This is an optimization exercise on Yosys and OpenROAD, whose aim is small area and a short achievable clock period, not a production implementation.
Function was checked by simulation only, so behaviour that the tests miss may differ from the original.
The series may have gaps, and a smaller design here may also do less where the tests do not look.
Power and IR drop assume default switching activity.

<file path="flow/run.sh">
#!/bin/bash
# synth_recipe.tcl (not shown) runs the flow's synth.tcl, then flattens the netlist and writes it again
# the make line also repeats each setting of config.mk as NAME=value (left out here)
make -C /OpenROAD-flow-scripts/flow DESIGN_CONFIG=/design/flow/config.mk WORK_HOME=/design/flow/orfs CLKGATE_MAP_FILE= SYNTH_SCRIPT=/design/flow/synth_recipe.tcl finish
</file>
<file path="flow/config.mk">
export PLATFORM = sky130hd
export DESIGN_NAME = tlb
export DESIGN_NICKNAME = tlb
export VERILOG_FILES = /design/flow/design.v
export SDC_FILE = /design/flow/constraint.sdc
export NUM_CORES = 4
export LEC_CHECK = 0
export CAP_MARGIN = 20
export CORE_MARGIN = 2
export CORE_UTILIZATION = 40
export SLEW_MARGIN = 20
</file>
<file path="flow/design.v">
`timescale 1ns / 1ps
module tlb(
    input wire clk,
    input wire [18:0] s0_vppn,
    input wire        s0_va_bit12,
    input wire [ 9:0] s0_asid,
    output wire        s0_found,
    output wire [ 3:0] s0_index,
    output wire [19:0] s0_ppn, 
    output wire [ 5:0] s0_ps,
    output wire [ 1:0] s0_plv, 
    output wire [ 1:0] s0_mat,
    output wire        s0_d   ,
    output wire        s0_v   ,
    input wire [18:0] s1_vppn,
    input wire        s1_va_bit12,
    input wire [ 9:0] s1_asid,
    output wire        s1_found,
    output wire [ 3:0] s1_index,
    output wire [19:0] s1_ppn, 
    output wire [ 5:0] s1_ps,
    output wire [ 1:0] s1_plv, 
    output wire [ 1:0] s1_mat,
    output wire        s1_d   ,
    output wire        s1_v   ,
    input wire         invtlb_valid,
    input wire  [ 4:0] invtlb_op,
    input wire        we,
    input wire        w_e,
    input wire [18:0] w_vppn,
    input wire [ 9:0] w_asid,
    input wire        w_g,
    input wire [ 5:0] w_ps,    
    input wire [ 3:0] w_index,
    input wire [19:0] w_ppn0, 
    input wire [ 1:0] w_plv0, 
    input wire [ 1:0] w_mat0,
    input wire        w_d0   ,
    input wire        w_v0   ,
    input wire [19:0] w_ppn1, 
    input wire [ 1:0] w_plv1, 
    input wire [ 1:0] w_mat1,
    input wire        w_d1   ,
    input wire        w_v1   ,    
    input wire [ 3:0] r_index,
    output wire        r_e,
    output wire [18:0] r_vppn,
    output wire [ 9:0] r_asid,
    output wire        r_g,
    output wire [ 5:0] r_ps,    
    output wire [19:0] r_ppn0, 
    output wire [ 1:0] r_plv0, 
    output wire [ 1:0] r_mat0,
    output wire        r_d0   ,
    output wire        r_v0   ,
    output wire [19:0] r_ppn1, 
    output wire [ 1:0] r_plv1, 
    output wire [ 1:0] r_mat1,
    output wire        r_d1   ,
    output wire        r_v1   
    );
reg [15:0] tlb_e;
reg [15:0] tlb_ps4MB;   
reg [18:0] tlb_vppn [15:0];
reg [ 9:0] tlb_asid [15:0];
reg        tlb_g    [15:0];
reg [19:0] tlb_ppn0 [15:0];
reg [ 1:0] tlb_plv0 [15:0]; 
reg [ 1:0] tlb_mat0 [15:0];
reg        tlb_d0   [15:0];
reg        tlb_v0   [15:0];
reg [19:0] tlb_ppn1 [15:0];
reg [ 1:0] tlb_plv1 [15:0]; 
reg [ 1:0] tlb_mat1 [15:0];
reg        tlb_d1   [15:0];
reg        tlb_v1   [15:0];  
wire [15:0] match0;
wire [15:0] match1;
always @(posedge clk) begin
    if (we) begin
        tlb_e[w_index] <= w_e;
        tlb_vppn[w_index] <= w_vppn;
        tlb_asid[w_index] <= w_asid;
        tlb_g[w_index] <= w_g;
        tlb_ps4MB[w_index] <= (w_ps == 6'd21);
        tlb_ppn0[w_index] <= w_ppn0;
        tlb_plv0[w_index] <= w_plv0;
        tlb_mat0[w_index] <= w_mat0;
        tlb_d0[w_index] <= w_d0;
        tlb_v0[w_index] <= w_v0;
        tlb_ppn1[w_index] <= w_ppn1;
        tlb_plv1[w_index] <= w_plv1;
        tlb_mat1[w_index] <= w_mat1;
        tlb_d1[w_index] <= w_d1;
        tlb_v1[w_index] <= w_v1;
    end
    else if(invtlb_valid)begin
        tlb_e <= ~invtlb_mask[invtlb_op] & tlb_e;
    end
end
assign r_e = tlb_e[r_index];
assign r_vppn = tlb_vppn[r_index];
assign r_asid = tlb_asid[r_index];
assign r_g = tlb_g[r_index];
assign r_ps = tlb_ps4MB[r_index] ? 6'd21 : 6'b001100;
assign r_ppn0 = tlb_ppn0[r_index];
assign r_plv0 = tlb_plv0[r_index];
assign r_mat0 = tlb_mat0[r_index];
assign r_d0 = tlb_d0[r_index];
assign r_v0 = tlb_v0[r_index];
assign r_ppn1 = tlb_ppn1[r_index];
assign r_plv1 = tlb_plv1[r_index];
assign r_mat1 = tlb_mat1[r_index];
assign r_d1 = tlb_d1[r_index];
assign r_v1 = tlb_v1[r_index];
assign match0[0] = (s0_vppn[18:9] == tlb_vppn[0][18:9])
                &&  (tlb_ps4MB[0] || s0_vppn[8:0] == tlb_vppn[0][8:0])
                &&  ( (s0_asid == tlb_asid[0]) || tlb_g[0] ) && tlb_e[0];
assign match0[1] = (s0_vppn[18:9] == tlb_vppn[1][18:9])
                &&  (tlb_ps4MB[1] || s0_vppn[8:0] == tlb_vppn[1][8:0])
                &&  ( (s0_asid == tlb_asid[1]) || tlb_g[1] ) && tlb_e[1];
assign match0[2] = (s0_vppn[18:9] == tlb_vppn[2][18:9])
                &&  (tlb_ps4MB[2] || s0_vppn[8:0] == tlb_vppn[2][8:0])
                &&  ( (s0_asid == tlb_asid[2]) || tlb_g[2] ) && tlb_e[2];
assign match0[3] = (s0_vppn[18:9] == tlb_vppn[3][18:9])
                &&  (tlb_ps4MB[3] || s0_vppn[8:0] == tlb_vppn[3][8:0])
                &&  ( (s0_asid == tlb_asid[3]) || tlb_g[3] ) && tlb_e[3];
assign match0[4] = (s0_vppn[18:9] == tlb_vppn[4][18:9])
                &&  (tlb_ps4MB[4] || s0_vppn[8:0] == tlb_vppn[4][8:0])
                &&  ( (s0_asid == tlb_asid[4]) || tlb_g[4] ) && tlb_e[4];
assign match0[5] = (s0_vppn[18:9] == tlb_vppn[5][18:9])
                &&  (tlb_ps4MB[5] || s0_vppn[8:0] == tlb_vppn[5][8:0])
                &&  ( (s0_asid == tlb_asid[5]) || tlb_g[5] ) && tlb_e[5];
assign match0[6] = (s0_vppn[18:9] == tlb_vppn[6][18:9])
                &&  (tlb_ps4MB[6] || s0_vppn[8:0] == tlb_vppn[6][8:0])
                &&  ( (s0_asid == tlb_asid[6]) || tlb_g[6] ) && tlb_e[6];
assign match0[7] = (s0_vppn[18:9] == tlb_vppn[7][18:9])
                &&  (tlb_ps4MB[7] || s0_vppn[8:0] == tlb_vppn[7][8:0])
                &&  ( (s0_asid == tlb_asid[7]) || tlb_g[7] ) && tlb_e[7];
assign match0[8] = (s0_vppn[18:9] == tlb_vppn[8][18:9])
                &&  (tlb_ps4MB[8] || s0_vppn[8:0] == tlb_vppn[8][8:0])
                &&  ( (s0_asid == tlb_asid[8]) || tlb_g[8] ) && tlb_e[8];
assign match0[9] = (s0_vppn[18:9] == tlb_vppn[9][18:9])
                &&  (tlb_ps4MB[9] || s0_vppn[8:0] == tlb_vppn[9][8:0])
                &&  ( (s0_asid == tlb_asid[9]) || tlb_g[9] ) && tlb_e[9];
assign match0[10] = (s0_vppn[18:9] == tlb_vppn[10][18:9])
                &&  (tlb_ps4MB[10] || s0_vppn[8:0] == tlb_vppn[10][8:0])
                &&  ( (s0_asid == tlb_asid[10]) || tlb_g[10] ) && tlb_e[10];
assign match0[11] = (s0_vppn[18:9] == tlb_vppn[11][18:9])
                &&  (tlb_ps4MB[11] || s0_vppn[8:0] == tlb_vppn[11][8:0])
                &&  ( (s0_asid == tlb_asid[11]) || tlb_g[11] ) && tlb_e[11];
assign match0[12] = (s0_vppn[18:9] == tlb_vppn[12][18:9])
                &&  (tlb_ps4MB[12] || s0_vppn[8:0] == tlb_vppn[12][8:0])
                &&  ( (s0_asid == tlb_asid[12]) || tlb_g[12] ) && tlb_e[12];
assign match0[13] = (s0_vppn[18:9] == tlb_vppn[13][18:9])
                &&  (tlb_ps4MB[13] || s0_vppn[8:0] == tlb_vppn[13][8:0])
                &&  ( (s0_asid == tlb_asid[13]) || tlb_g[13] ) && tlb_e[13];
assign match0[14] = (s0_vppn[18:9] == tlb_vppn[14][18:9])
                &&  (tlb_ps4MB[14] || s0_vppn[8:0] == tlb_vppn[14][8:0])
                &&  ( (s0_asid == tlb_asid[14]) || tlb_g[14] ) && tlb_e[14];
assign match0[15] = (s0_vppn[18:9] == tlb_vppn[15][18:9])
                &&  (tlb_ps4MB[15] || s0_vppn[8:0] == tlb_vppn[15][8:0])
                &&  ( (s0_asid == tlb_asid[15]) || tlb_g[15] ) && tlb_e[15];                
assign match1[0] = (s1_vppn[18:9] == tlb_vppn[0][18:9])
                &&  (tlb_ps4MB[0] || s1_vppn[8:0] == tlb_vppn[0][8:0])
                &&  ( (s1_asid == tlb_asid[0]) || tlb_g[0] ) && tlb_e[0];
assign match1[1] = (s1_vppn[18:9] == tlb_vppn[1][18:9])
                &&  (tlb_ps4MB[1] || s1_vppn[8:0] == tlb_vppn[1][8:0])
                &&  ( (s1_asid == tlb_asid[1]) || tlb_g[1] ) && tlb_e[1];
assign match1[2] = (s1_vppn[18:9] == tlb_vppn[2][18:9])
                &&  (tlb_ps4MB[2] || s1_vppn[8:0] == tlb_vppn[2][8:0])
                &&  ( (s1_asid == tlb_asid[2]) || tlb_g[2] ) && tlb_e[2];
assign match1[3] = (s1_vppn[18:9] == tlb_vppn[3][18:9])
                &&  (tlb_ps4MB[3] || s1_vppn[8:0] == tlb_vppn[3][8:0])
                &&  ( (s1_asid == tlb_asid[3]) || tlb_g[3] ) && tlb_e[3];
assign match1[4] = (s1_vppn[18:9] == tlb_vppn[4][18:9])
                &&  (tlb_ps4MB[4] || s1_vppn[8:0] == tlb_vppn[4][8:0])
                &&  ( (s1_asid == tlb_asid[4]) || tlb_g[4] ) && tlb_e[4];
assign match1[5] = (s1_vppn[18:9] == tlb_vppn[5][18:9])
                &&  (tlb_ps4MB[5] || s1_vppn[8:0] == tlb_vppn[5][8:0])
                &&  ( (s1_asid == tlb_asid[5]) || tlb_g[5] ) && tlb_e[5];
assign match1[6] = (s1_vppn[18:9] == tlb_vppn[6][18:9])
                &&  (tlb_ps4MB[6] || s1_vppn[8:0] == tlb_vppn[6][8:0])
                &&  ( (s1_asid == tlb_asid[6]) || tlb_g[6] ) && tlb_e[6];
assign match1[7] = (s1_vppn[18:9] == tlb_vppn[7][18:9])
                &&  (tlb_ps4MB[7] || s1_vppn[8:0] == tlb_vppn[7][8:0])
                &&  ( (s1_asid == tlb_asid[7]) || tlb_g[7] ) && tlb_e[7];
assign match1[8] = (s1_vppn[18:9] == tlb_vppn[8][18:9])
                &&  (tlb_ps4MB[8] || s1_vppn[8:0] == tlb_vppn[8][8:0])
                &&  ( (s1_asid == tlb_asid[8]) || tlb_g[8] ) && tlb_e[8];
assign match1[9] = (s1_vppn[18:9] == tlb_vppn[9][18:9])
                &&  (tlb_ps4MB[9] || s1_vppn[8:0] == tlb_vppn[9][8:0])
                &&  ( (s1_asid == tlb_asid[9]) || tlb_g[9] ) && tlb_e[9];
assign match1[10] = (s1_vppn[18:9] == tlb_vppn[10][18:9])
                &&  (tlb_ps4MB[10] || s1_vppn[8:0] == tlb_vppn[10][8:0])
                &&  ( (s1_asid == tlb_asid[10]) || tlb_g[10] ) && tlb_e[10];
assign match1[11] = (s1_vppn[18:9] == tlb_vppn[11][18:9])
                &&  (tlb_ps4MB[11] || s1_vppn[8:0] == tlb_vppn[11][8:0])
                &&  ( (s1_asid == tlb_asid[11]) || tlb_g[11] ) && tlb_e[11];
assign match1[12] = (s1_vppn[18:9] == tlb_vppn[12][18:9])
                &&  (tlb_ps4MB[12] || s1_vppn[8:0] == tlb_vppn[12][8:0])
                &&  ( (s1_asid == tlb_asid[12]) || tlb_g[12] ) && tlb_e[12];
assign match1[13] = (s1_vppn[18:9] == tlb_vppn[13][18:9])
                &&  (tlb_ps4MB[13] || s1_vppn[8:0] == tlb_vppn[13][8:0])
                &&  ( (s1_asid == tlb_asid[13]) || tlb_g[13] ) && tlb_e[13];
assign match1[14] = (s1_vppn[18:9] == tlb_vppn[14][18:9])
                &&  (tlb_ps4MB[14] || s1_vppn[8:0] == tlb_vppn[14][8:0])
                &&  ( (s1_asid == tlb_asid[14]) || tlb_g[14] ) && tlb_e[14];
assign match1[15] = (s1_vppn[18:9] == tlb_vppn[15][18:9])
                &&  (tlb_ps4MB[15] || s1_vppn[8:0] == tlb_vppn[15][8:0])
                &&  ( (s1_asid == tlb_asid[15]) || tlb_g[15] ) && tlb_e[15];
assign s0_found = (match0[15:0] != 16'b0);
assign s0_index = ({4{match0[15]}} & 4'd15) | ({4{match0[14]}} & 4'd14) | ({4{match0[13]}} & 4'd13) |
                   ({4{match0[12]}} & 4'd12) | ({4{match0[11]}} & 4'd11) | ({4{match0[10]}} & 4'd10) |
                   ({4{match0[9]}} & 4'd9) | ({4{match0[8]}} & 4'd8) | ({4{match0[7]}} & 4'd7) |
                   ({4{match0[6]}} & 4'd6) | ({4{match0[5]}} & 4'd5) | ({4{match0[4]}} & 4'd4) |
                   ({4{match0[3]}} & 4'd3) | ({4{match0[2]}} & 4'd2) | ({4{match0[1]}} & 4'd1) |({4{match0[0]}} & 4'd0);            
wire s0_odd = tlb_ps4MB[s0_index] ? s0_vppn[8] : s0_va_bit12;
assign s0_ps  =   tlb_ps4MB[s0_index]==1'b1 ? 6'd21 :6'd12;
assign s0_ppn =   s0_odd ? tlb_ppn1 [s0_index] : tlb_ppn0 [s0_index];
assign s0_mat =   s0_odd ? tlb_mat1 [s0_index] : tlb_mat0 [s0_index];
assign s0_d   =   s0_odd ? tlb_d1   [s0_index] : tlb_d0   [s0_index];
assign s0_v   =   s0_odd ? tlb_v1   [s0_index] : tlb_v0   [s0_index];
assign s0_plv =   s0_odd ? tlb_plv1 [s0_index] : tlb_plv0 [s0_index];
wire s1_odd  =   tlb_ps4MB[s1_index] ? s1_vppn[8] : s1_va_bit12;
assign s1_ps  =   tlb_ps4MB[s1_index]==1'b1 ? 6'd21 :6'd12;
assign s1_ppn =   s1_odd ? tlb_ppn1 [s1_index] : tlb_ppn0 [s1_index];
assign s1_mat =   s1_odd ? tlb_mat1 [s1_index] : tlb_mat0 [s1_index];
assign s1_d   =   s1_odd ? tlb_d1   [s1_index] : tlb_d0   [s1_index];
assign s1_v   =   s1_odd ? tlb_v1   [s1_index] : tlb_v0   [s1_index];
assign s1_plv =   s1_odd ? tlb_plv1 [s1_index] : tlb_plv0 [s1_index];
assign s1_found = (match1[15:0] != 16'b0);
assign s1_index = ({4{match1[15]}} & 4'd15) | ({4{match1[14]}} & 4'd14) | ({4{match1[13]}} & 4'd13) |
                   ({4{match1[12]}} & 4'd12) | ({4{match1[11]}} & 4'd11) | ({4{match1[10]}} & 4'd10) |
                   ({4{match1[9]}} & 4'd9) | ({4{match1[8]}} & 4'd8) | ({4{match1[7]}} & 4'd7) |
                   ({4{match1[6]}} & 4'd6) | ({4{match1[5]}} & 4'd5) | ({4{match1[4]}} & 4'd4) |
                   ({4{match1[3]}} & 4'd3) | ({4{match1[2]}} & 4'd2) | ({4{match1[1]}} & 4'd1) | ({4{match1[0]}} & 4'd0);           
wire [15:0] cond [3:0];
wire [15:0] invtlb_mask [31:0];
genvar i;
generate for (i = 0;i < 16; i = i + 1)begin
    assign cond[0][i] = ~tlb_g[i];
    assign cond[1][i] = tlb_g[i];
    assign cond[2][i] = s1_asid == tlb_asid[i];
    assign cond[3][i] = (s1_vppn[18:9] == tlb_vppn[i][18:9]) &&  (tlb_ps4MB[i] || s1_vppn[8:0] == tlb_vppn[i][8:0]);
end
endgenerate 
assign invtlb_mask[0] = 16'hffff;
assign invtlb_mask[1] = 16'hffff;
assign invtlb_mask[2] = cond[1];
assign invtlb_mask[3] = cond[0];
assign invtlb_mask[4] = cond[0] & cond[2];
assign invtlb_mask[5] = cond[0] & cond[2] & cond[3];
assign invtlb_mask[6] = (cond[1] | cond[2]) & cond[3];
generate for (i = 7; i < 32; i = i + 1) begin
    assign invtlb_mask[i] = 16'b0; 
end
endgenerate
endmodule
</file>
<file path="flow/constraint.sdc">
create_clock -name core_clock -period 10.0 [get_ports {clk}]
set_input_delay 2.0000 -clock core_clock [delete_from_list [all_inputs] [get_ports {clk}]]
set_output_delay 2.0000 -clock core_clock [all_outputs]
set_load 0.01 [all_outputs]
</file>
==> results.py, run 1 <==
metrics = {
    "run_status": {
        "status": "finished clean",
    },
    "setup_path": {
        "cp_cell_sequence": "clkdlybuf4s50_1 -> xor2_1 -> nor4_1 -> a41oi_1 -> a21oi_1 -> a21oi_1 -> nand4_1 -> buf_12 -> buf_12 -> buf_4 -> mux2i_1 -> mux2i_1 -> mux2i_1 -> buf_4 -> o21ai_0 -> mux2_1 -> clkdlybuf4s50_1",
        "cp-start-kind": "input pin",
        "arrival_ns": 7.88,
        "path_buf_inv": 6,
        "endpoint_kind": "output pin",
        "slowest_delay_ns": 0.79,
        "critical_path_class": "in -> out",
        "cpMostUsedCell": "mux2i_1",
        "slowest_stage": "clkdlybuf4s50_1",
        "cp.required_ns": 8.00,
    },
    "sta": {
        "fin_ws_ns": 0.1155,
        "setup_tns_ns": 0,
        "rsz0062_at_grt": "no",
        "hold-worst-slack_ns": 0.6889,
        "tightest_slew_ns": 1.195,
        "hold_violations": 0,
        "finalClockSkew_ns": 0.03140,
        "fmax_mhz": 101.2,
        "finalCritPeriodShare": 0.9884,
        "drv_slew": 0,
    },
    "synthesis": {
        "synthArstFlopShare": 0,
        "ys.flop_type": "edfxtp_1",
        "yosysTopAreaCellShare": 0.5066,
        "synthMuxAreaShare": 0.2408,
        "synth-seq-area-share": 0.5066,
        "synth_top_family_by_area": "multiplexers",
        "synth_common_cells": "edfxtp_1 (1344), mux2i_1 (899), nand2_1 (630)",
        "syn_area_mm2": 0.07967,
        "yosysMostFrequentCell": "edfxtp_1",
    },
    "place": {
        "pre_cts_slack_ns": 0.3504,
        "port_buffers": 318,
        "dpl.hpwl_mm": 196.7,
    },
    "global_routing": {
        "grt_use_met1": 0.3683,
        "busiest_layer": "met2",
        "grt_use_met3": 0.05475,
        "overflow": 0,
        "grt_pass1_wl_mm": 425.0,
        "use_met2": 0.4740,
        "track_usage": 0.2910,
        "grt_max_degree": 115,
        "grt_pass1_vias": 56180,
    },
    "floorplanning": {
        "core_mm2": 0.1976,
        "ios": 328,
        "initial_utilization": 0.4031,
    },
    "power": {
        "vdd_drop_max_uv": 149.2,
        "fin_total_pwr_w": 0.01391,
        "clk-power_w": 0.00594,
        "p_sw_w": 0.003461,
        "power.leakage_nw": 28.08,
        "swShare": 0.2489,
        "clkPwrFrac": 0.427,
        "power.internal_w": 0.01044,
    },
    "final_layout": {
        "multi_input_area_share": 0.3988,
        "final_nets": 6320,
        "stdcell_area_mm2": 0.09210,
        "drive_gt1_frac": 0.1693,
        "area_growth_pct": 15.60,
        "final_cells": 8930,
        "clock_cell_area_share": 0.05679,
        "multi_input_area_mm2": 0.03673,
        "fill_cells": 17260,
        "buffer_area_frac": 0.06834,
        "final_util": 0.4660,
        "seq_area_frac": 0.4382,
        "register_area_mm2": 0.04036,
        "n_antenna_cell": 12,
    },
    "clocking": {
        "h-tree-depth": 4,
        "clock_latency_ns": 0.83,
        "path_clk_slew_ns": 0.07,
        "holdBufCountCts": 0,
        "cts_setup_buffers": 0,
        "cts-root-buf": "clkbuf_16",
        "cts.sink_count": 1344,
    },
    "route": {
        "num_vias": 56830,
        "drtAntennaViolNets": 0,
        "via_per_inst": 6.364,
        "first_iter_violations": 6995,
        "wl_mm": 302.3,
    },
    "hold_path": {
        "hold_class": "reg -> reg",
    },
}
run 1: path summary, 6_finish.rpt:
check	startpoint	to	slack (ns)	cells after the start
setup / recovery	s0_asid[5]	s0_ppn[18]	0.12	17
hold reg to reg	tlb_e[13]	tlb_e[13]	0.69	2
setup reg to reg	tlb_vppn[0][3]	tlb_e[0]	7.06	9
hold / removal	tlb_e[13]	tlb_e[13]	0.69	2
run 1: state kept, by name, indices dropped and copies added (netlist names):
register,flops
tlb_v1,16
tlb_plv0,32
tlb_asid,160
tlb_e,16
tlb_g,16
tlb_v0,16
tlb_ppn1,320
tlb_d0,16
tlb_d1,16
tlb_plv1,32
tlb_ppn0,320
tlb_vppn,304
tlb_mat1,32
tlb_ps4MB,16
tlb_mat0,32
run 1: layout by cell type, fill, tap and decap left out, types with 156 or more instances in the layout:
master,netlist,routed
nand2_1,630,629
a32oi_1,156,156
mux4_2,420,420
buf_4,45,239
mux2i_1,899,899
clkbuf_16,0,158
clkdlybuf4s50_1,0,310
edfxtp_1,1344,1344
nand4_1,191,191
xnor2_1,357,357
xor2_1,567,567
run_1/zoom.png
Window x 88 to 138, y 88 to 138 um. Cells in gray, sequential cells in the stronger gray; small squares are vias.
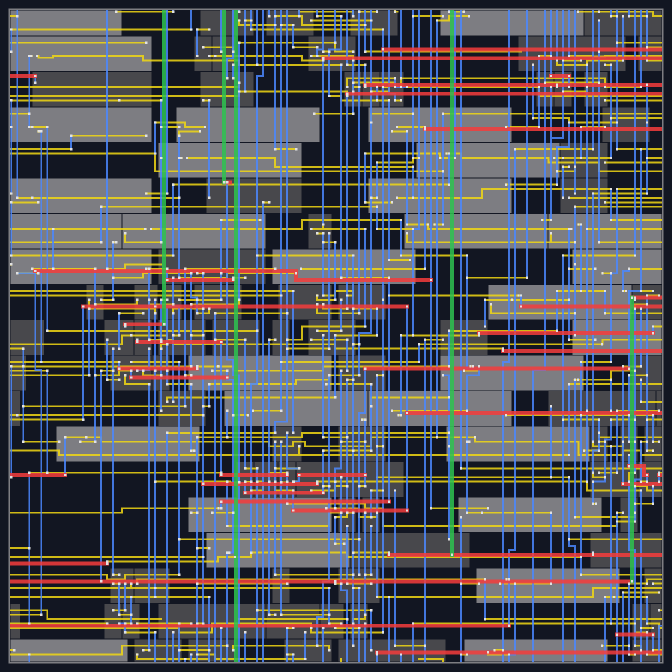
green -> met4
blue -> met2
yellow -> met1
red -> met3
sequential cells in the window = 31
netlist names of flops here include = tlb_ppn0 (16), tlb_v0 (9), tlb_mat0 (6)
most frequent = edfxtp_1 (31), nand2_1 (22), mux2i_1 (19)
cells with their middle in the window = 105

run_1/final_all.png
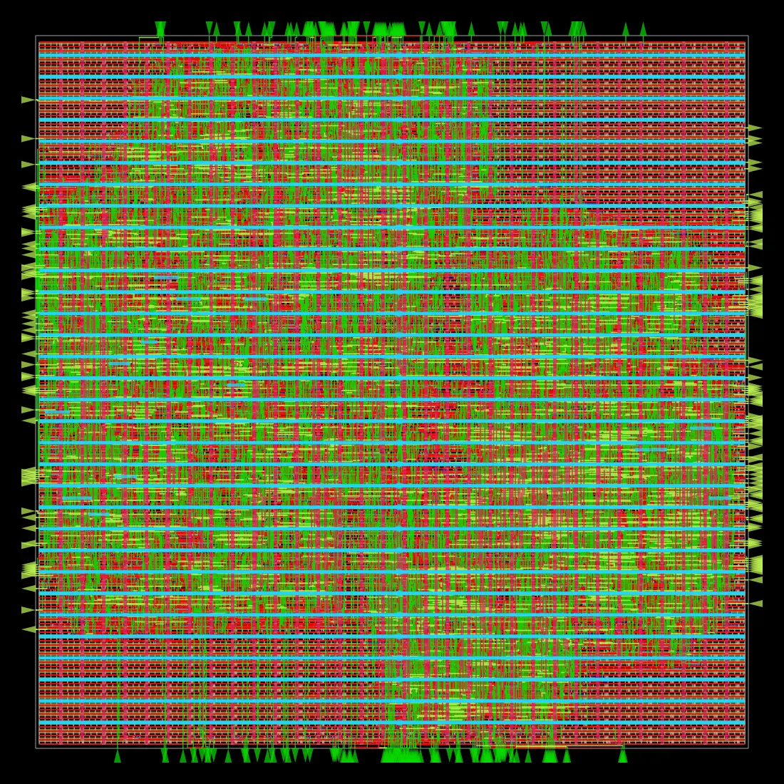
die area: 0.2028 mm2
Rows: 163

run_1/met3.png
Scale bar: 100 um.
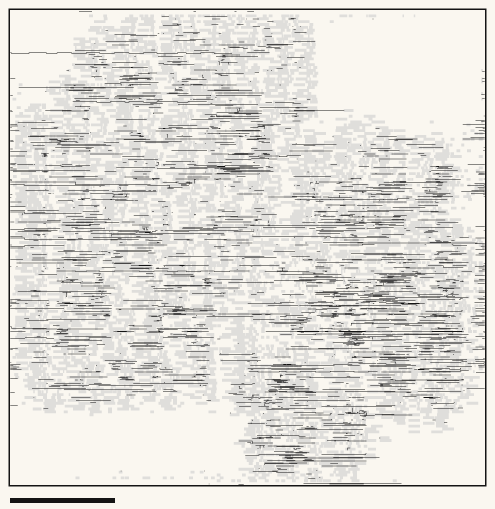
nets with wire on the layer = 974
longest straight run = 113 um
wire length on this layer = 25.8 mm

run_1/registers.png
Other sequential cells in the stronger gray, the rest of the logic in the fainter gray.
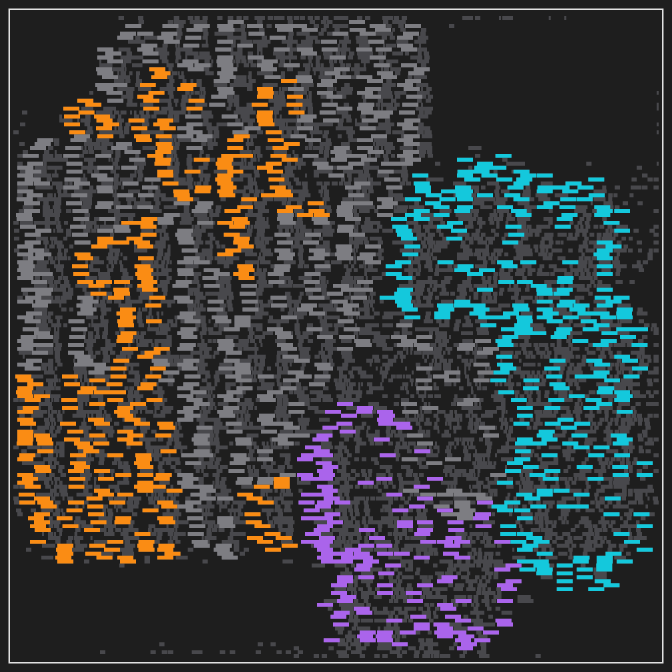

## Run 2: files that changed since run 1, shown whole
==> flow/design.v <==
`timescale 1ns / 1ps
module tlb(
    input wire clk,
    input wire [18:0] s0_vppn,
    input wire        s0_va_bit12,
    input wire [ 9:0] s0_asid,
    output wire        s0_found,
    output wire [ 3:0] s0_index,
    output wire [19:0] s0_ppn,
    output wire [ 5:0] s0_ps,
    output wire [ 1:0] s0_plv,
    output wire [ 1:0] s0_mat,
    output wire        s0_d   ,
    output wire        s0_v   ,
    input wire [18:0] s1_vppn,
    input wire        s1_va_bit12,
    input wire [ 9:0] s1_asid,
    output wire        s1_found,
    output wire [ 3:0] s1_index,
    output wire [19:0] s1_ppn,
    output wire [ 5:0] s1_ps,
    output wire [ 1:0] s1_plv,
    output wire [ 1:0] s1_mat,
    output wire        s1_d   ,
    output wire        s1_v   ,
    input wire         invtlb_valid,
    input wire  [ 4:0] invtlb_op,
    input wire        we,
    input wire        w_e,
    input wire [18:0] w_vppn,
    input wire [ 9:0] w_asid,
    input wire        w_g,
    input wire [ 5:0] w_ps,
    input wire [ 3:0] w_index,
    input wire [19:0] w_ppn0,
    input wire [ 1:0] w_plv0,
    input wire [ 1:0] w_mat0,
    input wire        w_d0   ,
    input wire        w_v0   ,
    input wire [19:0] w_ppn1,
    input wire [ 1:0] w_plv1,
    input wire [ 1:0] w_mat1,
    input wire        w_d1   ,
    input wire        w_v1   ,
    input wire [ 3:0] r_index,
    output wire        r_e,
    output wire [18:0] r_vppn,
    output wire [ 9:0] r_asid,
    output wire        r_g,
    output wire [ 5:0] r_ps,
    output wire [19:0] r_ppn0,
    output wire [ 1:0] r_plv0,
    output wire [ 1:0] r_mat0,
    output wire        r_d0   ,
    output wire        r_v0   ,
    output wire [19:0] r_ppn1,
    output wire [ 1:0] r_plv1,
    output wire [ 1:0] r_mat1,
    output wire        r_d1   ,
    output wire        r_v1
    );
wire [25:0] w_p0 = {w_ppn0, w_plv0, w_mat0, w_d0, w_v0};
wire [25:0] w_p1 = {w_ppn1, w_plv1, w_mat1, w_d1, w_v1};
wire        w_big = (w_ps == 6'd21);
wire        inv = invtlb_valid & ~we;
wire [15:0] e_q, big_q, g_q;
wire [18:0] vppn_q [15:0];
wire [ 9:0] asid_q [15:0];
wire [25:0] p0_q   [15:0];
wire [25:0] p1_q   [15:0];
wire [15:0] m0, m1;
wire [15:0] h0e, h0o, h1e, h1o;
genvar i;
generate for (i = 0; i < 16; i = i + 1) begin : ent
    reg        e, big, g;
    reg [18:0] vppn;
    reg [ 9:0] asid;
    reg [25:0] p0, p1;
    wire wsel = we & (w_index == i);
    always @(posedge clk) begin
        if (wsel) begin
            vppn <= w_vppn;
            asid <= w_asid;
            g    <= w_g;
            big  <= w_big;
            p0   <= w_p0;
            p1   <= w_p1;
        end
    end
    wire vm0 = (s0_vppn[18:9] == vppn[18:9]) & (big | (s0_vppn[8:0] == vppn[8:0]));
    wire vm1 = (s1_vppn[18:9] == vppn[18:9]) & (big | (s1_vppn[8:0] == vppn[8:0]));
    wire am0 = (s0_asid == asid);
    wire am1 = (s1_asid == asid);
    assign m0[i] = e & vm0 & (g | am0);
    assign m1[i] = e & vm1 & (g | am1);
    wire kill = (invtlb_op == 5'd0) | (invtlb_op == 5'd1)
              | ((invtlb_op == 5'd2) &  g)
              | ((invtlb_op == 5'd3) & ~g)
              | ((invtlb_op == 5'd4) & ~g & am1)
              | ((invtlb_op == 5'd5) & ~g & am1 & vm1)
              | ((invtlb_op == 5'd6) & (g | am1) & vm1);
    always @(posedge clk) begin
        if (wsel)
            e <= w_e;
        else if (inv & kill)
            e <= 1'b0;
    end
    wire odd0 = big ? s0_vppn[8] : s0_va_bit12;
    wire odd1 = big ? s1_vppn[8] : s1_va_bit12;
    assign h0e[i] = m0[i] & ~odd0;
    assign h0o[i] = m0[i] &  odd0;
    assign h1e[i] = m1[i] & ~odd1;
    assign h1o[i] = m1[i] &  odd1;
    assign e_q[i] = e;
    assign big_q[i] = big;
    assign g_q[i] = g;
    assign vppn_q[i] = vppn;
    assign asid_q[i] = asid;
    assign p0_q[i] = p0;
    assign p1_q[i] = p1;
end endgenerate
wire [25:0] s0_pg, s1_pg;
genvar b;
generate for (b = 0; b < 26; b = b + 1) begin : sel
    wire [15:0] d0, d1;
    for (i = 0; i < 16; i = i + 1) begin : col
        assign d0[i] = p0_q[i][b];
        assign d1[i] = p1_q[i][b];
    end
    tlb_ao32 u0 (.s({h0o, h0e}), .d({d1, d0}), .q(s0_pg[b]));
    tlb_ao32 u1 (.s({h1o, h1e}), .d({d1, d0}), .q(s1_pg[b]));
end endgenerate
wire s0_big = |(m0 & big_q);
wire s1_big = |(m1 & big_q);
assign s0_found = |m0;
assign s0_index = {|(m0 & 16'hff00), |(m0 & 16'hf0f0), |(m0 & 16'hcccc), |(m0 & 16'haaaa)};
assign s0_ps    = s0_big ? 6'd21 : 6'd12;
assign {s0_ppn, s0_plv, s0_mat, s0_d, s0_v} = s0_pg;
assign s1_found = |m1;
assign s1_index = {|(m1 & 16'hff00), |(m1 & 16'hf0f0), |(m1 & 16'hcccc), |(m1 & 16'haaaa)};
assign s1_ps    = s1_big ? 6'd21 : 6'd12;
assign {s1_ppn, s1_plv, s1_mat, s1_d, s1_v} = s1_pg;
wire [15:0] rsel;
wire [83:0] rq;
wire [83:0] rd [15:0];
generate for (i = 0; i < 16; i = i + 1) begin : rdec
    assign rsel[i] = (r_index == i);
    assign rd[i] = {e_q[i], vppn_q[i], asid_q[i], g_q[i], big_q[i], p0_q[i], p1_q[i]};
end endgenerate
generate for (b = 0; b < 84; b = b + 1) begin : rdb
    wire [15:0] c;
    for (i = 0; i < 16; i = i + 1) begin : col
        assign c[i] = rd[i][b];
    end
    tlb_ao16 u (.s(rsel), .d(c), .q(rq[b]));
end endgenerate
wire r_big;
assign {r_e, r_vppn, r_asid, r_g, r_big,
        r_ppn0, r_plv0, r_mat0, r_d0, r_v0,
        r_ppn1, r_plv1, r_mat1, r_d1, r_v1} = rq;
assign r_ps = r_big ? 6'd21 : 6'd12;
endmodule
module tlb_ao32(input wire [31:0] s, input wire [31:0] d, output wire q);
assign q = |(s & d);
endmodule
module tlb_ao16(input wire [15:0] s, input wire [15:0] d, output wire q);
assign q = |(s & d);
endmodule
==> flow/config.mk <==
export PLATFORM = sky130hd
export DESIGN_NAME = tlb
export DESIGN_NICKNAME = tlb
export VERILOG_FILES = /design/flow/design.v
export SDC_FILE = /design/flow/constraint.sdc
export NUM_CORES = 4
export LEC_CHECK = 0
export CAP_MARGIN = 20
export CORE_MARGIN = 2
export CORE_UTILIZATION = 35
export SETUP_SLACK_MARGIN = 3
export SLEW_MARGIN = 20
export SYNTH_HIERARCHICAL = 1
run_2/registers.png
Other sequential cells in the stronger gray, the rest of the logic in the fainter gray.
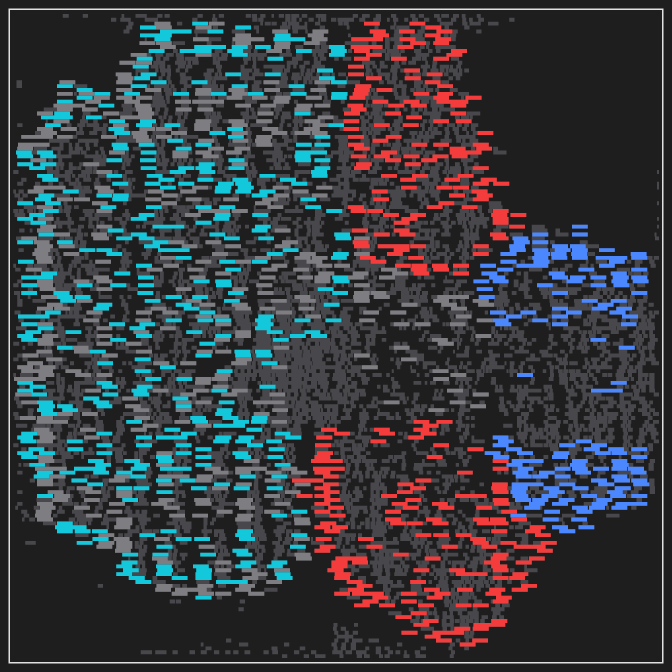
blue -> ent.asid  # sequential cells 160
red -> ent.vppn  # sequential cells 304
cyan -> ent.p0  # sequential cells 416

run_2/final_routing.png
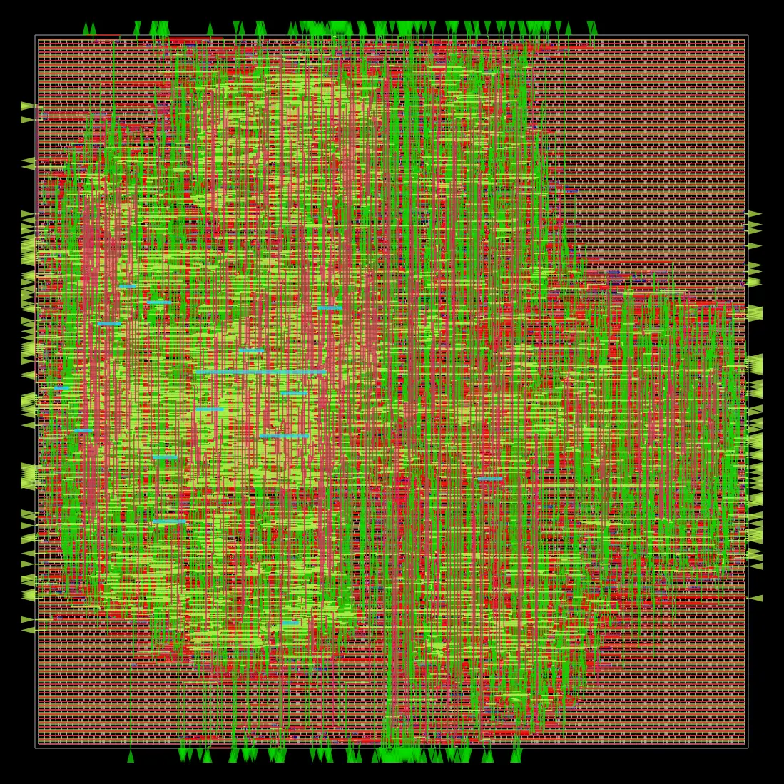
WL met1: 131.8 mm
routed wl met2: 163.2 mm
WL per Instance: 43.47 um

==> results.py, run 2 <==
metrics = {
    "global_routing": {
        "busiest_layer": "met2",
        "grt_use_met1": 0.4263,
        "grt_pass1_wl_mm": 502.9,
        "use_met2": 0.5323,
        "overflow": 0,
        "antenna_found_initial": 28,
        "grt_max_degree": 72,
        "track_usage": 0.3537,
        "grt_pass1_vias": 58870,
        "grt_use_met3": 0.1066,
    },
    "route": {
        "drc": 0,
        "route.met3.wl_mm": 46.74,
        "dr.max_layer_used": "met5",
        "num_vias": 61210,
        "via_per_inst": 7.026,
        "wl_mm": 378.7,
        "drtAntennaViolNets": 0,
        "first_pass_iters": 10,
        "first_iter_violations": 10730,
    },
    "sta": {
        "drv_slew": 0,
        "setup_tns_ns": 0,
        "finalClockSkew_ns": 0.05879,
        "rsz0062_at_grt": "yes",
        "setup_viol": 0,
        "hold-worst-slack_ns": 1.097,
        "tightest_slew_ns": 1.229,
        "post-route-min-period_ns": 7.068,
        "fmax_mhz": 141.5,
        "slew_headroom": 0.1804,
        "finalCritPeriodShare": 0.7068,
        "hold_violations": 0,
        "fin_ws_ns": 2.932,
    },
    "clocking": {
        "h-tree-depth": 4,
        "cts.sink_count": 1344,
        "cts_tree": "built",
        "cts_buffer_depth": 3,
        "clock_latency_ns": 0.85,
        "numCtsBuffers": 153,
        "path_clk_slew_ns": 0.06,
        "cts-root-buf": "clkbuf_16",
    },
    "synthesis": {
        "syn_area_mm2": 0.07095,
        "synth_edf_count": 1344,
        "synth-seq-cells": 1344,
        "yosysWarnings": 7,
        "yosys.area_share.xor_xnor": 0.1147,
        "ys.flop_type": "edfxtp_1",
        "synthMuxAreaShare": 0.004673,
        "synth-simple-area-share": 0.07532,
        "synth_common_cells": "edfxtp_1 (1344), a22oi_1 (788), xor2_1 (538)",
        "syn_area_per_cell_um2": 14.12,
        "synth_compound_area_frac": 0.2209,
        "synthArstFlopShare": 0,
        "synthCells": 5023,
        "yosysTopAreaCellShare": 0.5689,
        "yosysMostFrequentCell": "edfxtp_1",
        "synth-seq-area-share": 0.5689,
        "yosys.cell_types.count": 73,
        "synth_area_leaders": "edfxtp_1 (57%), a22oi_1 (8.3%), a221oi_2 (7.1%), xor2_1 (6.6%), xnor2_1 (4.8%)",
        "synth_top_cell_by_area": "edfxtp_1",
        "synth_top_family_by_area": "compound AO/OA/AOI/OAI gates",
        "synth_fa_ha_area_frac": 0,
    },
    "power": {
        "swShare": 0.2541,
        "p_sw_w": 0.003494,
        "fin_total_pwr_w": 0.01375,
        "power.internal_w": 0.01026,
        "power.leakage_nw": 29.26,
        "power_frac_seq": 0.470,
        "clkPwrFrac": 0.437,
        "p_per_area_mw_per_mm2": 151.2,
        "vdd_drop_max_uv": 138.3,
        "p_comb_frac": 0.093,
    },
    "hold_path": {
        "hold_path_depth": 2,
        "min_to": "ent[5].e",
        "hp-start": "ent[5].g",
        "hold_class": "reg -> reg",
    },
    "floorplanning": {
        "die_h_um": 454.2,
        "std_cell_rows": 165,
        "ios": 328,
        "initial_utilization": 0.3514,
        "core_mm2": 0.2019,
        "die_w_um": 454.2,
        "dieArea_mm2": 0.2063,
    },
    "setup_path": {
        "path_buf_inv": 4,
        "slowest_delay_ns": 0.63,
        "endpoint_kind": "output pin",
        "cp.required_ns": 8.00,
        "arrival_ns": 5.07,
        "critical_path_class": "in -> out",
        "worst-path-max-fanout": 11,
        "r2r_end": "ent[12].e",
        "worst-r2r-cell-count": 7,
        "cp_cell_sequence": "buf_6 -> xor2_1 -> nor4_1 -> a41oi_2 -> nor3_2 -> and2_4 -> buf_12 -> buf_4 -> a22oi_2 -> nand4_1 -> or4_4 -> buf_2",
        "r2r-start": "ent[12].asid[3]",
        "critical_path.startpoint": "s1_asid[2]",
        "cp.depth": 12,
        "path_delay_family": "simple AND/OR/NAND/NOR gates",
        "cp-start-kind": "input pin",
        "endpoint": "s1_ppn[11]",
        "slowest_stage": "or4_4",
        "regToRegSetupSlack_ns": 7.32,
    },
    "place": {
        "dpl.hpwl_mm": 240.0,
        "place_inst": 8137,
        "port_buffers": 318,
        "gp_congestion": 1.008,
        "pre_cts_slack_ns": 0.8096,
        "placed_cell_area_mm2": 0.07996,
    },
    "final_layout": {
        "final_common_cell": "edfxtp_1",
        "final_nets": 6065,
        "stdcell_area_mm2": 0.09092,
        "top_regs": "ent.p0 (416), ent.p1 (416), ent.vppn (304)",
        "final_cell_mix": "edfxtp_1 (1344), a22oi_1 (750), xor2_1 (503)",
        "final_util": 0.4503,
        "final_cells": 8712,
        "drive_gt1_frac": 0.2811,
        "area_growth_pct": 28.15,
    },
    "run": {
        "maxCapViolations": 0,
    },
    "run_status": {
        "status": "finished clean",
    },
}
run_2/met2.png
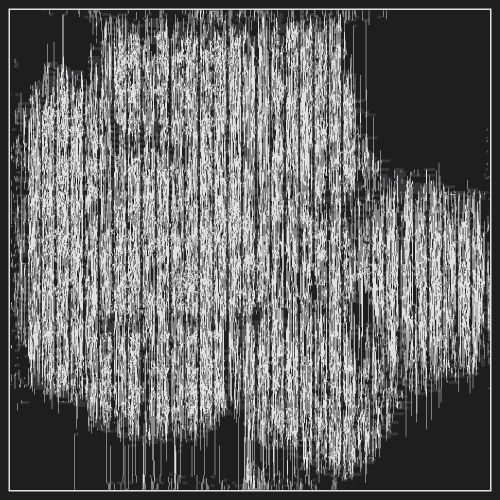
nets with wire on the layer = 5419
main direction = vertical

==> run 2: changes by cell type in the layout (fill, tap and decap cells not counted), sizes merged, moves of 103 or more <==
cell | before | now
mux2i | 901 | 32
a22oi | 6 | 840
nand3 | 136 | 33
a22o | 7 | 336
nand2 | 630 | 35
buf | 309 | 630
clkdlybuf4s50 | 310 | 197
nand4 | 191 | 367
a32oi | 156 | 0
mux4 | 420 | 0
a221oi | 0 | 337
==> run 2: power groups by stage <==
stage	Combinational, W	Clock [W]	Sequential [W]
final	0.00127	0.00601	0.00646
after global routing	0.00131	0.00625	0.00647
after CTS	0.00122	0.00603	0.00645
after detailed placement	0.00115	0	0.00657
after global placement	0.00115	0	0.00657
after floorplan	0.000580	0	0.00653
==> run 2: repair_timing <==
item	in CTS	in global routing
gates resized for setup	827	247
setup endpoints to repair	154	69
setup buffers	218	41
pin swaps	157	109
gates cloned	14	7
hold buffers	0	0
==> run 2: final cells by class <==
cell class              count  area, um2
diodes                     13      32.53
clock inverters           106       1333
well taps                2672       3343
inverters                  11      41.29
flip-flops and latches   1344      40360
fillers                 17880     111000
clock buffers             176       3958
multi-input cells        3515      32170
repair buffers            875       9684
run_2/met3.png
Scale bar: 100 um.
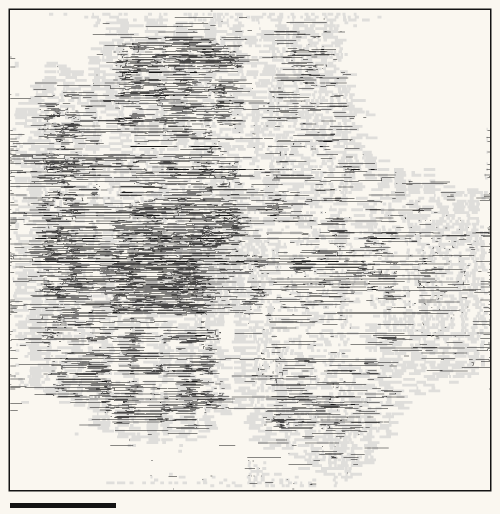

==> run 3: a larger rewrite; changed files in full <==
removed: flow/run.sh
==> flow/design.v <==
`timescale 1ns / 1ps
module tlb(
    input wire clk,
    input wire [18:0] s0_vppn,
    input wire        s0_va_bit12,
    input wire [ 9:0] s0_asid,
    output wire        s0_found,
    output wire [ 3:0] s0_index,
    output wire [19:0] s0_ppn,
    output wire [ 5:0] s0_ps,
    output wire [ 1:0] s0_plv,
    output wire [ 1:0] s0_mat,
    output wire        s0_d   ,
    output wire        s0_v   ,
    input wire [18:0] s1_vppn,
    input wire        s1_va_bit12,
    input wire [ 9:0] s1_asid,
    output wire        s1_found,
    output wire [ 3:0] s1_index,
    output wire [19:0] s1_ppn,
    output wire [ 5:0] s1_ps,
    output wire [ 1:0] s1_plv,
    output wire [ 1:0] s1_mat,
    output wire        s1_d   ,
    output wire        s1_v   ,
    input wire         invtlb_valid,
    input wire  [ 4:0] invtlb_op,
    input wire        we,
    input wire        w_e,
    input wire [18:0] w_vppn,
    input wire [ 9:0] w_asid,
    input wire        w_g,
    input wire [ 5:0] w_ps,
    input wire [ 3:0] w_index,
    input wire [19:0] w_ppn0,
    input wire [ 1:0] w_plv0,
    input wire [ 1:0] w_mat0,
    input wire        w_d0   ,
    input wire        w_v0   ,
    input wire [19:0] w_ppn1,
    input wire [ 1:0] w_plv1,
    input wire [ 1:0] w_mat1,
    input wire        w_d1   ,
    input wire        w_v1   ,
    input wire [ 3:0] r_index,
    output wire        r_e,
    output wire [18:0] r_vppn,
    output wire [ 9:0] r_asid,
    output wire        r_g,
    output wire [ 5:0] r_ps,
    output wire [19:0] r_ppn0,
    output wire [ 1:0] r_plv0,
    output wire [ 1:0] r_mat0,
    output wire        r_d0   ,
    output wire        r_v0   ,
    output wire [19:0] r_ppn1,
    output wire [ 1:0] r_plv1,
    output wire [ 1:0] r_mat1,
    output wire        r_d1   ,
    output wire        r_v1
    );
wire [25:0] w_p0 = {w_ppn0, w_plv0, w_mat0, w_d0, w_v0};
wire [25:0] w_p1 = {w_ppn1, w_plv1, w_mat1, w_d1, w_v1};
wire        w_big = (w_ps == 6'd21);
wire        inv = invtlb_valid & ~we;
wire [15:0] e_q, big_q, g_q;
wire [18:0] vppn_q [15:0];
wire [ 9:0] asid_q [15:0];
wire [25:0] p0_q   [15:0];
wire [25:0] p1_q   [15:0];
wire [15:0] m0_n, m1_n;
wire [15:0] h0e, h0o, h1e, h1o;
genvar i;
generate for (i = 0; i < 16; i = i + 1) begin : ent
    reg        e, big, g;
    reg [18:0] vppn;
    reg [ 9:0] asid;
    reg [25:0] p0, p1;
    wire wsel = we & (w_index == i);
    always @(posedge clk) begin
        if (wsel) begin
            vppn <= w_vppn;
            asid <= w_asid;
            g    <= w_g;
            big  <= w_big;
            p0   <= w_p0;
            p1   <= w_p1;
        end
    end
    wire odd0 = big ? s0_vppn[8] : s0_va_bit12;
    wire odd1 = big ? s1_vppn[8] : s1_va_bit12;
    wire hi0, lo0, as0, hi1, lo1, as1;
    tlb_cmp c0 (.v(s0_vppn), .a(s0_asid), .sv(vppn), .sa(asid), .e(e), .big(big), .g(g),
                .odd(odd0), .odd_n(~odd0), .m_n(m0_n[i]), .he(h0e[i]), .ho(h0o[i]),
                .hi_e(hi0), .lo_eq(lo0), .as_eq(as0));
    tlb_cmp c1 (.v(s1_vppn), .a(s1_asid), .sv(vppn), .sa(asid), .e(e), .big(big), .g(g),
                .odd(odd1), .odd_n(~odd1), .m_n(m1_n[i]), .he(h1e[i]), .ho(h1o[i]),
                .hi_e(hi1), .lo_eq(lo1), .as_eq(as1));
    wire vm1 = hi1 & (big | lo1);
    wire kill = (invtlb_op == 5'd0) | (invtlb_op == 5'd1)
              | ((invtlb_op == 5'd2) &  g)
              | ((invtlb_op == 5'd3) & ~g)
              | ((invtlb_op == 5'd4) & ~g & as1)
              | ((invtlb_op == 5'd5) & ~g & as1 & vm1)
              | ((invtlb_op == 5'd6) & (g | as1) & vm1);
    always @(posedge clk) begin
        if (wsel)
            e <= w_e;
        else if (inv & kill)
            e <= 1'b0;
    end
    assign e_q[i] = e;
    assign big_q[i] = big;
    assign g_q[i] = g;
    assign vppn_q[i] = vppn;
    assign asid_q[i] = asid;
    assign p0_q[i] = p0;
    assign p1_q[i] = p1;
end endgenerate
wire [25:0] s0_pg, s1_pg;
genvar b;
generate for (b = 0; b < 26; b = b + 1) begin : sel
    wire [15:0] d0, d1;
    for (i = 0; i < 16; i = i + 1) begin : col
        assign d0[i] = p0_q[i][b];
        assign d1[i] = p1_q[i][b];
    end
    tlb_sel32 u0 (.he(h0e), .ho(h0o), .d0(d0), .d1(d1), .q(s0_pg[b]));
    tlb_sel32 u1 (.he(h1e), .ho(h1o), .d0(d0), .d1(d1), .q(s1_pg[b]));
end endgenerate
wire [15:0] m0 = ~m0_n;
wire [15:0] m1 = ~m1_n;
wire s0_big = |(m0 & big_q);
wire s1_big = |(m1 & big_q);
assign s0_found = |m0;
assign s0_index = {|(m0 & 16'hff00), |(m0 & 16'hf0f0), |(m0 & 16'hcccc), |(m0 & 16'haaaa)};
assign s0_ps    = s0_big ? 6'd21 : 6'd12;
assign {s0_ppn, s0_plv, s0_mat, s0_d, s0_v} = s0_pg;
assign s1_found = |m1;
assign s1_index = {|(m1 & 16'hff00), |(m1 & 16'hf0f0), |(m1 & 16'hcccc), |(m1 & 16'haaaa)};
assign s1_ps    = s1_big ? 6'd21 : 6'd12;
assign {s1_ppn, s1_plv, s1_mat, s1_d, s1_v} = s1_pg;
wire [15:0] rsel;
wire [83:0] rq;
wire [83:0] rd [15:0];
generate for (i = 0; i < 16; i = i + 1) begin : rdec
    assign rsel[i] = (r_index == i);
    assign rd[i] = {e_q[i], vppn_q[i], asid_q[i], g_q[i], big_q[i], p0_q[i], p1_q[i]};
end endgenerate
generate for (b = 0; b < 84; b = b + 1) begin : rdb
    wire [15:0] c;
    for (i = 0; i < 16; i = i + 1) begin : col
        assign c[i] = rd[i][b];
    end
    tlb_ao16 u (.s(rsel), .d(c), .q(rq[b]));
end endgenerate
wire r_big;
assign {r_e, r_vppn, r_asid, r_g, r_big,
        r_ppn0, r_plv0, r_mat0, r_d0, r_v0,
        r_ppn1, r_plv1, r_mat1, r_d1, r_v1} = rq;
assign r_ps = r_big ? 6'd21 : 6'd12;
endmodule
module tlb_cmp(
    input  wire [18:0] v,
    input  wire [ 9:0] a,
    input  wire [18:0] sv,
    input  wire [ 9:0] sa,
    input  wire        e, big, g, odd, odd_n,
    output wire        m_n, he, ho,
    output wire        hi_e, lo_eq, as_eq
);
wire [18:0] ve;
wire [ 9:0] ae;
genvar k;
generate for (k = 0; k < 19; k = k + 1) begin : vx
    tlb_xnor2 x (.a(v[k]), .b(sv[k]), .y(ve[k]));
end
for (k = 0; k < 10; k = k + 1) begin : ax
    tlb_xnor2 x (.a(a[k]), .b(sa[k]), .y(ae[k]));
end endgenerate
wire h0, h1, h2, l0, l1, l2, a0, a1, a2;
tlb_nand4 nh0 (.a(ve[18]), .b(ve[17]), .c(ve[16]), .d(ve[15]), .y(h0));
tlb_nand4 nh1 (.a(ve[14]), .b(ve[13]), .c(ve[12]), .d(e),      .y(h1));
tlb_nand3 nh2 (.a(ve[11]), .b(ve[10]), .c(ve[9]),               .y(h2));
tlb_nand3 nl0 (.a(ve[8]),  .b(ve[7]),  .c(ve[6]),               .y(l0));
tlb_nand3 nl1 (.a(ve[5]),  .b(ve[4]),  .c(ve[3]),               .y(l1));
tlb_nand3 nl2 (.a(ve[2]),  .b(ve[1]),  .c(ve[0]),               .y(l2));
tlb_nand4 na0 (.a(ae[9]),  .b(ae[8]),  .c(ae[7]),  .d(ae[6]),   .y(a0));
tlb_nand3 na1 (.a(ae[5]),  .b(ae[4]),  .c(ae[3]),               .y(a1));
tlb_nand3 na2 (.a(ae[2]),  .b(ae[1]),  .c(ae[0]),               .y(a2));
tlb_nor3 rh (.a(h0), .b(h1), .c(h2), .y(hi_e));
tlb_nor3 rl (.a(l0), .b(l1), .c(l2), .y(lo_eq));
tlb_nor3 ra (.a(a0), .b(a1), .c(a2), .y(as_eq));
tlb_o221ai m (.a1(big), .a2(lo_eq), .b1(g), .b2(as_eq), .c1(hi_e), .y(m_n));
tlb_nor2 se (.a(m_n), .b(odd),   .y(he));
tlb_nor2 so (.a(m_n), .b(odd_n), .y(ho));
endmodule
module tlb_sel32(
    input  wire [15:0] he, ho, d0, d1,
    output wire        q
);
wire [3:0] n;
wire [1:0] r;
genvar k;
generate for (k = 0; k < 4; k = k + 1) begin : n_
    tlb_ao8 x (.s({ho[4*k+3:4*k], he[4*k+3:4*k]}), .d({d1[4*k+3:4*k], d0[4*k+3:4*k]}), .q(n[k]));
end endgenerate
tlb_nor2 r0 (.a(n[0]), .b(n[1]), .y(r[0]));
tlb_nor2 r1 (.a(n[2]), .b(n[3]), .y(r[1]));
tlb_nand2 o (.a(r[0]), .b(r[1]), .y(q));
endmodule
module tlb_ao16(
    input  wire [15:0] s, d,
    output wire        q
);
wire [1:0] n;
wire r;
tlb_ao8 n0 (.s(s[7:0]),  .d(d[7:0]),  .q(n[0]));
tlb_ao8 n1 (.s(s[15:8]), .d(d[15:8]), .q(n[1]));
tlb_nor2 r0 (.a(n[0]), .b(n[1]), .y(r));
tlb_inv o (.a(r), .y(q));
endmodule
module tlb_ao8(
    input  wire [7:0] s, d,
    output wire       q
);
assign q = |(s & d);
endmodule
module tlb_xnor2(input wire a, b, output wire y);
assign y = ~(a ^ b);
endmodule
module tlb_nand2(input wire a, b, output wire y);
assign y = ~(a & b);
endmodule
module tlb_nand3(input wire a, b, c, output wire y);
assign y = ~(a & b & c);
endmodule
module tlb_nand4(input wire a, b, c, d, output wire y);
assign y = ~(a & b & c & d);
endmodule
module tlb_nor2(input wire a, b, output wire y);
assign y = ~(a | b);
endmodule
module tlb_nor3(input wire a, b, c, output wire y);
assign y = ~(a | b | c);
endmodule
module tlb_inv(input wire a, output wire y);
assign y = ~a;
endmodule
module tlb_o221ai(input wire a1, a2, b1, b2, c1, output wire y);
assign y = ~((a1 | a2) & (b1 | b2) & c1);
endmodule
==> flow/flow/run.sh <==
#!/bin/bash
# Standard ORFS layout, except that the port buffers are buf_2 cells instead of
# the default pick (a clock delay cell), which adds about 0.5 ns to every port path.
set -euo pipefail
export BUFFER_PORTS_ARGS="-buffer_cell sky130_fd_sc_hd__buf_2"
bash standard.sh > standard.log 2>&1
==> flow/standard.sh <==
#!/bin/bash
# synth_recipe.tcl (not shown) runs the flow's synth.tcl, then flattens the netlist and writes it again
# the make line also repeats each setting of config.mk as NAME=value (left out here)
make -C /OpenROAD-flow-scripts/flow DESIGN_CONFIG=/design/flow/config.mk WORK_HOME=/design/flow/orfs CLKGATE_MAP_FILE= SYNTH_SCRIPT=/design/flow/synth_recipe.tcl "${@:-finish}"
==> flow/config.mk <==
export PLATFORM = sky130hd
export DESIGN_NAME = tlb
export DESIGN_NICKNAME = tlb
export VERILOG_FILES = /design/flow/design.v
export SDC_FILE = /design/flow/constraint.sdc
export NUM_CORES = 4
export LEC_CHECK = 0
export CAP_MARGIN = 20
export CORE_MARGIN = 2
export CORE_UTILIZATION = 35
export CTS_BUF_LIST = sky130_fd_sc_hd__clkbuf_8
export CTS_CLUSTER_DIAMETER = 50
export CTS_CLUSTER_SIZE = 12
export SETUP_SLACK_MARGIN = 3.5
export SLEW_MARGIN = 20
export SYNTH_HIERARCHICAL = 1
run_3/met3.png
Scale bar: 100 um.
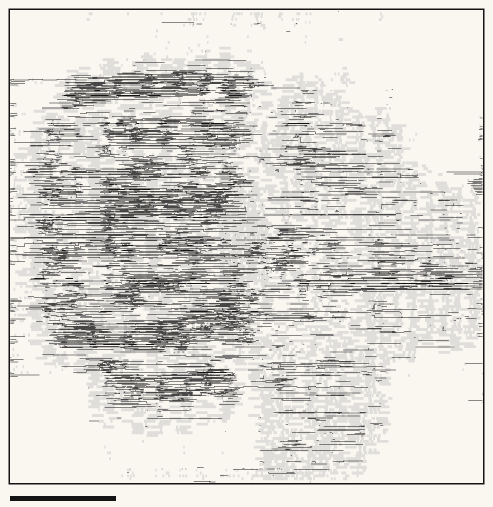
wire length on this layer = 46.2 mm
longest straight run = 150 um
main direction = horizontal

run_3/zoom.png
Window x 87 to 137, y 87 to 137 um. Cells in gray, sequential cells in the stronger gray; small squares are vias.
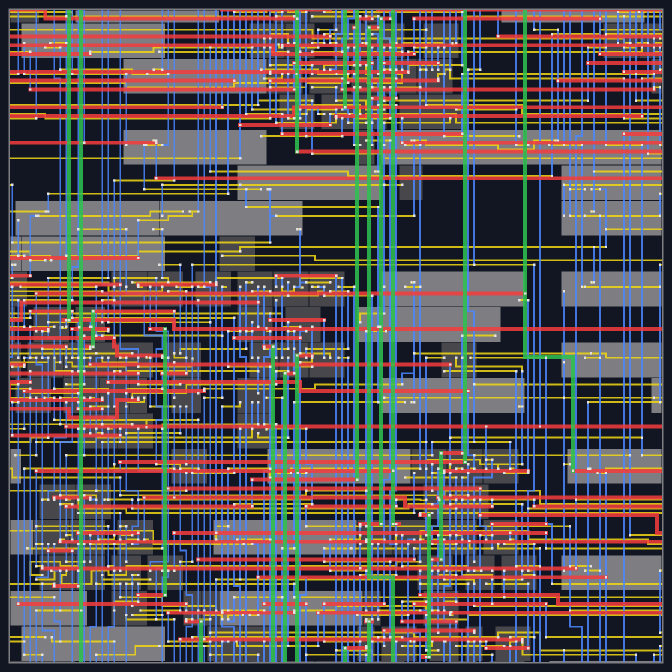
red -> met3
blue -> met2
green -> met4
yellow -> met1
netlist names of flops here include = ent.p1 (13), ent.p0 (10)
sequential cells in the window = 23
most frequent = a22oi_1 (56), edfxtp_1 (23), nand4_1 (13)
cells with their middle in the window = 104

run_3/registers.png
Other sequential cells in the stronger gray, the rest of the logic in the fainter gray.
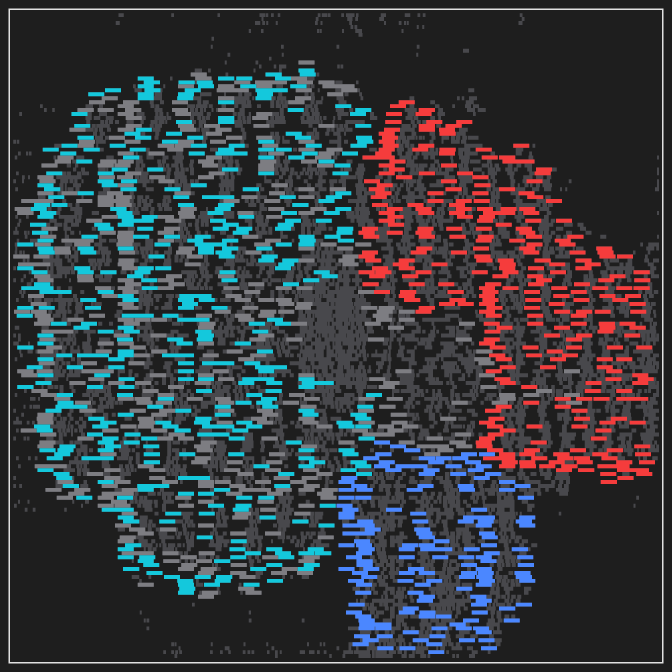
blue -> ent.asid  # sequential cells 160
cyan -> ent.p0  # sequential cells 416
red -> ent.vppn  # sequential cells 304

==> results.py, run 3 <==
metrics = {
    "route": {
        "dr.max_layer_used": "met5",
        "drc": 0,
        "wl_per_cell_um": 36.28,
        "route.met3.wl_mm": 46.17,
        "first_pass_iters": 11,
        "wl_met1_mm": 112.5,
    },
    "setup_path": {
        "critical_path.startpoint": "s0_asid[7]",
        "cp.required_ns": 8.00,
        "cp-start-kind": "input pin",
        "path_buf_inv": 3,
        "r2r-start": "ent[10].vppn[16]",
        "endpoint_kind": "output pin",
        "critical_path_class": "in -> out",
        "cp_cell_sequence": "buf_12 -> xnor2_1 -> nand4_1 -> nor3_4 -> o221ai_4 -> nor2_4 -> buf_12 -> a22oi_1 -> nand4_1 -> nor2_1 -> nand2_1 -> buf_2",
    },
    "power": {
        "power.leakage_nw": 26.09,
        "fin_total_pwr_w": 0.01156,
        "p_comb_frac": 0.092,
        "clkPwrFrac": 0.353,
        "clk-power_w": 0.00408,
        "power_top_consumer": "registers",
        "pg_comb_w": 0.00106,
        "power_frac_seq": 0.555,
        "p_per_area_mw_per_mm2": 139.2,
        "p_sw_w": 0.003062,
    },
    "final_layout": {
        "n_antenna_cell": 22,
        "register_area_mm2": 0.04036,
        "buffer_area_frac": 0.07089,
        "nMultiInputCombCells": 3841,
        "multi_input_area_share": 0.3585,
        "final_cell_mix": "a22oi_1 (1504), edfxtp_1 (1344), xnor2_1 (939)",
        "clock_cell_area_share": 0.03800,
        "inverters": 138,
        "nClkBuffers": 158,
        "final_util": 0.4220,
        "area_growth_pct": 20.23,
        "final_nets": 6280,
        "signal_buffers": 633,
        "final_common_cell": "a22oi_1",
    },
    "sta": {
        "tightest_slew_ns": 1.170,
        "drv_slew": 0,
        "finalCritPeriodShare": 0.6616,
        "fin_ws_ns": 3.384,
        "setup_tns_ns": 0,
        "hold_violations": 0,
        "hold-worst-slack_ns": 1.139,
        "finalClockSkew_ns": 0.04670,
        "post-route-min-period_ns": 6.616,
    },
    "synthesis": {
        "synth-seq-cells": 1344,
        "synthCells": 5348,
        "synth_area_leaders": "edfxtp_1 (58%), a22oi_1 (16%), xnor2_1 (12%), nand4_1 (4.4%), nor2_1 (1.6%)",
        "yosysMostFrequentCell": "a22oi_1",
        "synth_common_cells": "a22oi_1 (1504), edfxtp_1 (1344), xnor2_1 (944)",
        "yosysTopAreaCellShare": 0.5843,
        "synth_top_cell_by_area": "edfxtp_1",
    },
    "run_status": {
        "status": "finished clean",
    },
    "place": {
        "place_inst": 8404,
        "port_buffers": 318,
        "pre_cts_slack_ns": 2.237,
        "dpl.hpwl_mm": 197.4,
        "gp_congestion": 0.9935,
    },
    "floorplanning": {
        "std_cell_rows": 163,
        "initial_utilization": 0.3510,
        "die_w_um": 448.2,
        "tap_cells": 2640,
        "ios": 328,
    },
    "global_routing": {
        "grt_pass1_wl_mm": 438.2,
        "grt_max_degree": 85,
        "overflow": 0,
        "track_usage": 0.3076,
    },
}
-- run 3: cell count changes in the layout (fill, tap and decap cells not counted), sizes merged, moves of 220 or more --
cell,previous run,this run
a221oi,337,3
a22o,336,0
a22oi,840,1504
nor2,81,301
xnor2,390,944
xor2,538,0
-- run 3: layer usage --
layer  up-vias  track usage
li1      23570            -
met1     29330       0.3797
met3      1512       0.1113
met2      5598       0.4505
met5         -     0.004329
met4        32       0.2051
-- run 3: cell families (layout without fill, tap and decap cells) --
family                    after synthesis  after routing  synth area share
buffers and inverters                 176           1032           0.01063
DFF                                  1344           1344            0.5843
and+or+nand+nor                      1202           1208           0.09805
xor gates and xnor gates              944            944            0.1197
AOI/OAI and AO/OA                    1648           1648            0.1820
muxes                                  32             32          0.005217
other                                   2             31         0.0001087
-- run 3: worst paths after layout --
path / end / cells after the start
worst max-delay path: s0_ppn[3] / 12
worst max register to register: ent[10].e / 6
worst min register to register: ent[6].e / 3
worst min-delay path: ent[6].e / 3
-- run 3: repair_timing --
item	in CTS	in global routing
resized for setup	274	121
cloned	8	8
pin swaps	99	54
buffers inserted	158	18
endpoints found under the setup margin	132	60
run_3/final_routing.png
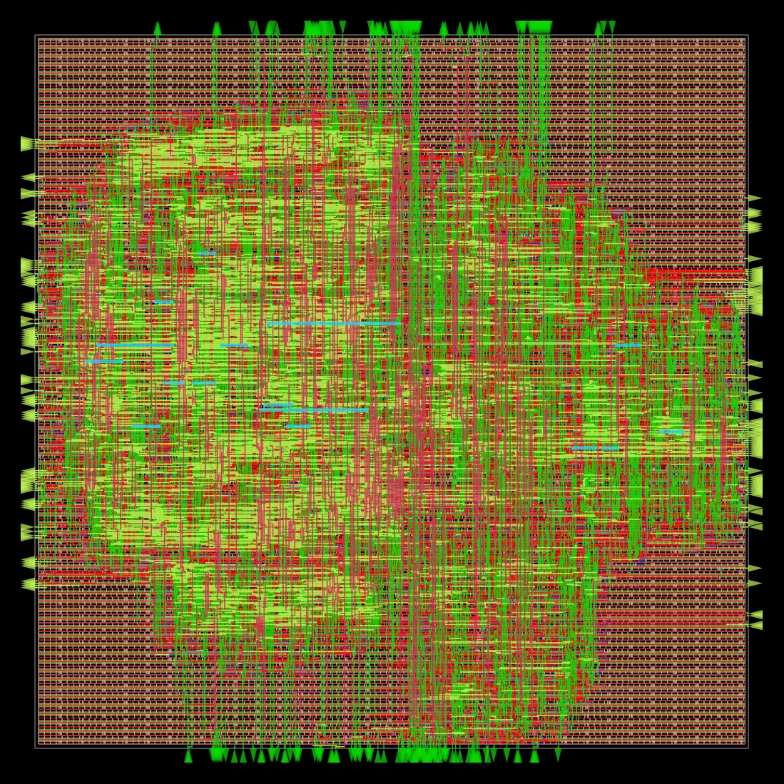

## Run 4: what changed since run 3
--- a/flow/config.mk
+++ b/flow/config.mk
@@ -7,7 +7,7 @@
 export LEC_CHECK = 0
 export CAP_MARGIN = 20
 export CORE_MARGIN = 2
-export CORE_UTILIZATION = 35
+export CORE_UTILIZATION = 45
 export CTS_BUF_LIST = sky130_fd_sc_hd__clkbuf_8
 export CTS_CLUSTER_DIAMETER = 50
 export CTS_CLUSTER_SIZE = 12
run_4/final_routing.png
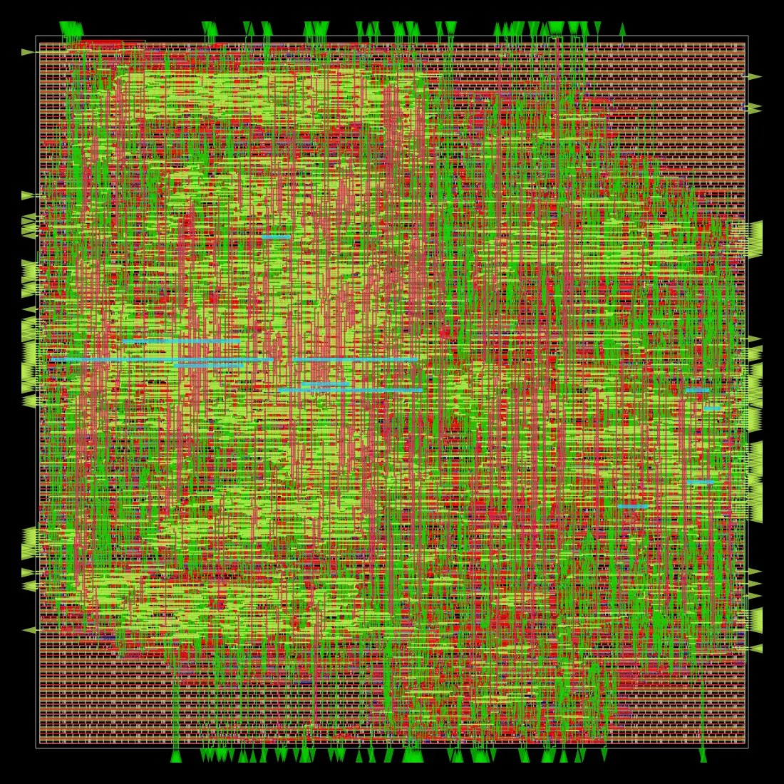
routed vias: 60.38k
metal3 WL: 47.84 mm

run_4/met2.png
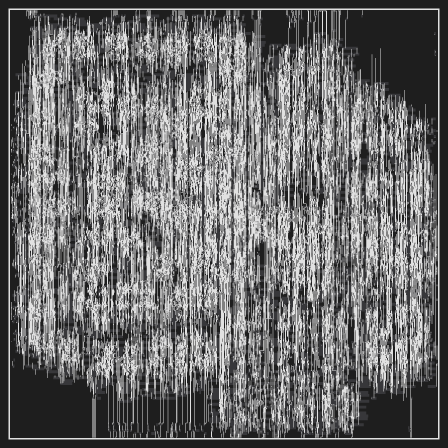
wire length on this layer = 133 mm
longest straight run = 119 um
share of all routed wire = 42%

==> results.py, run 4 <==
metrics = {
    "setup_path": {
        "cp.depth": 12,
        "cp-start-kind": "input pin",
        "worst-r2r-cell-count": 6,
        "cpMostUsedCell": "nand4_1",
        "r2r_end": "ent[13].e",
        "slowest_delay_ns": 0.42,
        "regToRegSetupSlack_ns": 7.61,
        "r2r-start": "ent[13].vppn[3]",
        "worst-path-max-fanout": 18,
        "path_delay_family": "simple AND/OR/NAND/NOR gates",
        "arrival_ns": 4.62,
        "slowest_stage": "nor3_2",
        "cp.required_ns": 8.00,
        "path_buf_inv": 3,
        "critical_path.startpoint": "s1_vppn[12]",
        "endpoint_kind": "output pin",
        "critical_path_class": "in -> out",
    },
    "sta": {
        "finalClockSkew_ns": 0.04507,
        "setup_viol": 0,
        "hold_violations": 0,
        "post-route-min-period_ns": 6.616,
        "hold-worst-slack_ns": 1.099,
        "finalCritPeriodShare": 0.6616,
        "tightest_slew_ns": 1.127,
        "rsz0062_at_grt": "yes",
        "setup_tns_ns": 0,
    },
    "final_layout": {
        "register_area_mm2": 0.04036,
        "top_regs": "ent.p0 (416), ent.p1 (416), ent.vppn (304)",
        "multi_input_area_mm2": 0.02984,
        "inverters": 138,
        "stdcell_area_mm2": 0.08234,
        "n_sequential_cell": 1344,
        "area_growth_pct": 19.21,
        "fill_cells": 12540,
        "final_cells": 8260,
        "clock_cell_area_share": 0.04173,
        "final_util": 0.5408,
        "final_cell_mix": "a22oi_1 (1504), edfxtp_1 (1344), xnor2_1 (942)",
        "nClkBuffers": 167,
        "multi_input_area_share": 0.3624,
        "dominant_cells": "sequential cells",
        "final_common_cell": "a22oi_1",
    },
    "route": {
        "dr.max_layer_used": "met5",
        "via_per_inst": 7.310,
        "drc": 0,
        "first_pass_iters": 9,
        "drtAntennaViolNets": 0,
        "wl_per_cell_um": 38.14,
    },
    "synthesis": {
        "yosysWarnings": 7,
        "ys.flop_type": "edfxtp_1",
        "synth-seq-area-share": 0.5843,
        "synth_top_cell_by_area": "edfxtp_1",
        "synth_edf_count": 1344,
        "yosysTopAreaCellShare": 0.5843,
        "synth_common_cells": "a22oi_1 (1504), edfxtp_1 (1344), xnor2_1 (944)",
        "synth-seq-cells": 1344,
        "yosysMostFrequentCell": "a22oi_1",
    },
    "clocking": {
        "clock_latency_ns": 0.92,
        "h-tree-depth": 4,
        "cts_tree": "built",
        "cts-root-buf": "clkbuf_8",
        "cts_buffer_depth": 3,
        "holdBufCountCts": 0,
        "cts.sink_count": 1344,
    },
    "power": {
        "fin_total_pwr_w": 0.01179,
        "power.leakage_nw": 25.94,
        "vdd_drop_max_uv": 112.2,
        "p_per_area_mw_per_mm2": 143.2,
    },
    "run": {
        "maxCapViolations": 0,
    },
    "floorplanning": {
        "die_h_um": 395.8,
        "dieArea_mm2": 0.1566,
        "ios": 328,
        "initial_utilization": 0.4536,
        "die_w_um": 395.8,
        "std_cell_rows": 143,
        "tap_cells": 2030,
        "core_mm2": 0.1523,
    },
    "place": {
        "dpl.hpwl_mm": 192.1,
        "place_inst": 7793,
        "gp_congestion": 0.9901,
        "port_buffers": 318,
        "pre_cts_slack_ns": 2.144,
    },
    "run_status": {
        "status": "finished clean",
    },
    "hold_path": {
        "hold_path_depth": 3,
    },
    "global_routing": {
        "antenna_found_initial": 26,
    },
}
run_4/met3.png
Scale bar: 100 um.
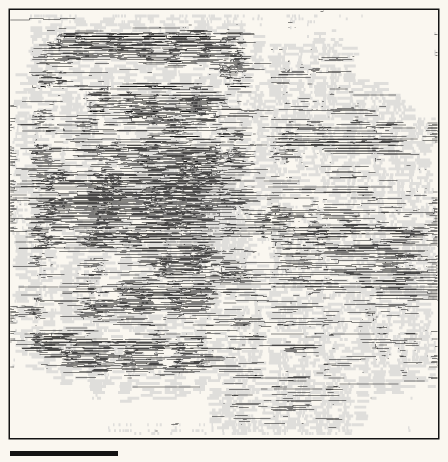
nets with wire on the layer = 1318
share of all routed wire = 15%
main direction = horizontal

-- run 4: cell counts after synthesis --
Identical to the previous run, type by type.
-- run 4: worst min path at each step --
stage,start,to,slack [ns]
final,ent[3].g,ent[3].e,1.10
after global placement,ent[3].g,ent[3].e,1.04
after global routing,ent[3].g,ent[3].e,1.15
after detailed placement,ent[3].g,ent[3].e,1.03
after CTS,ent[4].g,ent[4].e,1.08
after floorplan,ent[10].g,ent[10].e,0.91
-- run 4: cells by family after synthesis --
group | count (synthesis) | share of synthesized area
other cells | 2 | 0.0001087
compound gates | 1648 | 0.1820
xor+xnor | 944 | 0.1197
buf+inv | 176 | 0.01063
mux | 32 | 0.005217
simple gates | 1202 | 0.09805
flops | 1344 | 0.5843
-- run 4: routing by layer --
metal / vias up / global-route usage
met5: - / 0.01724
met4: 22 / 0.2613
met3: 1591 / 0.1523
met2: 5805 / 0.5668
met1: 29400 / 0.4761
li1: 23570 / -
-- run 4: where the power goes --
part	total [W]	switching (W)	internal [W]	leakage, nW
Clock	0.00431	0.00224	0.00207	1.74
Combinational	0.00106	0.000702	0.000358	12.0
Sequential	0.00642	0.000109	0.00631	12.1
run_4/registers.png
Other sequential cells in the stronger gray, the rest of the logic in the fainter gray.
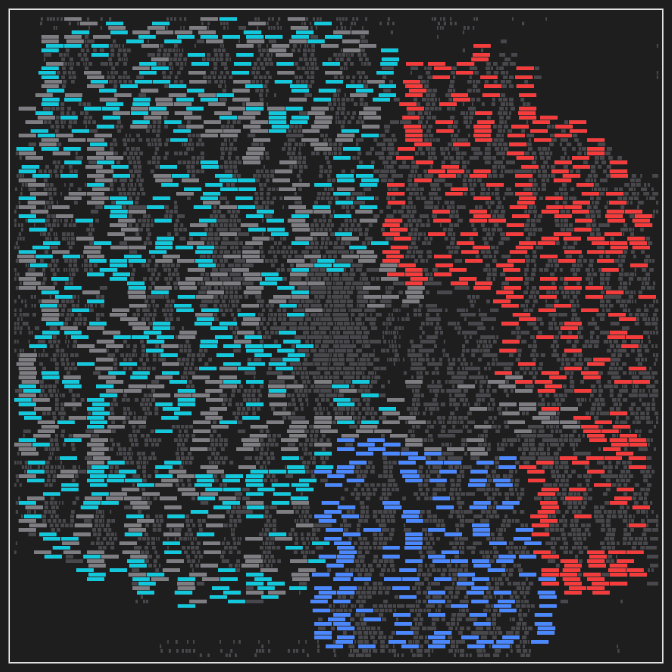

## Run 5: what changed since run 4
==> flow/config.mk (replaced) <==
export PLATFORM = sky130hd
export DESIGN_NAME = tlb
export DESIGN_NICKNAME = tlb
export VERILOG_FILES = /design/flow/design.v
export SDC_FILE = /design/flow/constraint.sdc
export NUM_CORES = 4
export LEC_CHECK = 0
export CAP_MARGIN = 10
export CORE_MARGIN = 2
export CORE_UTILIZATION = 35
export CTS_BUF_LIST = sky130_fd_sc_hd__clkbuf_8
export CTS_CLUSTER_DIAMETER = 50
export CTS_CLUSTER_SIZE = 12
export SETUP_SLACK_MARGIN = 3.5
export SLEW_MARGIN = 10
export SYNTH_HIERARCHICAL = 1
run_5/registers.png
Other sequential cells in the stronger gray, the rest of the logic in the fainter gray.
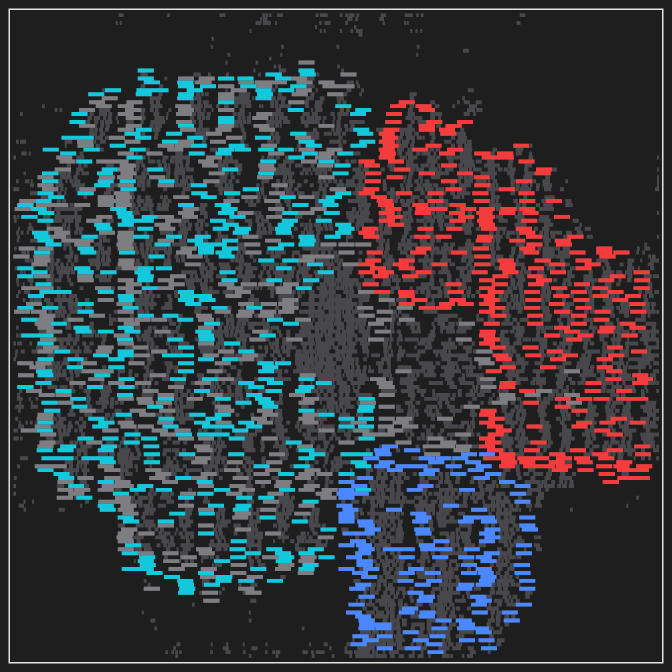
Seq group: 0.00642 W
post-layout util: 0.4248
register area: 0.04036 mm2
sequential share of cell area: 0.4827

run_5/final_routing.png
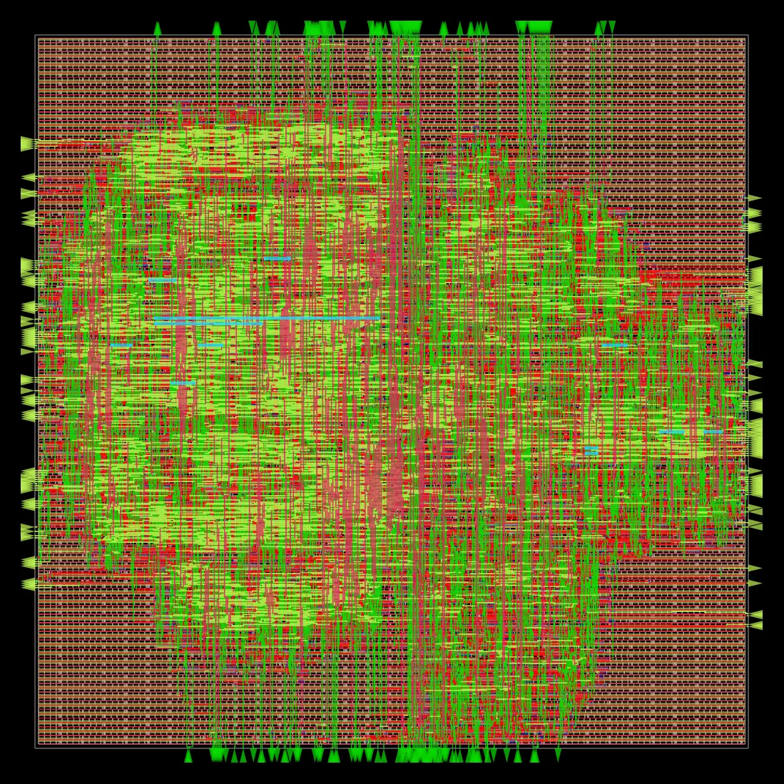
DR top layer: met5
WL met1: 112.6 mm

==> results.py, run 5 <==
metrics = {
    "run_status": {
        "status": "finished clean",
    },
    "sta": {
        "drv_slew": 0,
        "setup_tns_ns": 0,
        "finalCritPeriodShare": 0.6648,
        "slew_headroom": 0.1991,
        "fin_ws_ns": 3.352,
        "fmax_mhz": 150.4,
        "hold_violations": 0,
        "tightest_slew_ns": 1.196,
        "finalClockSkew_ns": 0.06672,
        "hold-worst-slack_ns": 1.145,
    },
    "synthesis": {
        "synth_top_family_by_area": "compound AO/OA/AOI/OAI gates",
        "synth_edf_count": 1344,
        "yosysWarnings": 7,
        "synth_compound_area_frac": 0.1820,
        "ys.flop_type": "edfxtp_1",
        "synth-seq-cells": 1344,
        "synth_area_leaders": "edfxtp_1 (58%), a22oi_1 (16%), xnor2_1 (12%), nand4_1 (4.4%), nor2_1 (1.6%)",
        "synthArstFlopShare": 0,
        "yosys.cell_types.count": 40,
        "synthMuxAreaShare": 0.005217,
        "yosysMostFrequentCell": "a22oi_1",
        "yosys.area_share.xor_xnor": 0.1197,
        "synthCells": 5348,
        "yosysTopAreaCellShare": 0.5843,
        "syn_area_per_cell_um2": 12.92,
        "syn_area_mm2": 0.06907,
        "synth_fa_ha_area_frac": 0,
    },
    "clocking": {
        "cts-resized-gates": 279,
        "clock_latency_ns": 0.97,
        "cts_setup_buffers": 166,
        "cts.sink_count": 1344,
        "numCtsBuffers": 163,
        "cts_buffer_depth": 3,
        "path_clk_slew_ns": 0.08,
        "holdBufCountCts": 0,
        "cts-root-buf": "clkbuf_8",
        "h-tree-depth": 4,
        "cts_tree": "built",
    },
    "setup_path": {
        "critical_path_class": "in -> out",
        "critical_path.startpoint": "r_index[2]",
        "path_delay_family": "simple AND/OR/NAND/NOR gates",
        "slowest_stage": "nand2b_2",
        "r2r-start": "ent[12].asid[9]",
        "cp-start-kind": "input pin",
        "regToRegSetupSlack_ns": 7.69,
        "worst-r2r-cell-count": 7,
        "endpoint_kind": "output pin",
        "cpMostUsedCell": "buf_2",
        "arrival_ns": 4.65,
        "worst-path-max-fanout": 36,
        "cp_cell_sequence": "buf_2 -> nand2b_2 -> nor2_4 -> buf_4 -> a22oi_1 -> nand4_1 -> nor2_1 -> inv_1 -> buf_2",
        "cp.required_ns": 8.00,
        "slowest_delay_ns": 0.55,
        "path_buf_inv": 4,
        "cp.depth": 9,
        "r2r_end": "ent[12].e",
        "endpoint": "r_mat1[1]",
    },
    "floorplanning": {
        "dieArea_mm2": 0.2009,
        "std_cell_rows": 163,
        "die_h_um": 448.2,
        "core_mm2": 0.1968,
        "initial_utilization": 0.3510,
        "ios": 328,
        "die_w_um": 448.2,
    },
    "global_routing": {
        "overflow": 0,
        "busiest_layer": "met2",
        "grt_pass1_wl_mm": 438.6,
        "track_usage": 0.3080,
        "use_met2": 0.4517,
        "grt_use_met3": 0.1068,
        "grt_use_met1": 0.3845,
        "antenna_found_initial": 31,
        "grt_max_degree": 85,
        "grt_pass1_vias": 57350,
    },
    "hold_path": {
        "hold_class": "reg -> reg",
        "hold_path_depth": 3,
        "hp-start": "ent[6].g",
        "min_to": "ent[6].e",
    },
    "place": {
        "placed_cell_area_mm2": 0.07557,
        "port_buffers": 318,
        "place_inst": 8403,
        "dpl.hpwl_mm": 197.3,
    },
    "route": {
        "wl_per_cell_um": 36.23,
        "wl_mm": 323.1,
        "drc": 0,
        "wl_met2_mm": 137.3,
        "first_iter_violations": 11890,
        "route.met3.wl_mm": 46.63,
        "first_pass_iters": 10,
    },
    "final_layout": {
        "area_growth_pct": 21.04,
        "final_cells": 8918,
        "final_cell_mix": "a22oi_1 (1485), edfxtp_1 (1344), xnor2_1 (940)",
        "final_nets": 6313,
        "drive_gt1_frac": 0.2057,
        "stdcell_area_mm2": 0.08360,
        "final_common_cell": "a22oi_1",
        "top_regs": "ent.p0 (416), ent.p1 (416), ent.vppn (304)",
        "fill_cells": 17980,
    },
    "power": {
        "vdd_drop_max_uv": 105.5,
        "p_per_area_mw_per_mm2": 138.5,
        "p_comb_frac": 0.092,
        "clkPwrFrac": 0.353,
        "power_top_consumer": "registers",
        "pg_comb_w": 0.00107,
        "fin_total_pwr_w": 0.01158,
        "power.leakage_nw": 26.22,
        "clk-power_w": 0.00409,
        "power.internal_w": 0.008477,
        "swShare": 0.2679,
    },
}
run_5/zoom.png
Window x 87 to 137, y 87 to 137 um. Cells in gray, sequential cells in the stronger gray; small squares are vias.
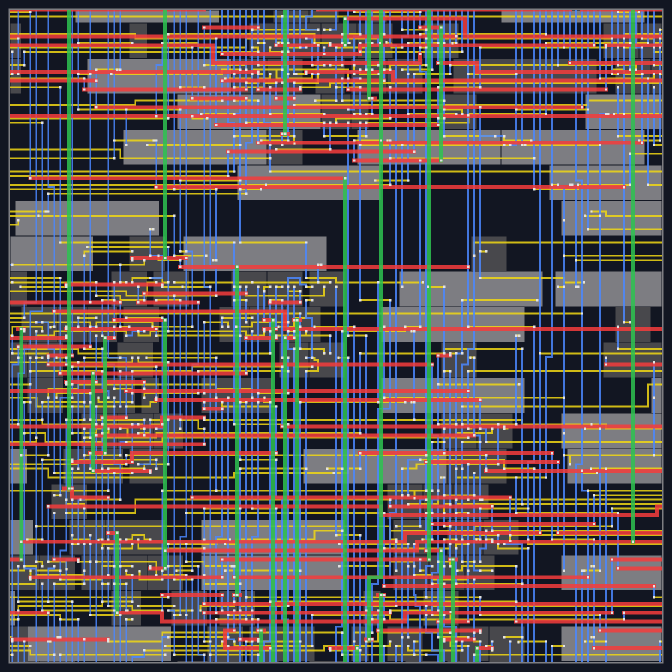
blue -> met2
green -> met4
yellow -> met1
red -> met3
sequential cells in the window = 24
netlist names of flops here include = ent.p1 (13), ent.p0 (11)
most frequent = a22oi_1 (55), edfxtp_1 (24), nand4_1 (12)
cells with their middle in the window = 110

run 5: changes by cell type in the layout (fill, tap and decap cells not counted), sizes merged:
cell,before,now
bufinv,18,7
inv,169,176
buf,590,651
clkinv,43,44
clkbuf,169,175
clkinvlp,17,13
nor2,314,302
run 5: layout make-up:
| type | instances | area (um2) | share of cell area |
|---|---|---|---|
| multi-input combinational | 3842 | 29980 | 0.3586 |
| sequential | 1344 | 40360 | 0.4827 |
| clock inverter | 102 | 902.1 | 0.01079 |
| clock buffer | 167 | 2298 | 0.02749 |
| timing repair buffer | 659 | 6180 | 0.07392 |
| antenna | 26 | 65.06 | 0.0007782 |
| tap | 2640 | 3303 | 0.03951 |
| inverter | 138 | 518.0 | 0.006196 |
run 5: logic make-up (layout without fill, tap and decap cells):
| family | count (synthesis) | after routing |
|---|---|---|
| simple gates | 1202 | 1209 |
| xor+xnor | 944 | 944 |
| other cells | 2 | 35 |
| flops | 1344 | 1344 |
| buf+inv | 176 | 1066 |
| mux | 32 | 32 |
| compound gates | 1648 | 1648 |
run_5/met3.png
Scale bar: 100 um.
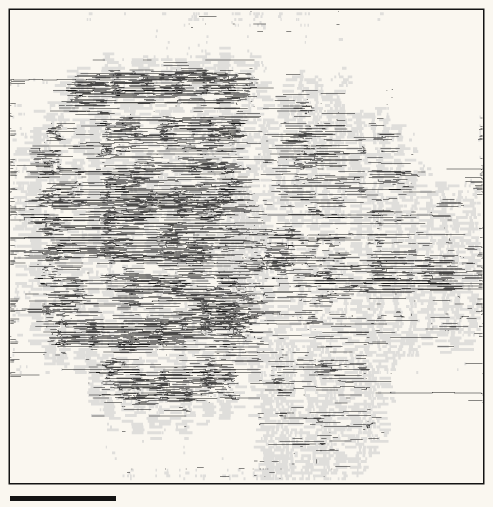

## Run 6: what changed since run 5
==> flow/flow/run.sh (replaced) <==
#!/bin/bash
# Standard ORFS layout, except that the port buffers are buf_4 cells instead of
# the default pick (a clock delay cell), which adds about 0.5 ns to every port path.
set -euo pipefail
export BUFFER_PORTS_ARGS="-buffer_cell sky130_fd_sc_hd__buf_4"
bash standard.sh > standard.log 2>&1
--- a/flow/config.mk
+++ b/flow/config.mk
@@ -5,12 +5,12 @@
 export SDC_FILE = /design/flow/constraint.sdc
 export NUM_CORES = 4
 export LEC_CHECK = 0
-export CAP_MARGIN = 10
+export CAP_MARGIN = 20
 export CORE_MARGIN = 2
 export CORE_UTILIZATION = 35
 export CTS_BUF_LIST = sky130_fd_sc_hd__clkbuf_8
 export CTS_CLUSTER_DIAMETER = 50
 export CTS_CLUSTER_SIZE = 12
 export SETUP_SLACK_MARGIN = 3.5
-export SLEW_MARGIN = 10
+export SLEW_MARGIN = 20
 export SYNTH_HIERARCHICAL = 1
run_6/met3.png
Scale bar: 100 um.
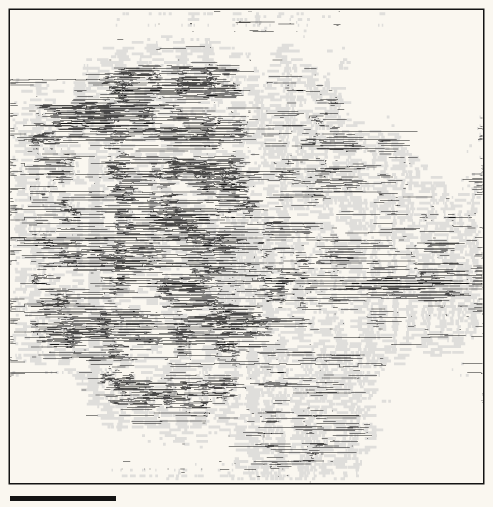
main direction = horizontal
wire length on this layer = 44.5 mm
share of all routed wire = 14%
nets with wire on the layer = 1302
longest straight run = 161 um

run_6/final_routing.png
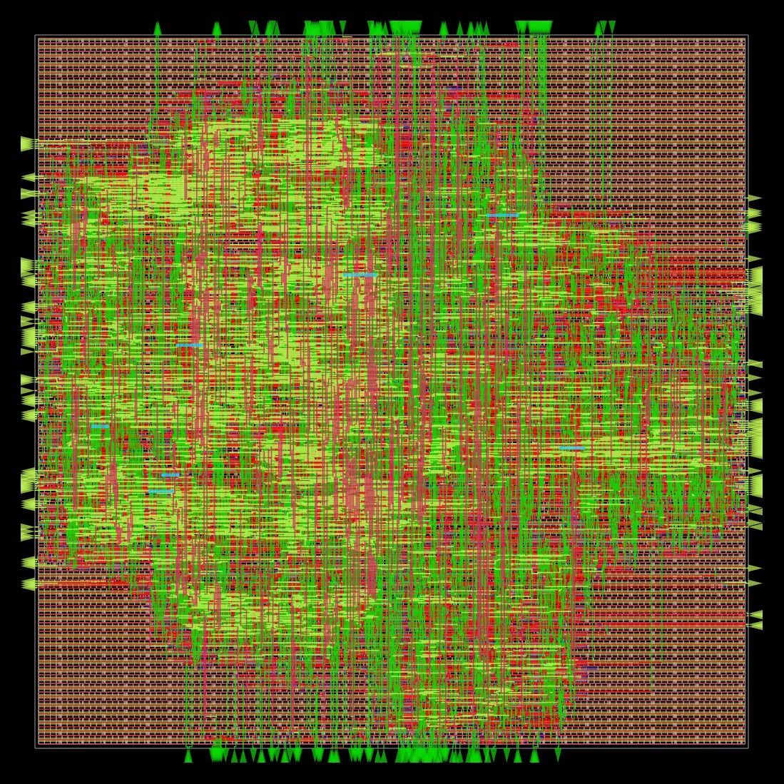
drt total wl: 320.8 mm
metal3 WL: 44.54 mm
Overall Global Routing Usage: 0.3070
routed wl met2: 138.5 mm
routed vias: 59.51k

run_6/met2.png
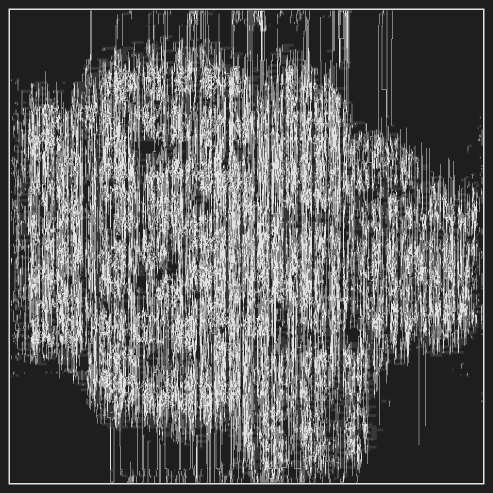
main direction = vertical
longest straight run = 177 um
nets with wire on the layer = 5430

==> results.py, run 6 <==
metrics = {
    "power": {
        "power_frac_seq": 0.558,
        "pg_comb_w": 0.00110,
        "clk-power_w": 0.00399,
        "clkPwrFrac": 0.347,
        "vdd_drop_max_uv": 109.9,
        "p_per_area_mw_per_mm2": 139.0,
        "seq_cell_power_w": 0.00642,
        "power.internal_w": 0.008476,
        "p_comb_frac": 0.095,
        "swShare": 0.2635,
        "power.leakage_nw": 25.72,
        "power_top_consumer": "registers",
        "p_sw_w": 0.003032,
    },
    "setup_path": {
        "worst-r2r-cell-count": 6,
        "cp-start-kind": "input pin",
        "critical_path_class": "in -> out",
        "arrival_ns": 4.59,
        "endpoint_kind": "output pin",
        "cp.depth": 13,
        "cpMostUsedCell": "buf_4",
        "path_buf_inv": 4,
        "r2r_end": "ent[12].e",
        "cp_cell_sequence": "buf_6 -> xnor2_1 -> nand3_1 -> nor3_4 -> buf_4 -> o221ai_4 -> nor2_4 -> buf_4 -> a22oi_1 -> nand4_1 -> nor2_1 -> nand2_1 -> buf_4",
        "slowest_delay_ns": 0.37,
        "path_delay_family": "simple AND/OR/NAND/NOR gates",
        "regToRegSetupSlack_ns": 7.71,
        "slowest_stage": "nor2_4",
        "r2r-start": "ent[12].vppn[3]",
        "worst-path-max-fanout": 16,
        "cp.required_ns": 8.00,
    },
    "final_layout": {
        "final_cells": 8787,
        "final_nets": 6208,
        "final_common_cell": "a22oi_1",
        "clock_cell_area_share": 0.03645,
        "inverters": 138,
        "drive_gt1_frac": 0.1825,
        "buffer_area_frac": 0.07015,
        "register_area_mm2": 0.04036,
        "final_cell_mix": "a22oi_1 (1503), edfxtp_1 (1344), xnor2_1 (944)",
        "nClkBuffers": 156,
        "final_util": 0.4206,
        "dominant_cells": "sequential cells",
        "seq_area_frac": 0.4876,
        "area_growth_pct": 19.84,
        "n_sequential_cell": 1344,
        "signal_buffers": 566,
        "multi_input_area_share": 0.3591,
        "multi_input_area_mm2": 0.02973,
        "n_antenna_cell": 17,
        "fill_cells": 18040,
        "nMultiInputCombCells": 3837,
        "top_regs": "ent.p0 (416), ent.p1 (416), ent.vppn (304)",
    },
    "clocking": {
        "cts.sink_count": 1344,
        "cts-resized-gates": 288,
        "cts_buffer_depth": 3,
        "h-tree-depth": 4,
        "cts-root-buf": "clkbuf_8",
        "holdBufCountCts": 0,
        "clock_latency_ns": 0.96,
        "numCtsBuffers": 156,
        "cts_setup_buffers": 82,
        "cts_tree": "built",
        "path_clk_slew_ns": 0.07,
    },
    "route": {
        "wl_met1_mm": 113.1,
        "dr.max_layer_used": "met5",
        "wl_per_cell_um": 36.51,
        "via_per_inst": 6.772,
        "first_pass_iters": 12,
        "drtAntennaViolNets": 0,
        "drc": 0,
        "first_iter_violations": 10910,
    },
    "global_routing": {
        "overflow": 0,
        "use_met2": 0.4588,
        "grt_pass1_wl_mm": 435.4,
        "grt_use_met1": 0.3817,
        "busiest_layer": "met2",
        "grt_pass1_vias": 56590,
        "antenna_found_initial": 22,
        "grt_use_met3": 0.1010,
        "grt_max_degree": 62,
    },
    "sta": {
        "tightest_slew_ns": 1.168,
        "setup_tns_ns": 0,
        "hold_violations": 0,
        "slew_headroom": 0.2203,
        "setup_viol": 0,
        "finalCritPeriodShare": 0.6586,
        "rsz0062_at_grt": "yes",
        "post-route-min-period_ns": 6.586,
        "fmax_mhz": 151.8,
        "drv_slew": 0,
        "finalClockSkew_ns": 0.07577,
    },
    "run": {
        "maxCapViolations": 0,
    },
    "hold_path": {
        "hold_path_depth": 3,
        "min_to": "ent[3].e",
        "hp-start": "ent[3].g",
        "hold_class": "reg -> reg",
    },
    "floorplanning": {
        "die_w_um": 448.2,
        "initial_utilization": 0.3510,
        "core_mm2": 0.1968,
        "tap_cells": 2640,
        "dieArea_mm2": 0.2009,
        "ios": 328,
        "die_h_um": 448.2,
        "std_cell_rows": 163,
    },
    "synthesis": {
        "yosys.cell_types.count": 40,
        "synth_edf_count": 1344,
        "yosysWarnings": 7,
        "yosysMostFrequentCell": "a22oi_1",
        "synthArstFlopShare": 0,
        "synth_common_cells": "a22oi_1 (1504), edfxtp_1 (1344), xnor2_1 (944)",
        "syn_area_per_cell_um2": 12.92,
        "synthCells": 5348,
        "synth-seq-cells": 1344,
        "synth_top_cell_by_area": "edfxtp_1",
        "yosysTopAreaCellShare": 0.5843,
        "synth_area_leaders": "edfxtp_1 (58%), a22oi_1 (16%), xnor2_1 (12%), nand4_1 (4.4%), nor2_1 (1.6%)",
        "ys.flop_type": "edfxtp_1",
        "synth-seq-area-share": 0.5843,
        "syn_area_mm2": 0.06907,
    },
    "place": {
        "port_buffers": 318,
        "gp_congestion": 0.9975,
        "place_inst": 8414,
        "dpl.hpwl_mm": 197.3,
    },
    "run_status": {
        "status": "finished clean",
    },
}
-- run 6: cell counts after synthesis --
No cell type changed its count.
-- run 6: cells by family (layout without fill, tap and decap cells) --
family | count (synthesis) | count (layout) | share of synthesized area
other cells | 2 | 26 | 0.0001087
simple gates | 1202 | 1204 | 0.09805
mux | 32 | 32 | 0.005217
compound gates | 1648 | 1648 | 0.1820
buf+inv | 176 | 949 | 0.01063
flops | 1344 | 1344 | 0.5843
xor+xnor | 944 | 944 | 0.1197
-- run 6: stage by stage --
stage	instance area (um2)	hold slack, ns	setup WS [ns]	power (W)
floorplan	69210	0.9086	1.354	0.007025
finish	82770	1.071	3.414	0.01151
global route	82750	1.116	3.479	0.01180
detailed placement	76390	0.9935	2.568	0.007583
global placement	76390	0.9777	2.635	0.007572
CTS	81870	1.024	3.503	0.01152
-- run 6: worst max path at each step --
stage                            from    endpoint  slack [ns]
after global routing       s1_asid[6]   s1_ppn[3]        3.48
final                      s1_vppn[2]   s1_ppn[3]        3.41
after global placement     s0_vppn[3]   s0_ppn[3]        2.64
after CTS                 s1_vppn[17]  s1_ppn[17]        3.50
after detailed placement   s0_vppn[5]   s0_ppn[3]        2.57
after floorplan            w_index[0]    ent[4].e        1.35
run_6/registers.png
Other sequential cells in the stronger gray, the rest of the logic in the fainter gray.
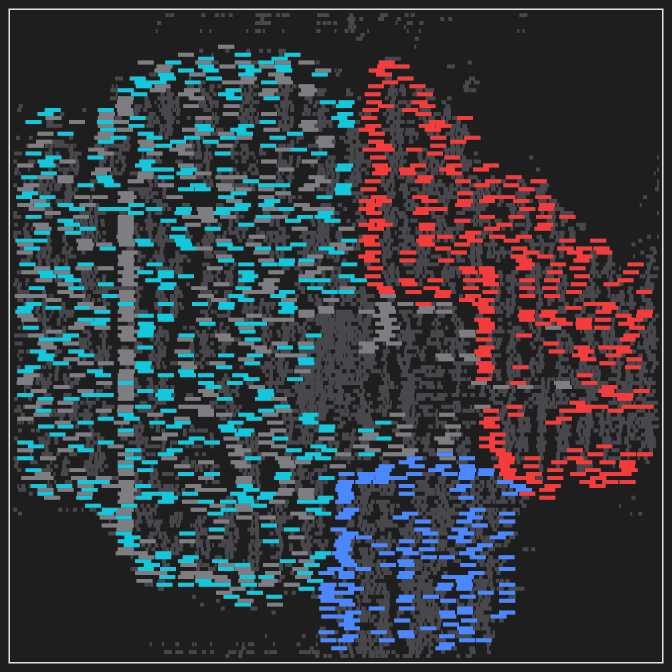

## Run 7: what changed since run 6
--- a/flow/design.v
+++ b/flow/design.v
@@ -69,7 +69,10 @@
 wire [25:0] p0_q   [15:0];
 wire [25:0] p1_q   [15:0];
 wire [15:0] m0_n, m1_n;
-wire [15:0] h0e, h0o, h1e, h1o;
+wire [15:0] h0e [1:0];
+wire [15:0] h0o [1:0];
+wire [15:0] h1e [1:0];
+wire [15:0] h1o [1:0];
 genvar i;
 generate for (i = 0; i < 16; i = i + 1) begin : ent
     reg        e, big, g;
@@ -91,10 +94,12 @@
     wire odd1 = big ? s1_vppn[8] : s1_va_bit12;
     wire hi0, lo0, as0, hi1, lo1, as1;
     tlb_cmp c0 (.v(s0_vppn), .a(s0_asid), .sv(vppn), .sa(asid), .e(e), .big(big), .g(g),
-                .odd(odd0), .odd_n(~odd0), .m_n(m0_n[i]), .he(h0e[i]), .ho(h0o[i]),
+                .odd(odd0), .odd_n(~odd0), .m_n(m0_n[i]),
+                .he({h0e[1][i], h0e[0][i]}), .ho({h0o[1][i], h0o[0][i]}),
                 .hi_e(hi0), .lo_eq(lo0), .as_eq(as0));
     tlb_cmp c1 (.v(s1_vppn), .a(s1_asid), .sv(vppn), .sa(asid), .e(e), .big(big), .g(g),
-                .odd(odd1), .odd_n(~odd1), .m_n(m1_n[i]), .he(h1e[i]), .ho(h1o[i]),
+                .odd(odd1), .odd_n(~odd1), .m_n(m1_n[i]),
+                .he({h1e[1][i], h1e[0][i]}), .ho({h1o[1][i], h1o[0][i]}),
                 .hi_e(hi1), .lo_eq(lo1), .as_eq(as1));
     wire vm1 = hi1 & (big | lo1);
     wire kill = (invtlb_op == 5'd0) | (invtlb_op == 5'd1)
@@ -125,8 +130,8 @@
         assign d0[i] = p0_q[i][b];
         assign d1[i] = p1_q[i][b];
     end
-    tlb_sel32 u0 (.he(h0e), .ho(h0o), .d0(d0), .d1(d1), .q(s0_pg[b]));
-    tlb_sel32 u1 (.he(h1e), .ho(h1o), .d0(d0), .d1(d1), .q(s1_pg[b]));
+    tlb_sel32 u0 (.he(h0e[b / 13]), .ho(h0o[b / 13]), .d0(d0), .d1(d1), .q(s0_pg[b]));
+    tlb_sel32 u1 (.he(h1e[b / 13]), .ho(h1o[b / 13]), .d0(d0), .d1(d1), .q(s1_pg[b]));
 end endgenerate
 wire [15:0] m0 = ~m0_n;
 wire [15:0] m1 = ~m1_n;
@@ -140,11 +145,13 @@
 assign s1_index = {|(m1 & 16'hff00), |(m1 & 16'hf0f0), |(m1 & 16'hcccc), |(m1 & 16'haaaa)};
 assign s1_ps    = s1_big ? 6'd21 : 6'd12;
 assign {s1_ppn, s1_plv, s1_mat, s1_d, s1_v} = s1_pg;
-wire [15:0] rsel;
+wire [15:0] rsel [3:0];
 wire [83:0] rq;
 wire [83:0] rd [15:0];
+generate for (i = 0; i < 4; i = i + 1) begin : rdup
+    tlb_dec4 d (.a(r_index), .y(rsel[i]));
+end endgenerate
 generate for (i = 0; i < 16; i = i + 1) begin : rdec
-    assign rsel[i] = (r_index == i);
     assign rd[i] = {e_q[i], vppn_q[i], asid_q[i], g_q[i], big_q[i], p0_q[i], p1_q[i]};
 end endgenerate
 generate for (b = 0; b < 84; b = b + 1) begin : rdb
@@ -152,7 +159,7 @@
     for (i = 0; i < 16; i = i + 1) begin : col
         assign c[i] = rd[i][b];
     end
-    tlb_ao16 u (.s(rsel), .d(c), .q(rq[b]));
+    tlb_ao16 u (.s(rsel[b / 21]), .d(c), .q(rq[b]));
 end endgenerate
 wire r_big;
 assign {r_e, r_vppn, r_asid, r_g, r_big,
@@ -166,7 +173,8 @@
     input  wire [18:0] sv,
     input  wire [ 9:0] sa,
     input  wire        e, big, g, odd, odd_n,
-    output wire        m_n, he, ho,
+    output wire        m_n,
+    output wire [1:0]  he, ho,
     output wire        hi_e, lo_eq, as_eq
 );
 wire [18:0] ve;
@@ -192,8 +200,10 @@
 tlb_nor3 rl (.a(l0), .b(l1), .c(l2), .y(lo_eq));
 tlb_nor3 ra (.a(a0), .b(a1), .c(a2), .y(as_eq));
 tlb_o221ai m (.a1(big), .a2(lo_eq), .b1(g), .b2(as_eq), .c1(hi_e), .y(m_n));
-tlb_nor2 se (.a(m_n), .b(odd),   .y(he));
-tlb_nor2 so (.a(m_n), .b(odd_n), .y(ho));
+tlb_nor2 se0 (.a(m_n), .b(odd),   .y(he[0]));
+tlb_nor2 se1 (.a(m_n), .b(odd),   .y(he[1]));
+tlb_nor2 so0 (.a(m_n), .b(odd_n), .y(ho[0]));
+tlb_nor2 so1 (.a(m_n), .b(odd_n), .y(ho[1]));
 endmodule
 module tlb_sel32(
     input  wire [15:0] he, ho, d0, d1,
@@ -226,6 +236,12 @@
 );
 assign q = |(s & d);
 endmodule
+module tlb_dec4(input wire [3:0] a, output wire [15:0] y);
+genvar k;
+generate for (k = 0; k < 16; k = k + 1) begin : d
+    assign y[k] = (a == k);
+end endgenerate
+endmodule
 module tlb_xnor2(input wire a, b, output wire y);
 assign y = ~(a ^ b);
 endmodule
==> flow/flow/run.sh (replaced) <==
#!/bin/bash
# Standard ORFS layout, except that the port buffers are buf_2 cells instead of
# the default pick (a clock delay cell), which adds about 0.5 ns to every port path.
set -euo pipefail
export BUFFER_PORTS_ARGS="-buffer_cell sky130_fd_sc_hd__buf_2"
bash standard.sh > standard.log 2>&1
--- a/flow/config.mk
+++ b/flow/config.mk
@@ -7,7 +7,7 @@
 export LEC_CHECK = 0
 export CAP_MARGIN = 20
 export CORE_MARGIN = 2
-export CORE_UTILIZATION = 35
+export CORE_UTILIZATION = 65
 export CTS_BUF_LIST = sky130_fd_sc_hd__clkbuf_8
 export CTS_CLUSTER_DIAMETER = 50
 export CTS_CLUSTER_SIZE = 12
run_7/registers.png
Other sequential cells in the stronger gray, the rest of the logic in the fainter gray.
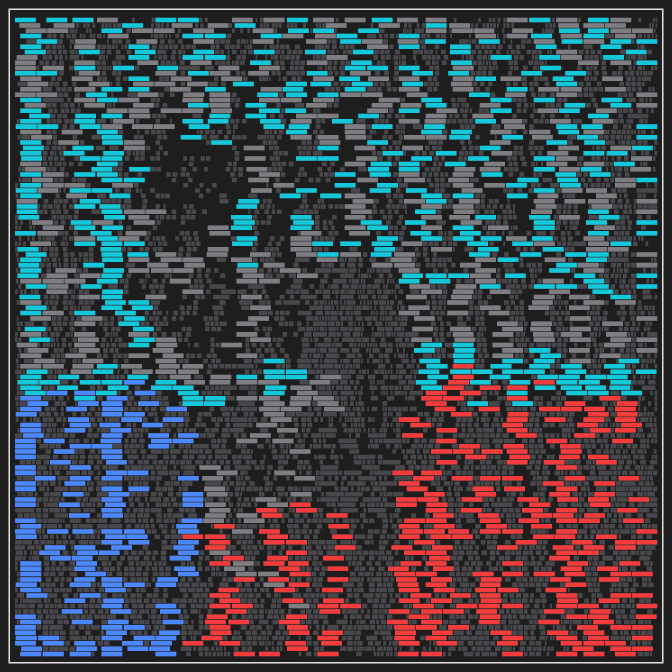
red -> ent.vppn  # sequential cells 304
blue -> ent.asid  # sequential cells 160, where bottom left
cyan -> ent.p0  # sequential cells 416
not colored = 464

run_7/met2.png
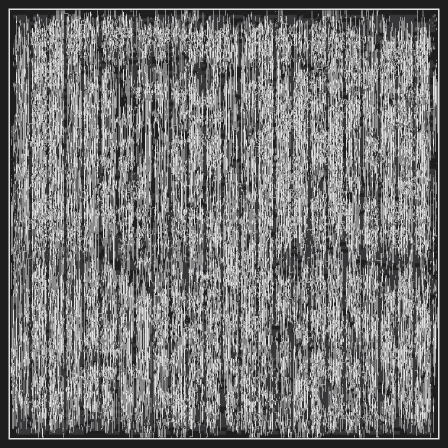
routed vias: 63.58k
drt total wl: 310.6 mm

run_7/zoom.png
Window x 58 to 108, y 58 to 108 um. Cells in gray, sequential cells in the stronger gray; small squares are vias.
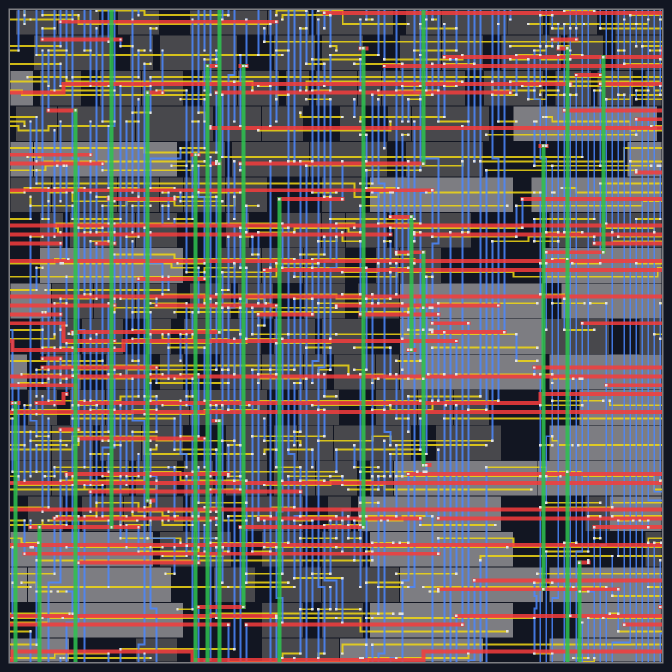
blue -> met2
yellow -> met1
green -> met4
red -> met3
sequential cells in the window = 26
cells with their middle in the window = 165
netlist names of flops here include = ent.asid (14), ent.g (8), ent.vppn (4)
most frequent = xnor2_1 (68), edfxtp_1 (26), nand3_1 (22)

==> results.py, run 7 <==
metrics = {
    "synthesis": {
        "yosysTopAreaCellShare": 0.5739,
        "yosysMostFrequentCell": "a22oi_1",
        "syn_area_mm2": 0.07032,
        "synth-seq-area-share": 0.5739,
        "yosysWarnings": 7,
        "synth-seq-cells": 1344,
        "synthArstFlopShare": 0,
        "yosys.cell_types.count": 45,
        "ys.flop_type": "edfxtp_1",
        "synth_edf_count": 1344,
        "syn_area_per_cell_um2": 12.85,
        "synthCells": 5471,
        "synth_common_cells": "a22oi_1 (1504), edfxtp_1 (1344), xnor2_1 (944)",
        "synth_area_leaders": "edfxtp_1 (57%), a22oi_1 (16%), xnor2_1 (12%), nand4_1 (4.3%), nor2_1 (1.8%)",
    },
    "route": {
        "first_pass_iters": 21,
        "drc": 0,
        "wl_met2_mm": 120.4,
        "route.met3.wl_mm": 67.09,
        "wl_per_cell_um": 40.55,
        "first_iter_violations": 14290,
        "dr.max_layer_used": "met5",
        "wl_met1_mm": 96.22,
        "via_per_inst": 8.301,
        "drtAntennaViolNets": 0,
    },
    "power": {
        "power_top_consumer": "registers",
        "power.internal_w": 0.008271,
        "vdd_drop_max_uv": 190.7,
        "clk-power_w": 0.00366,
        "power.leakage_nw": 25.73,
        "p_per_area_mw_per_mm2": 139.4,
        "fin_total_pwr_w": 0.01118,
        "swShare": 0.2602,
        "p_comb_frac": 0.098,
        "clkPwrFrac": 0.327,
        "pg_comb_w": 0.00110,
        "power_frac_seq": 0.575,
        "p_sw_w": 0.002910,
        "seq_cell_power_w": 0.00642,
    },
    "final_layout": {
        "register_area_mm2": 0.04036,
        "top_regs": "ent.p0 (416), ent.p1 (416), ent.vppn (304)",
        "final_common_cell": "a22oi_1",
        "fill_cells": 6812,
        "final_nets": 6332,
        "final_cells": 7660,
        "final_cell_mix": "a22oi_1 (1504), edfxtp_1 (1344), xnor2_1 (941)",
        "final_util": 0.7484,
        "drive_gt1_frac": 0.1709,
        "stdcell_area_mm2": 0.08023,
        "multi_input_area_mm2": 0.03016,
    },
    "sta": {
        "hold-worst-slack_ns": 1.112,
        "post-route-min-period_ns": 6.789,
        "hold_violations": 0,
        "fin_ws_ns": 3.211,
        "slew_headroom": 0.1650,
        "fmax_mhz": 147.3,
        "tightest_slew_ns": 1.252,
        "rsz0062_at_grt": "yes",
        "setup_tns_ns": 0,
        "finalClockSkew_ns": 0.03792,
    },
    "setup_path": {
        "cp-start-kind": "input pin",
        "worst-r2r-cell-count": 6,
        "endpoint_kind": "output pin",
        "path_delay_family": "simple AND/OR/NAND/NOR gates",
        "arrival_ns": 4.79,
        "worst-path-max-fanout": 16,
        "regToRegSetupSlack_ns": 7.31,
        "r2r_end": "ent[2].e",
        "cp.required_ns": 8.00,
        "slowest_stage": "nor3_2",
        "r2r-start": "ent[2].vppn[18]",
        "cp.depth": 12,
        "path_buf_inv": 3,
        "slowest_delay_ns": 0.53,
        "critical_path.startpoint": "s1_vppn[4]",
        "endpoint": "s1_ppn[2]",
        "critical_path_class": "in -> out",
        "cp_cell_sequence": "buf_4 -> xnor2_1 -> nand3_1 -> nor3_2 -> o221ai_2 -> nor2_1 -> buf_4 -> a22oi_1 -> nand4_1 -> nor2_1 -> nand2_1 -> buf_2",
    },
    "global_routing": {
        "grt_use_met1": 0.6709,
        "grt_pass1_wl_mm": 425.6,
        "busiest_layer": "met2",
        "grt_use_met3": 0.3168,
        "grt_max_degree": 54,
        "track_usage": 0.5422,
        "grt_pass1_vias": 59180,
        "use_met2": 0.7239,
        "antenna_found_initial": 24,
        "overflow": 0,
    },
    "floorplanning": {
        "std_cell_rows": 120,
        "ios": 328,
        "dieArea_mm2": 0.1108,
        "die_w_um": 332.9,
        "initial_utilization": 0.6559,
        "core_mm2": 0.1072,
        "die_h_um": 332.9,
    },
    "place": {
        "place_inst": 7358,
        "port_buffers": 318,
        "pre_cts_slack_ns": 2.770,
        "placed_cell_area_mm2": 0.07510,
        "gp_congestion": 1.046,
    },
    "hold_path": {
        "hold_class": "reg -> reg",
        "min_to": "ent[10].e",
        "hold_path_depth": 3,
        "hp-start": "ent[10].g",
    },
    "clocking": {
        "cts-root-buf": "clkbuf_8",
        "cts_tree": "built",
        "clock_latency_ns": 0.91,
        "holdBufCountCts": 0,
        "h-tree-depth": 4,
        "cts_buffer_depth": 3,
        "numCtsBuffers": 148,
        "cts.sink_count": 1344,
        "path_clk_slew_ns": 0.08,
    },
    "run": {
        "maxCapViolations": 0,
    },
    "run_status": {
        "status": "finished clean",
    },
}
-- run 7: cell families (layout without fill, tap and decap cells) --
group | count (synthesis) | in the layout | share of synthesized area
AO/OA/AOI/OAI | 1648 | 1648 | 0.1789
flip-flops | 1344 | 1344 | 0.5739
AND/OR/NAND/NOR | 1304 | 1304 | 0.1112
XOR/XNOR | 944 | 944 | 0.1176
buffers and inverters | 197 | 961 | 0.01320
multiplexers | 32 | 32 | 0.005125
other | 2 | 24 | 0.0001068
-- run 7: tightest hold or removal path: stages (launching register included) --
cell and delay, ns:
edfxtp_1 0.59, xnor2_1 0.11, o22ai_1 0.15, a211o_1 0.15
-- run 7: cell type report --
class	instances	area share
antenna	15	0.0004679
timing repair buffer	593	0.05844
sequential	1344	0.5030
inverter	143	0.006690
clock inverter	72	0.007314
clock buffer	153	0.02625
tap	1403	0.02188
multi-input combinational	3937	0.3759
-- run 7: timing repair --
action,4_1_cts,5_1_grt
pin swaps,37,35
setup buffers,25,34
resized for setup,177,155
cloned,0,3
setup endpoints to repair,150,94
run_7/final_routing.png
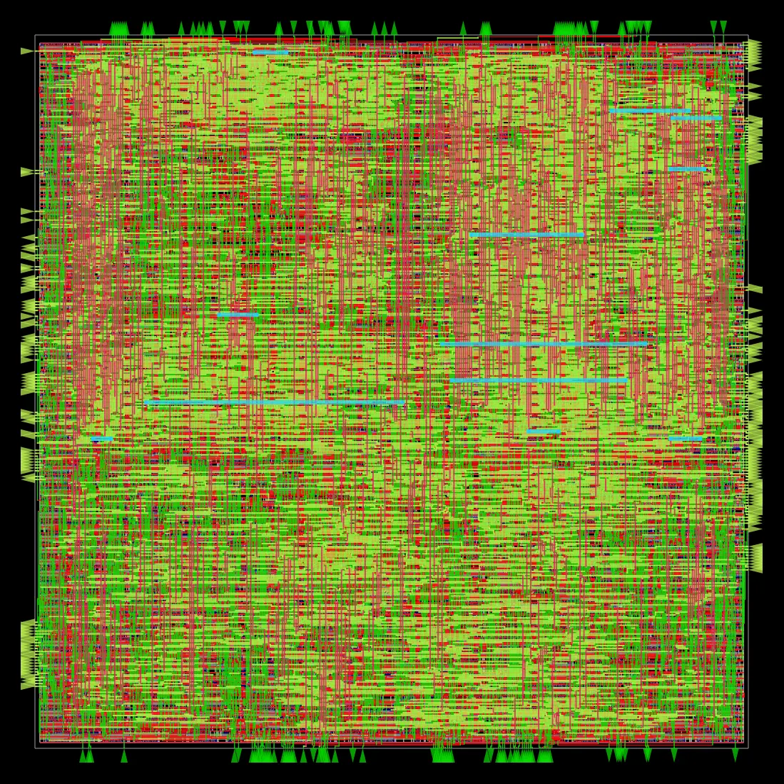

## Run 8: what changed since run 7
--- a/flow/design.v
+++ b/flow/design.v
@@ -96,18 +96,18 @@
     tlb_cmp c0 (.v(s0_vppn), .a(s0_asid), .sv(vppn), .sa(asid), .e(e), .big(big), .g(g),
                 .odd(odd0), .odd_n(~odd0), .m_n(m0_n[i]),
                 .he({h0e[1][i], h0e[0][i]}), .ho({h0o[1][i], h0o[0][i]}),
-                .hi_e(hi0), .lo_eq(lo0), .as_eq(as0));
+                .hi_e(hi0), .lo_ok(lo0), .as_ok(as0));
     tlb_cmp c1 (.v(s1_vppn), .a(s1_asid), .sv(vppn), .sa(asid), .e(e), .big(big), .g(g),
                 .odd(odd1), .odd_n(~odd1), .m_n(m1_n[i]),
                 .he({h1e[1][i], h1e[0][i]}), .ho({h1o[1][i], h1o[0][i]}),
-                .hi_e(hi1), .lo_eq(lo1), .as_eq(as1));
-    wire vm1 = hi1 & (big | lo1);
+                .hi_e(hi1), .lo_ok(lo1), .as_ok(as1));
+    wire vm1 = hi1 & lo1;
     wire kill = (invtlb_op == 5'd0) | (invtlb_op == 5'd1)
               | ((invtlb_op == 5'd2) &  g)
               | ((invtlb_op == 5'd3) & ~g)
               | ((invtlb_op == 5'd4) & ~g & as1)
               | ((invtlb_op == 5'd5) & ~g & as1 & vm1)
-              | ((invtlb_op == 5'd6) & (g | as1) & vm1);
+              | ((invtlb_op == 5'd6) & as1 & vm1);
     always @(posedge clk) begin
         if (wsel)
             e <= w_e;
@@ -175,7 +175,7 @@
     input  wire        e, big, g, odd, odd_n,
     output wire        m_n,
     output wire [1:0]  he, ho,
-    output wire        hi_e, lo_eq, as_eq
+    output wire        hi_e, lo_ok, as_ok
 );
 wire [18:0] ve;
 wire [ 9:0] ae;
@@ -190,16 +190,16 @@
 tlb_nand4 nh0 (.a(ve[18]), .b(ve[17]), .c(ve[16]), .d(ve[15]), .y(h0));
 tlb_nand4 nh1 (.a(ve[14]), .b(ve[13]), .c(ve[12]), .d(e),      .y(h1));
 tlb_nand3 nh2 (.a(ve[11]), .b(ve[10]), .c(ve[9]),               .y(h2));
-tlb_nand3 nl0 (.a(ve[8]),  .b(ve[7]),  .c(ve[6]),               .y(l0));
-tlb_nand3 nl1 (.a(ve[5]),  .b(ve[4]),  .c(ve[3]),               .y(l1));
-tlb_nand3 nl2 (.a(ve[2]),  .b(ve[1]),  .c(ve[0]),               .y(l2));
-tlb_nand4 na0 (.a(ae[9]),  .b(ae[8]),  .c(ae[7]),  .d(ae[6]),   .y(a0));
-tlb_nand3 na1 (.a(ae[5]),  .b(ae[4]),  .c(ae[3]),               .y(a1));
-tlb_nand3 na2 (.a(ae[2]),  .b(ae[1]),  .c(ae[0]),               .y(a2));
+tlb_a31oi nl0 (.a1(ve[8]), .a2(ve[7]), .a3(ve[6]), .b1(big),    .y(l0));
+tlb_a31oi nl1 (.a1(ve[5]), .a2(ve[4]), .a3(ve[3]), .b1(big),    .y(l1));
+tlb_a31oi nl2 (.a1(ve[2]), .a2(ve[1]), .a3(ve[0]), .b1(big),    .y(l2));
+tlb_a41oi na0 (.a1(ae[9]), .a2(ae[8]), .a3(ae[7]), .a4(ae[6]), .b1(g), .y(a0));
+tlb_a31oi na1 (.a1(ae[5]), .a2(ae[4]), .a3(ae[3]), .b1(g),      .y(a1));
+tlb_a31oi na2 (.a1(ae[2]), .a2(ae[1]), .a3(ae[0]), .b1(g),      .y(a2));
 tlb_nor3 rh (.a(h0), .b(h1), .c(h2), .y(hi_e));
-tlb_nor3 rl (.a(l0), .b(l1), .c(l2), .y(lo_eq));
-tlb_nor3 ra (.a(a0), .b(a1), .c(a2), .y(as_eq));
-tlb_o221ai m (.a1(big), .a2(lo_eq), .b1(g), .b2(as_eq), .c1(hi_e), .y(m_n));
+tlb_nor3 rl (.a(l0), .b(l1), .c(l2), .y(lo_ok));
+tlb_nor3 ra (.a(a0), .b(a1), .c(a2), .y(as_ok));
+tlb_nand3 m (.a(hi_e), .b(lo_ok), .c(as_ok), .y(m_n));
 tlb_nor2 se0 (.a(m_n), .b(odd),   .y(he[0]));
 tlb_nor2 se1 (.a(m_n), .b(odd),   .y(he[1]));
 tlb_nor2 so0 (.a(m_n), .b(odd_n), .y(ho[0]));
@@ -263,6 +263,9 @@
 module tlb_inv(input wire a, output wire y);
 assign y = ~a;
 endmodule
-module tlb_o221ai(input wire a1, a2, b1, b2, c1, output wire y);
-assign y = ~((a1 | a2) & (b1 | b2) & c1);
-endmodule
+module tlb_a31oi(input wire a1, a2, a3, b1, output wire y);
+assign y = ~((a1 & a2 & a3) | b1);
+endmodule
+module tlb_a41oi(input wire a1, a2, a3, a4, b1, output wire y);
+assign y = ~((a1 & a2 & a3 & a4) | b1);
+endmodule
--- a/flow/config.mk
+++ b/flow/config.mk
@@ -7,7 +7,7 @@
 export LEC_CHECK = 0
 export CAP_MARGIN = 20
 export CORE_MARGIN = 2
-export CORE_UTILIZATION = 65
+export CORE_UTILIZATION = 35
 export CTS_BUF_LIST = sky130_fd_sc_hd__clkbuf_8
 export CTS_CLUSTER_DIAMETER = 50
 export CTS_CLUSTER_SIZE = 12
run_8/final_routing.png
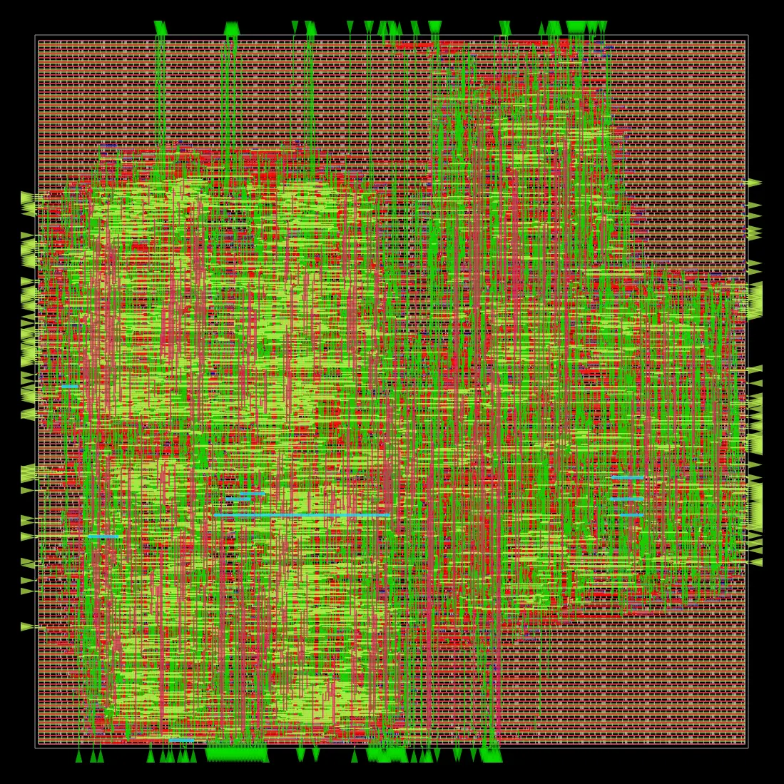
routed vias: 61.52k
metal3 WL: 44.40 mm
WL met1: 122.1 mm
Overall Global Routing Usage: 0.3218

run_8/zoom.png
Window x 88 to 138, y 88 to 138 um. Cells in gray, sequential cells in the stronger gray; small squares are vias.
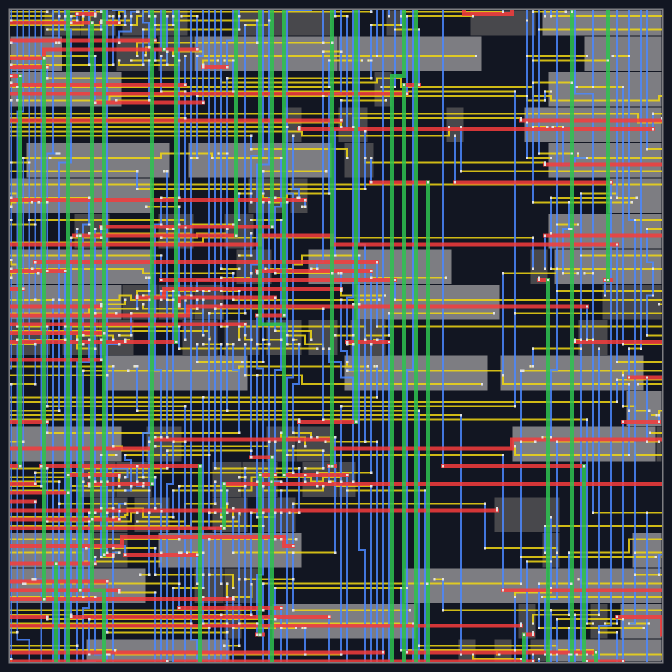

==> results.py, run 8 <==
metrics = {
    "run_status": {
        "status": "finished clean",
    },
    "floorplanning": {
        "std_cell_rows": 164,
        "core_mm2": 0.1999,
        "ios": 328,
        "die_h_um": 452.4,
        "tap_cells": 2656,
    },
    "power": {
        "power_top_consumer": "registers",
        "power.leakage_nw": 26.06,
        "vdd_drop_max_uv": 122.3,
        "power.internal_w": 0.008670,
        "pg_comb_w": 0.00117,
        "clk-power_w": 0.00430,
        "p_sw_w": 0.003224,
        "fin_total_pwr_w": 0.01189,
    },
    "synthesis": {
        "yosys.cell_types.count": 44,
        "yosysMostFrequentCell": "a22oi_1",
        "yosysWarnings": 7,
        "synth_top_cell_by_area": "edfxtp_1",
        "yosysTopAreaCellShare": 0.5735,
        "synth-seq-cells": 1344,
        "synthCells": 5447,
    },
    "route": {
        "wl_met2_mm": 149.8,
        "wl_mm": 343.5,
        "via_per_inst": 6.858,
        "dr.max_layer_used": "met5",
        "first_pass_iters": 8,
    },
    "place": {
        "dpl.hpwl_mm": 220.9,
        "gp_congestion": 1.004,
        "place_inst": 8585,
    },
    "final_layout": {
        "n_antenna_cell": 25,
        "register_area_mm2": 0.04036,
        "clock_cell_area_share": 0.04066,
        "multi_input_area_share": 0.3706,
        "top_regs": "ent.p0 (416), ent.p1 (416), ent.vppn (304)",
        "n_sequential_cell": 1344,
        "final_common_cell": "a22oi_1",
        "nClkBuffers": 169,
        "multi_input_area_mm2": 0.03081,
        "seq_area_frac": 0.4854,
        "signal_buffers": 607,
        "final_cell_mix": "a22oi_1 (1504), edfxtp_1 (1344), xnor2_1 (939)",
        "final_util": 0.4161,
    },
    "sta": {
        "tightest_slew_ns": 1.153,
        "fmax_mhz": 150.6,
        "slew_headroom": 0.2313,
        "post-route-min-period_ns": 6.641,
        "finalCritPeriodShare": 0.6641,
        "fin_ws_ns": 3.359,
        "setup_tns_ns": 0,
        "setup_viol": 0,
        "finalClockSkew_ns": 0.05437,
    },
    "clocking": {
        "clock_latency_ns": 0.97,
        "cts_setup_buffers": 29,
        "cts-root-buf": "clkbuf_8",
        "holdBufCountCts": 0,
        "cts-resized-gates": 311,
        "cts_tree": "built",
    },
    "global_routing": {
        "overflow": 0,
        "grt_pass1_wl_mm": 462.9,
        "antenna_found_initial": 30,
        "grt_pass1_vias": 58610,
    },
    "run": {
        "maxCapViolations": 0,
    },
    "setup_path": {
        "path_buf_inv": 4,
        "path_delay_family": "simple AND/OR/NAND/NOR gates",
        "slowest_delay_ns": 0.95,
        "endpoint_kind": "output pin",
        "cp.required_ns": 8.00,
        "slowest_stage": "and4b_2",
    },
}
run_8/registers.png
Other sequential cells in the stronger gray, the rest of the logic in the fainter gray.
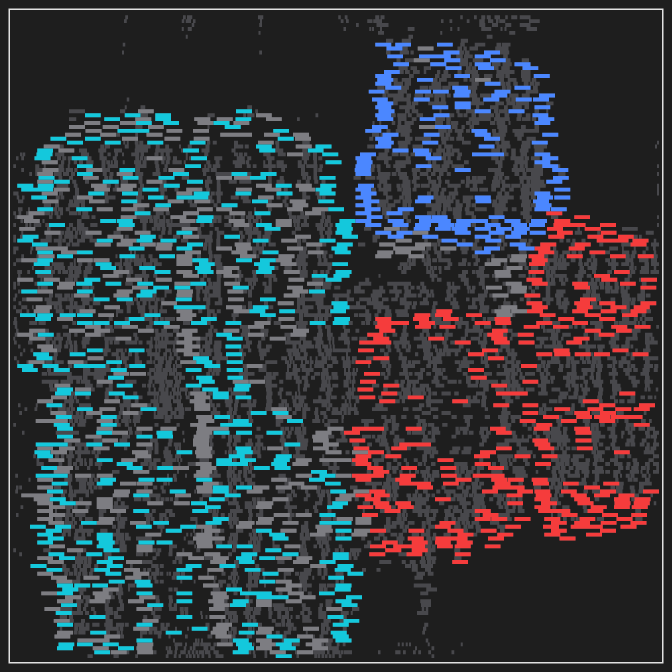
blue -> ent.asid  # sequential cells 160
cyan -> ent.p0  # sequential cells 416
red -> ent.vppn  # sequential cells 304

==> run 8: cell count changes after synthesis, sizes merged, moves of 16 or more <==
cell	change
a21oi	+16
a211oi	-16
a41oi	+32
a31oi	+160
o221ai	-32
nand3	-128
o21ai	-32
==> run 8: cells by family (layout without fill, tap and decap cells) <==
| group | count (synthesis) | count (layout) | synth area share |
|---|---|---|---|
| flip-flops | 1344 | 1344 | 0.5735 |
| AO/OA/AOI/OAI | 1776 | 1776 | 0.1906 |
| other | 2 | 34 | 0.0001067 |
| multiplexers | 32 | 32 | 0.005120 |
| AND/OR/NAND/NOR | 1154 | 1154 | 0.1001 |
| XOR/XNOR | 944 | 944 | 0.1175 |
| buffers and inverters | 195 | 1030 | 0.01317 |
==> run 8: path summary, 6_finish.rpt <==
kind	from	to	slack (ns)	depth (start not counted)
setup / recovery	r_index[1]	r_ppn0[9]	3.36	8
hold / removal	ent[1].g	ent[1].e	1.33	3
setup reg to reg	ent[4].big	ent[4].e	7.43	6
hold reg to reg	ent[1].g	ent[1].e	1.33	3

## re-timing with driven ports
In the flow no input, the clock included, has a driving cell. The finished layouts below were timed again as built, in two steps.
Step 1: set_driving_cell puts a clkbuf_16 on clk and a buf_2 on each other input, an assumption about the parent block.
Step 2 adds t to the input delays and takes it off the output delays; t is the mean of the earliest and latest rising clock arrival at the registers after step 1. Input paths then give back, and output paths get back, about the clock's delay inside the block.
a / b / c = ideal / step 1 / step 2; a / b = the first two.
run	shift t [ns]	slack for setup (ns)	worst setup path at the end	worst slew at a driven data input, ns
run 1	0.905	0.116 / 0.092 / 0.092	input to output	0.25
run 2	0.921	2.932 / 2.885 / 2.885	input to output	0.22
run 3	1.079	3.384 / 3.305 / 3.305	input to output	0.19
run 4	1.004	3.384 / 3.328 / 3.328	input to output	0.19
run 5	1.034	3.352 / 3.291 / 3.291	input to output	0.19
run 6	1.016	3.414 / 3.331 / 3.331	input to output	0.22
run 7	0.986	3.211 / 3.181 / 3.181	input to output	0.16
run 8	1.038	3.359 / 3.309 / 3.309	input to output	0.22
After both steps every run listed still meets setup and hold. For run 6, which loses most, drivers alone change the setup slack by -0.083 ns; drivers and shift together by -0.083 ns.
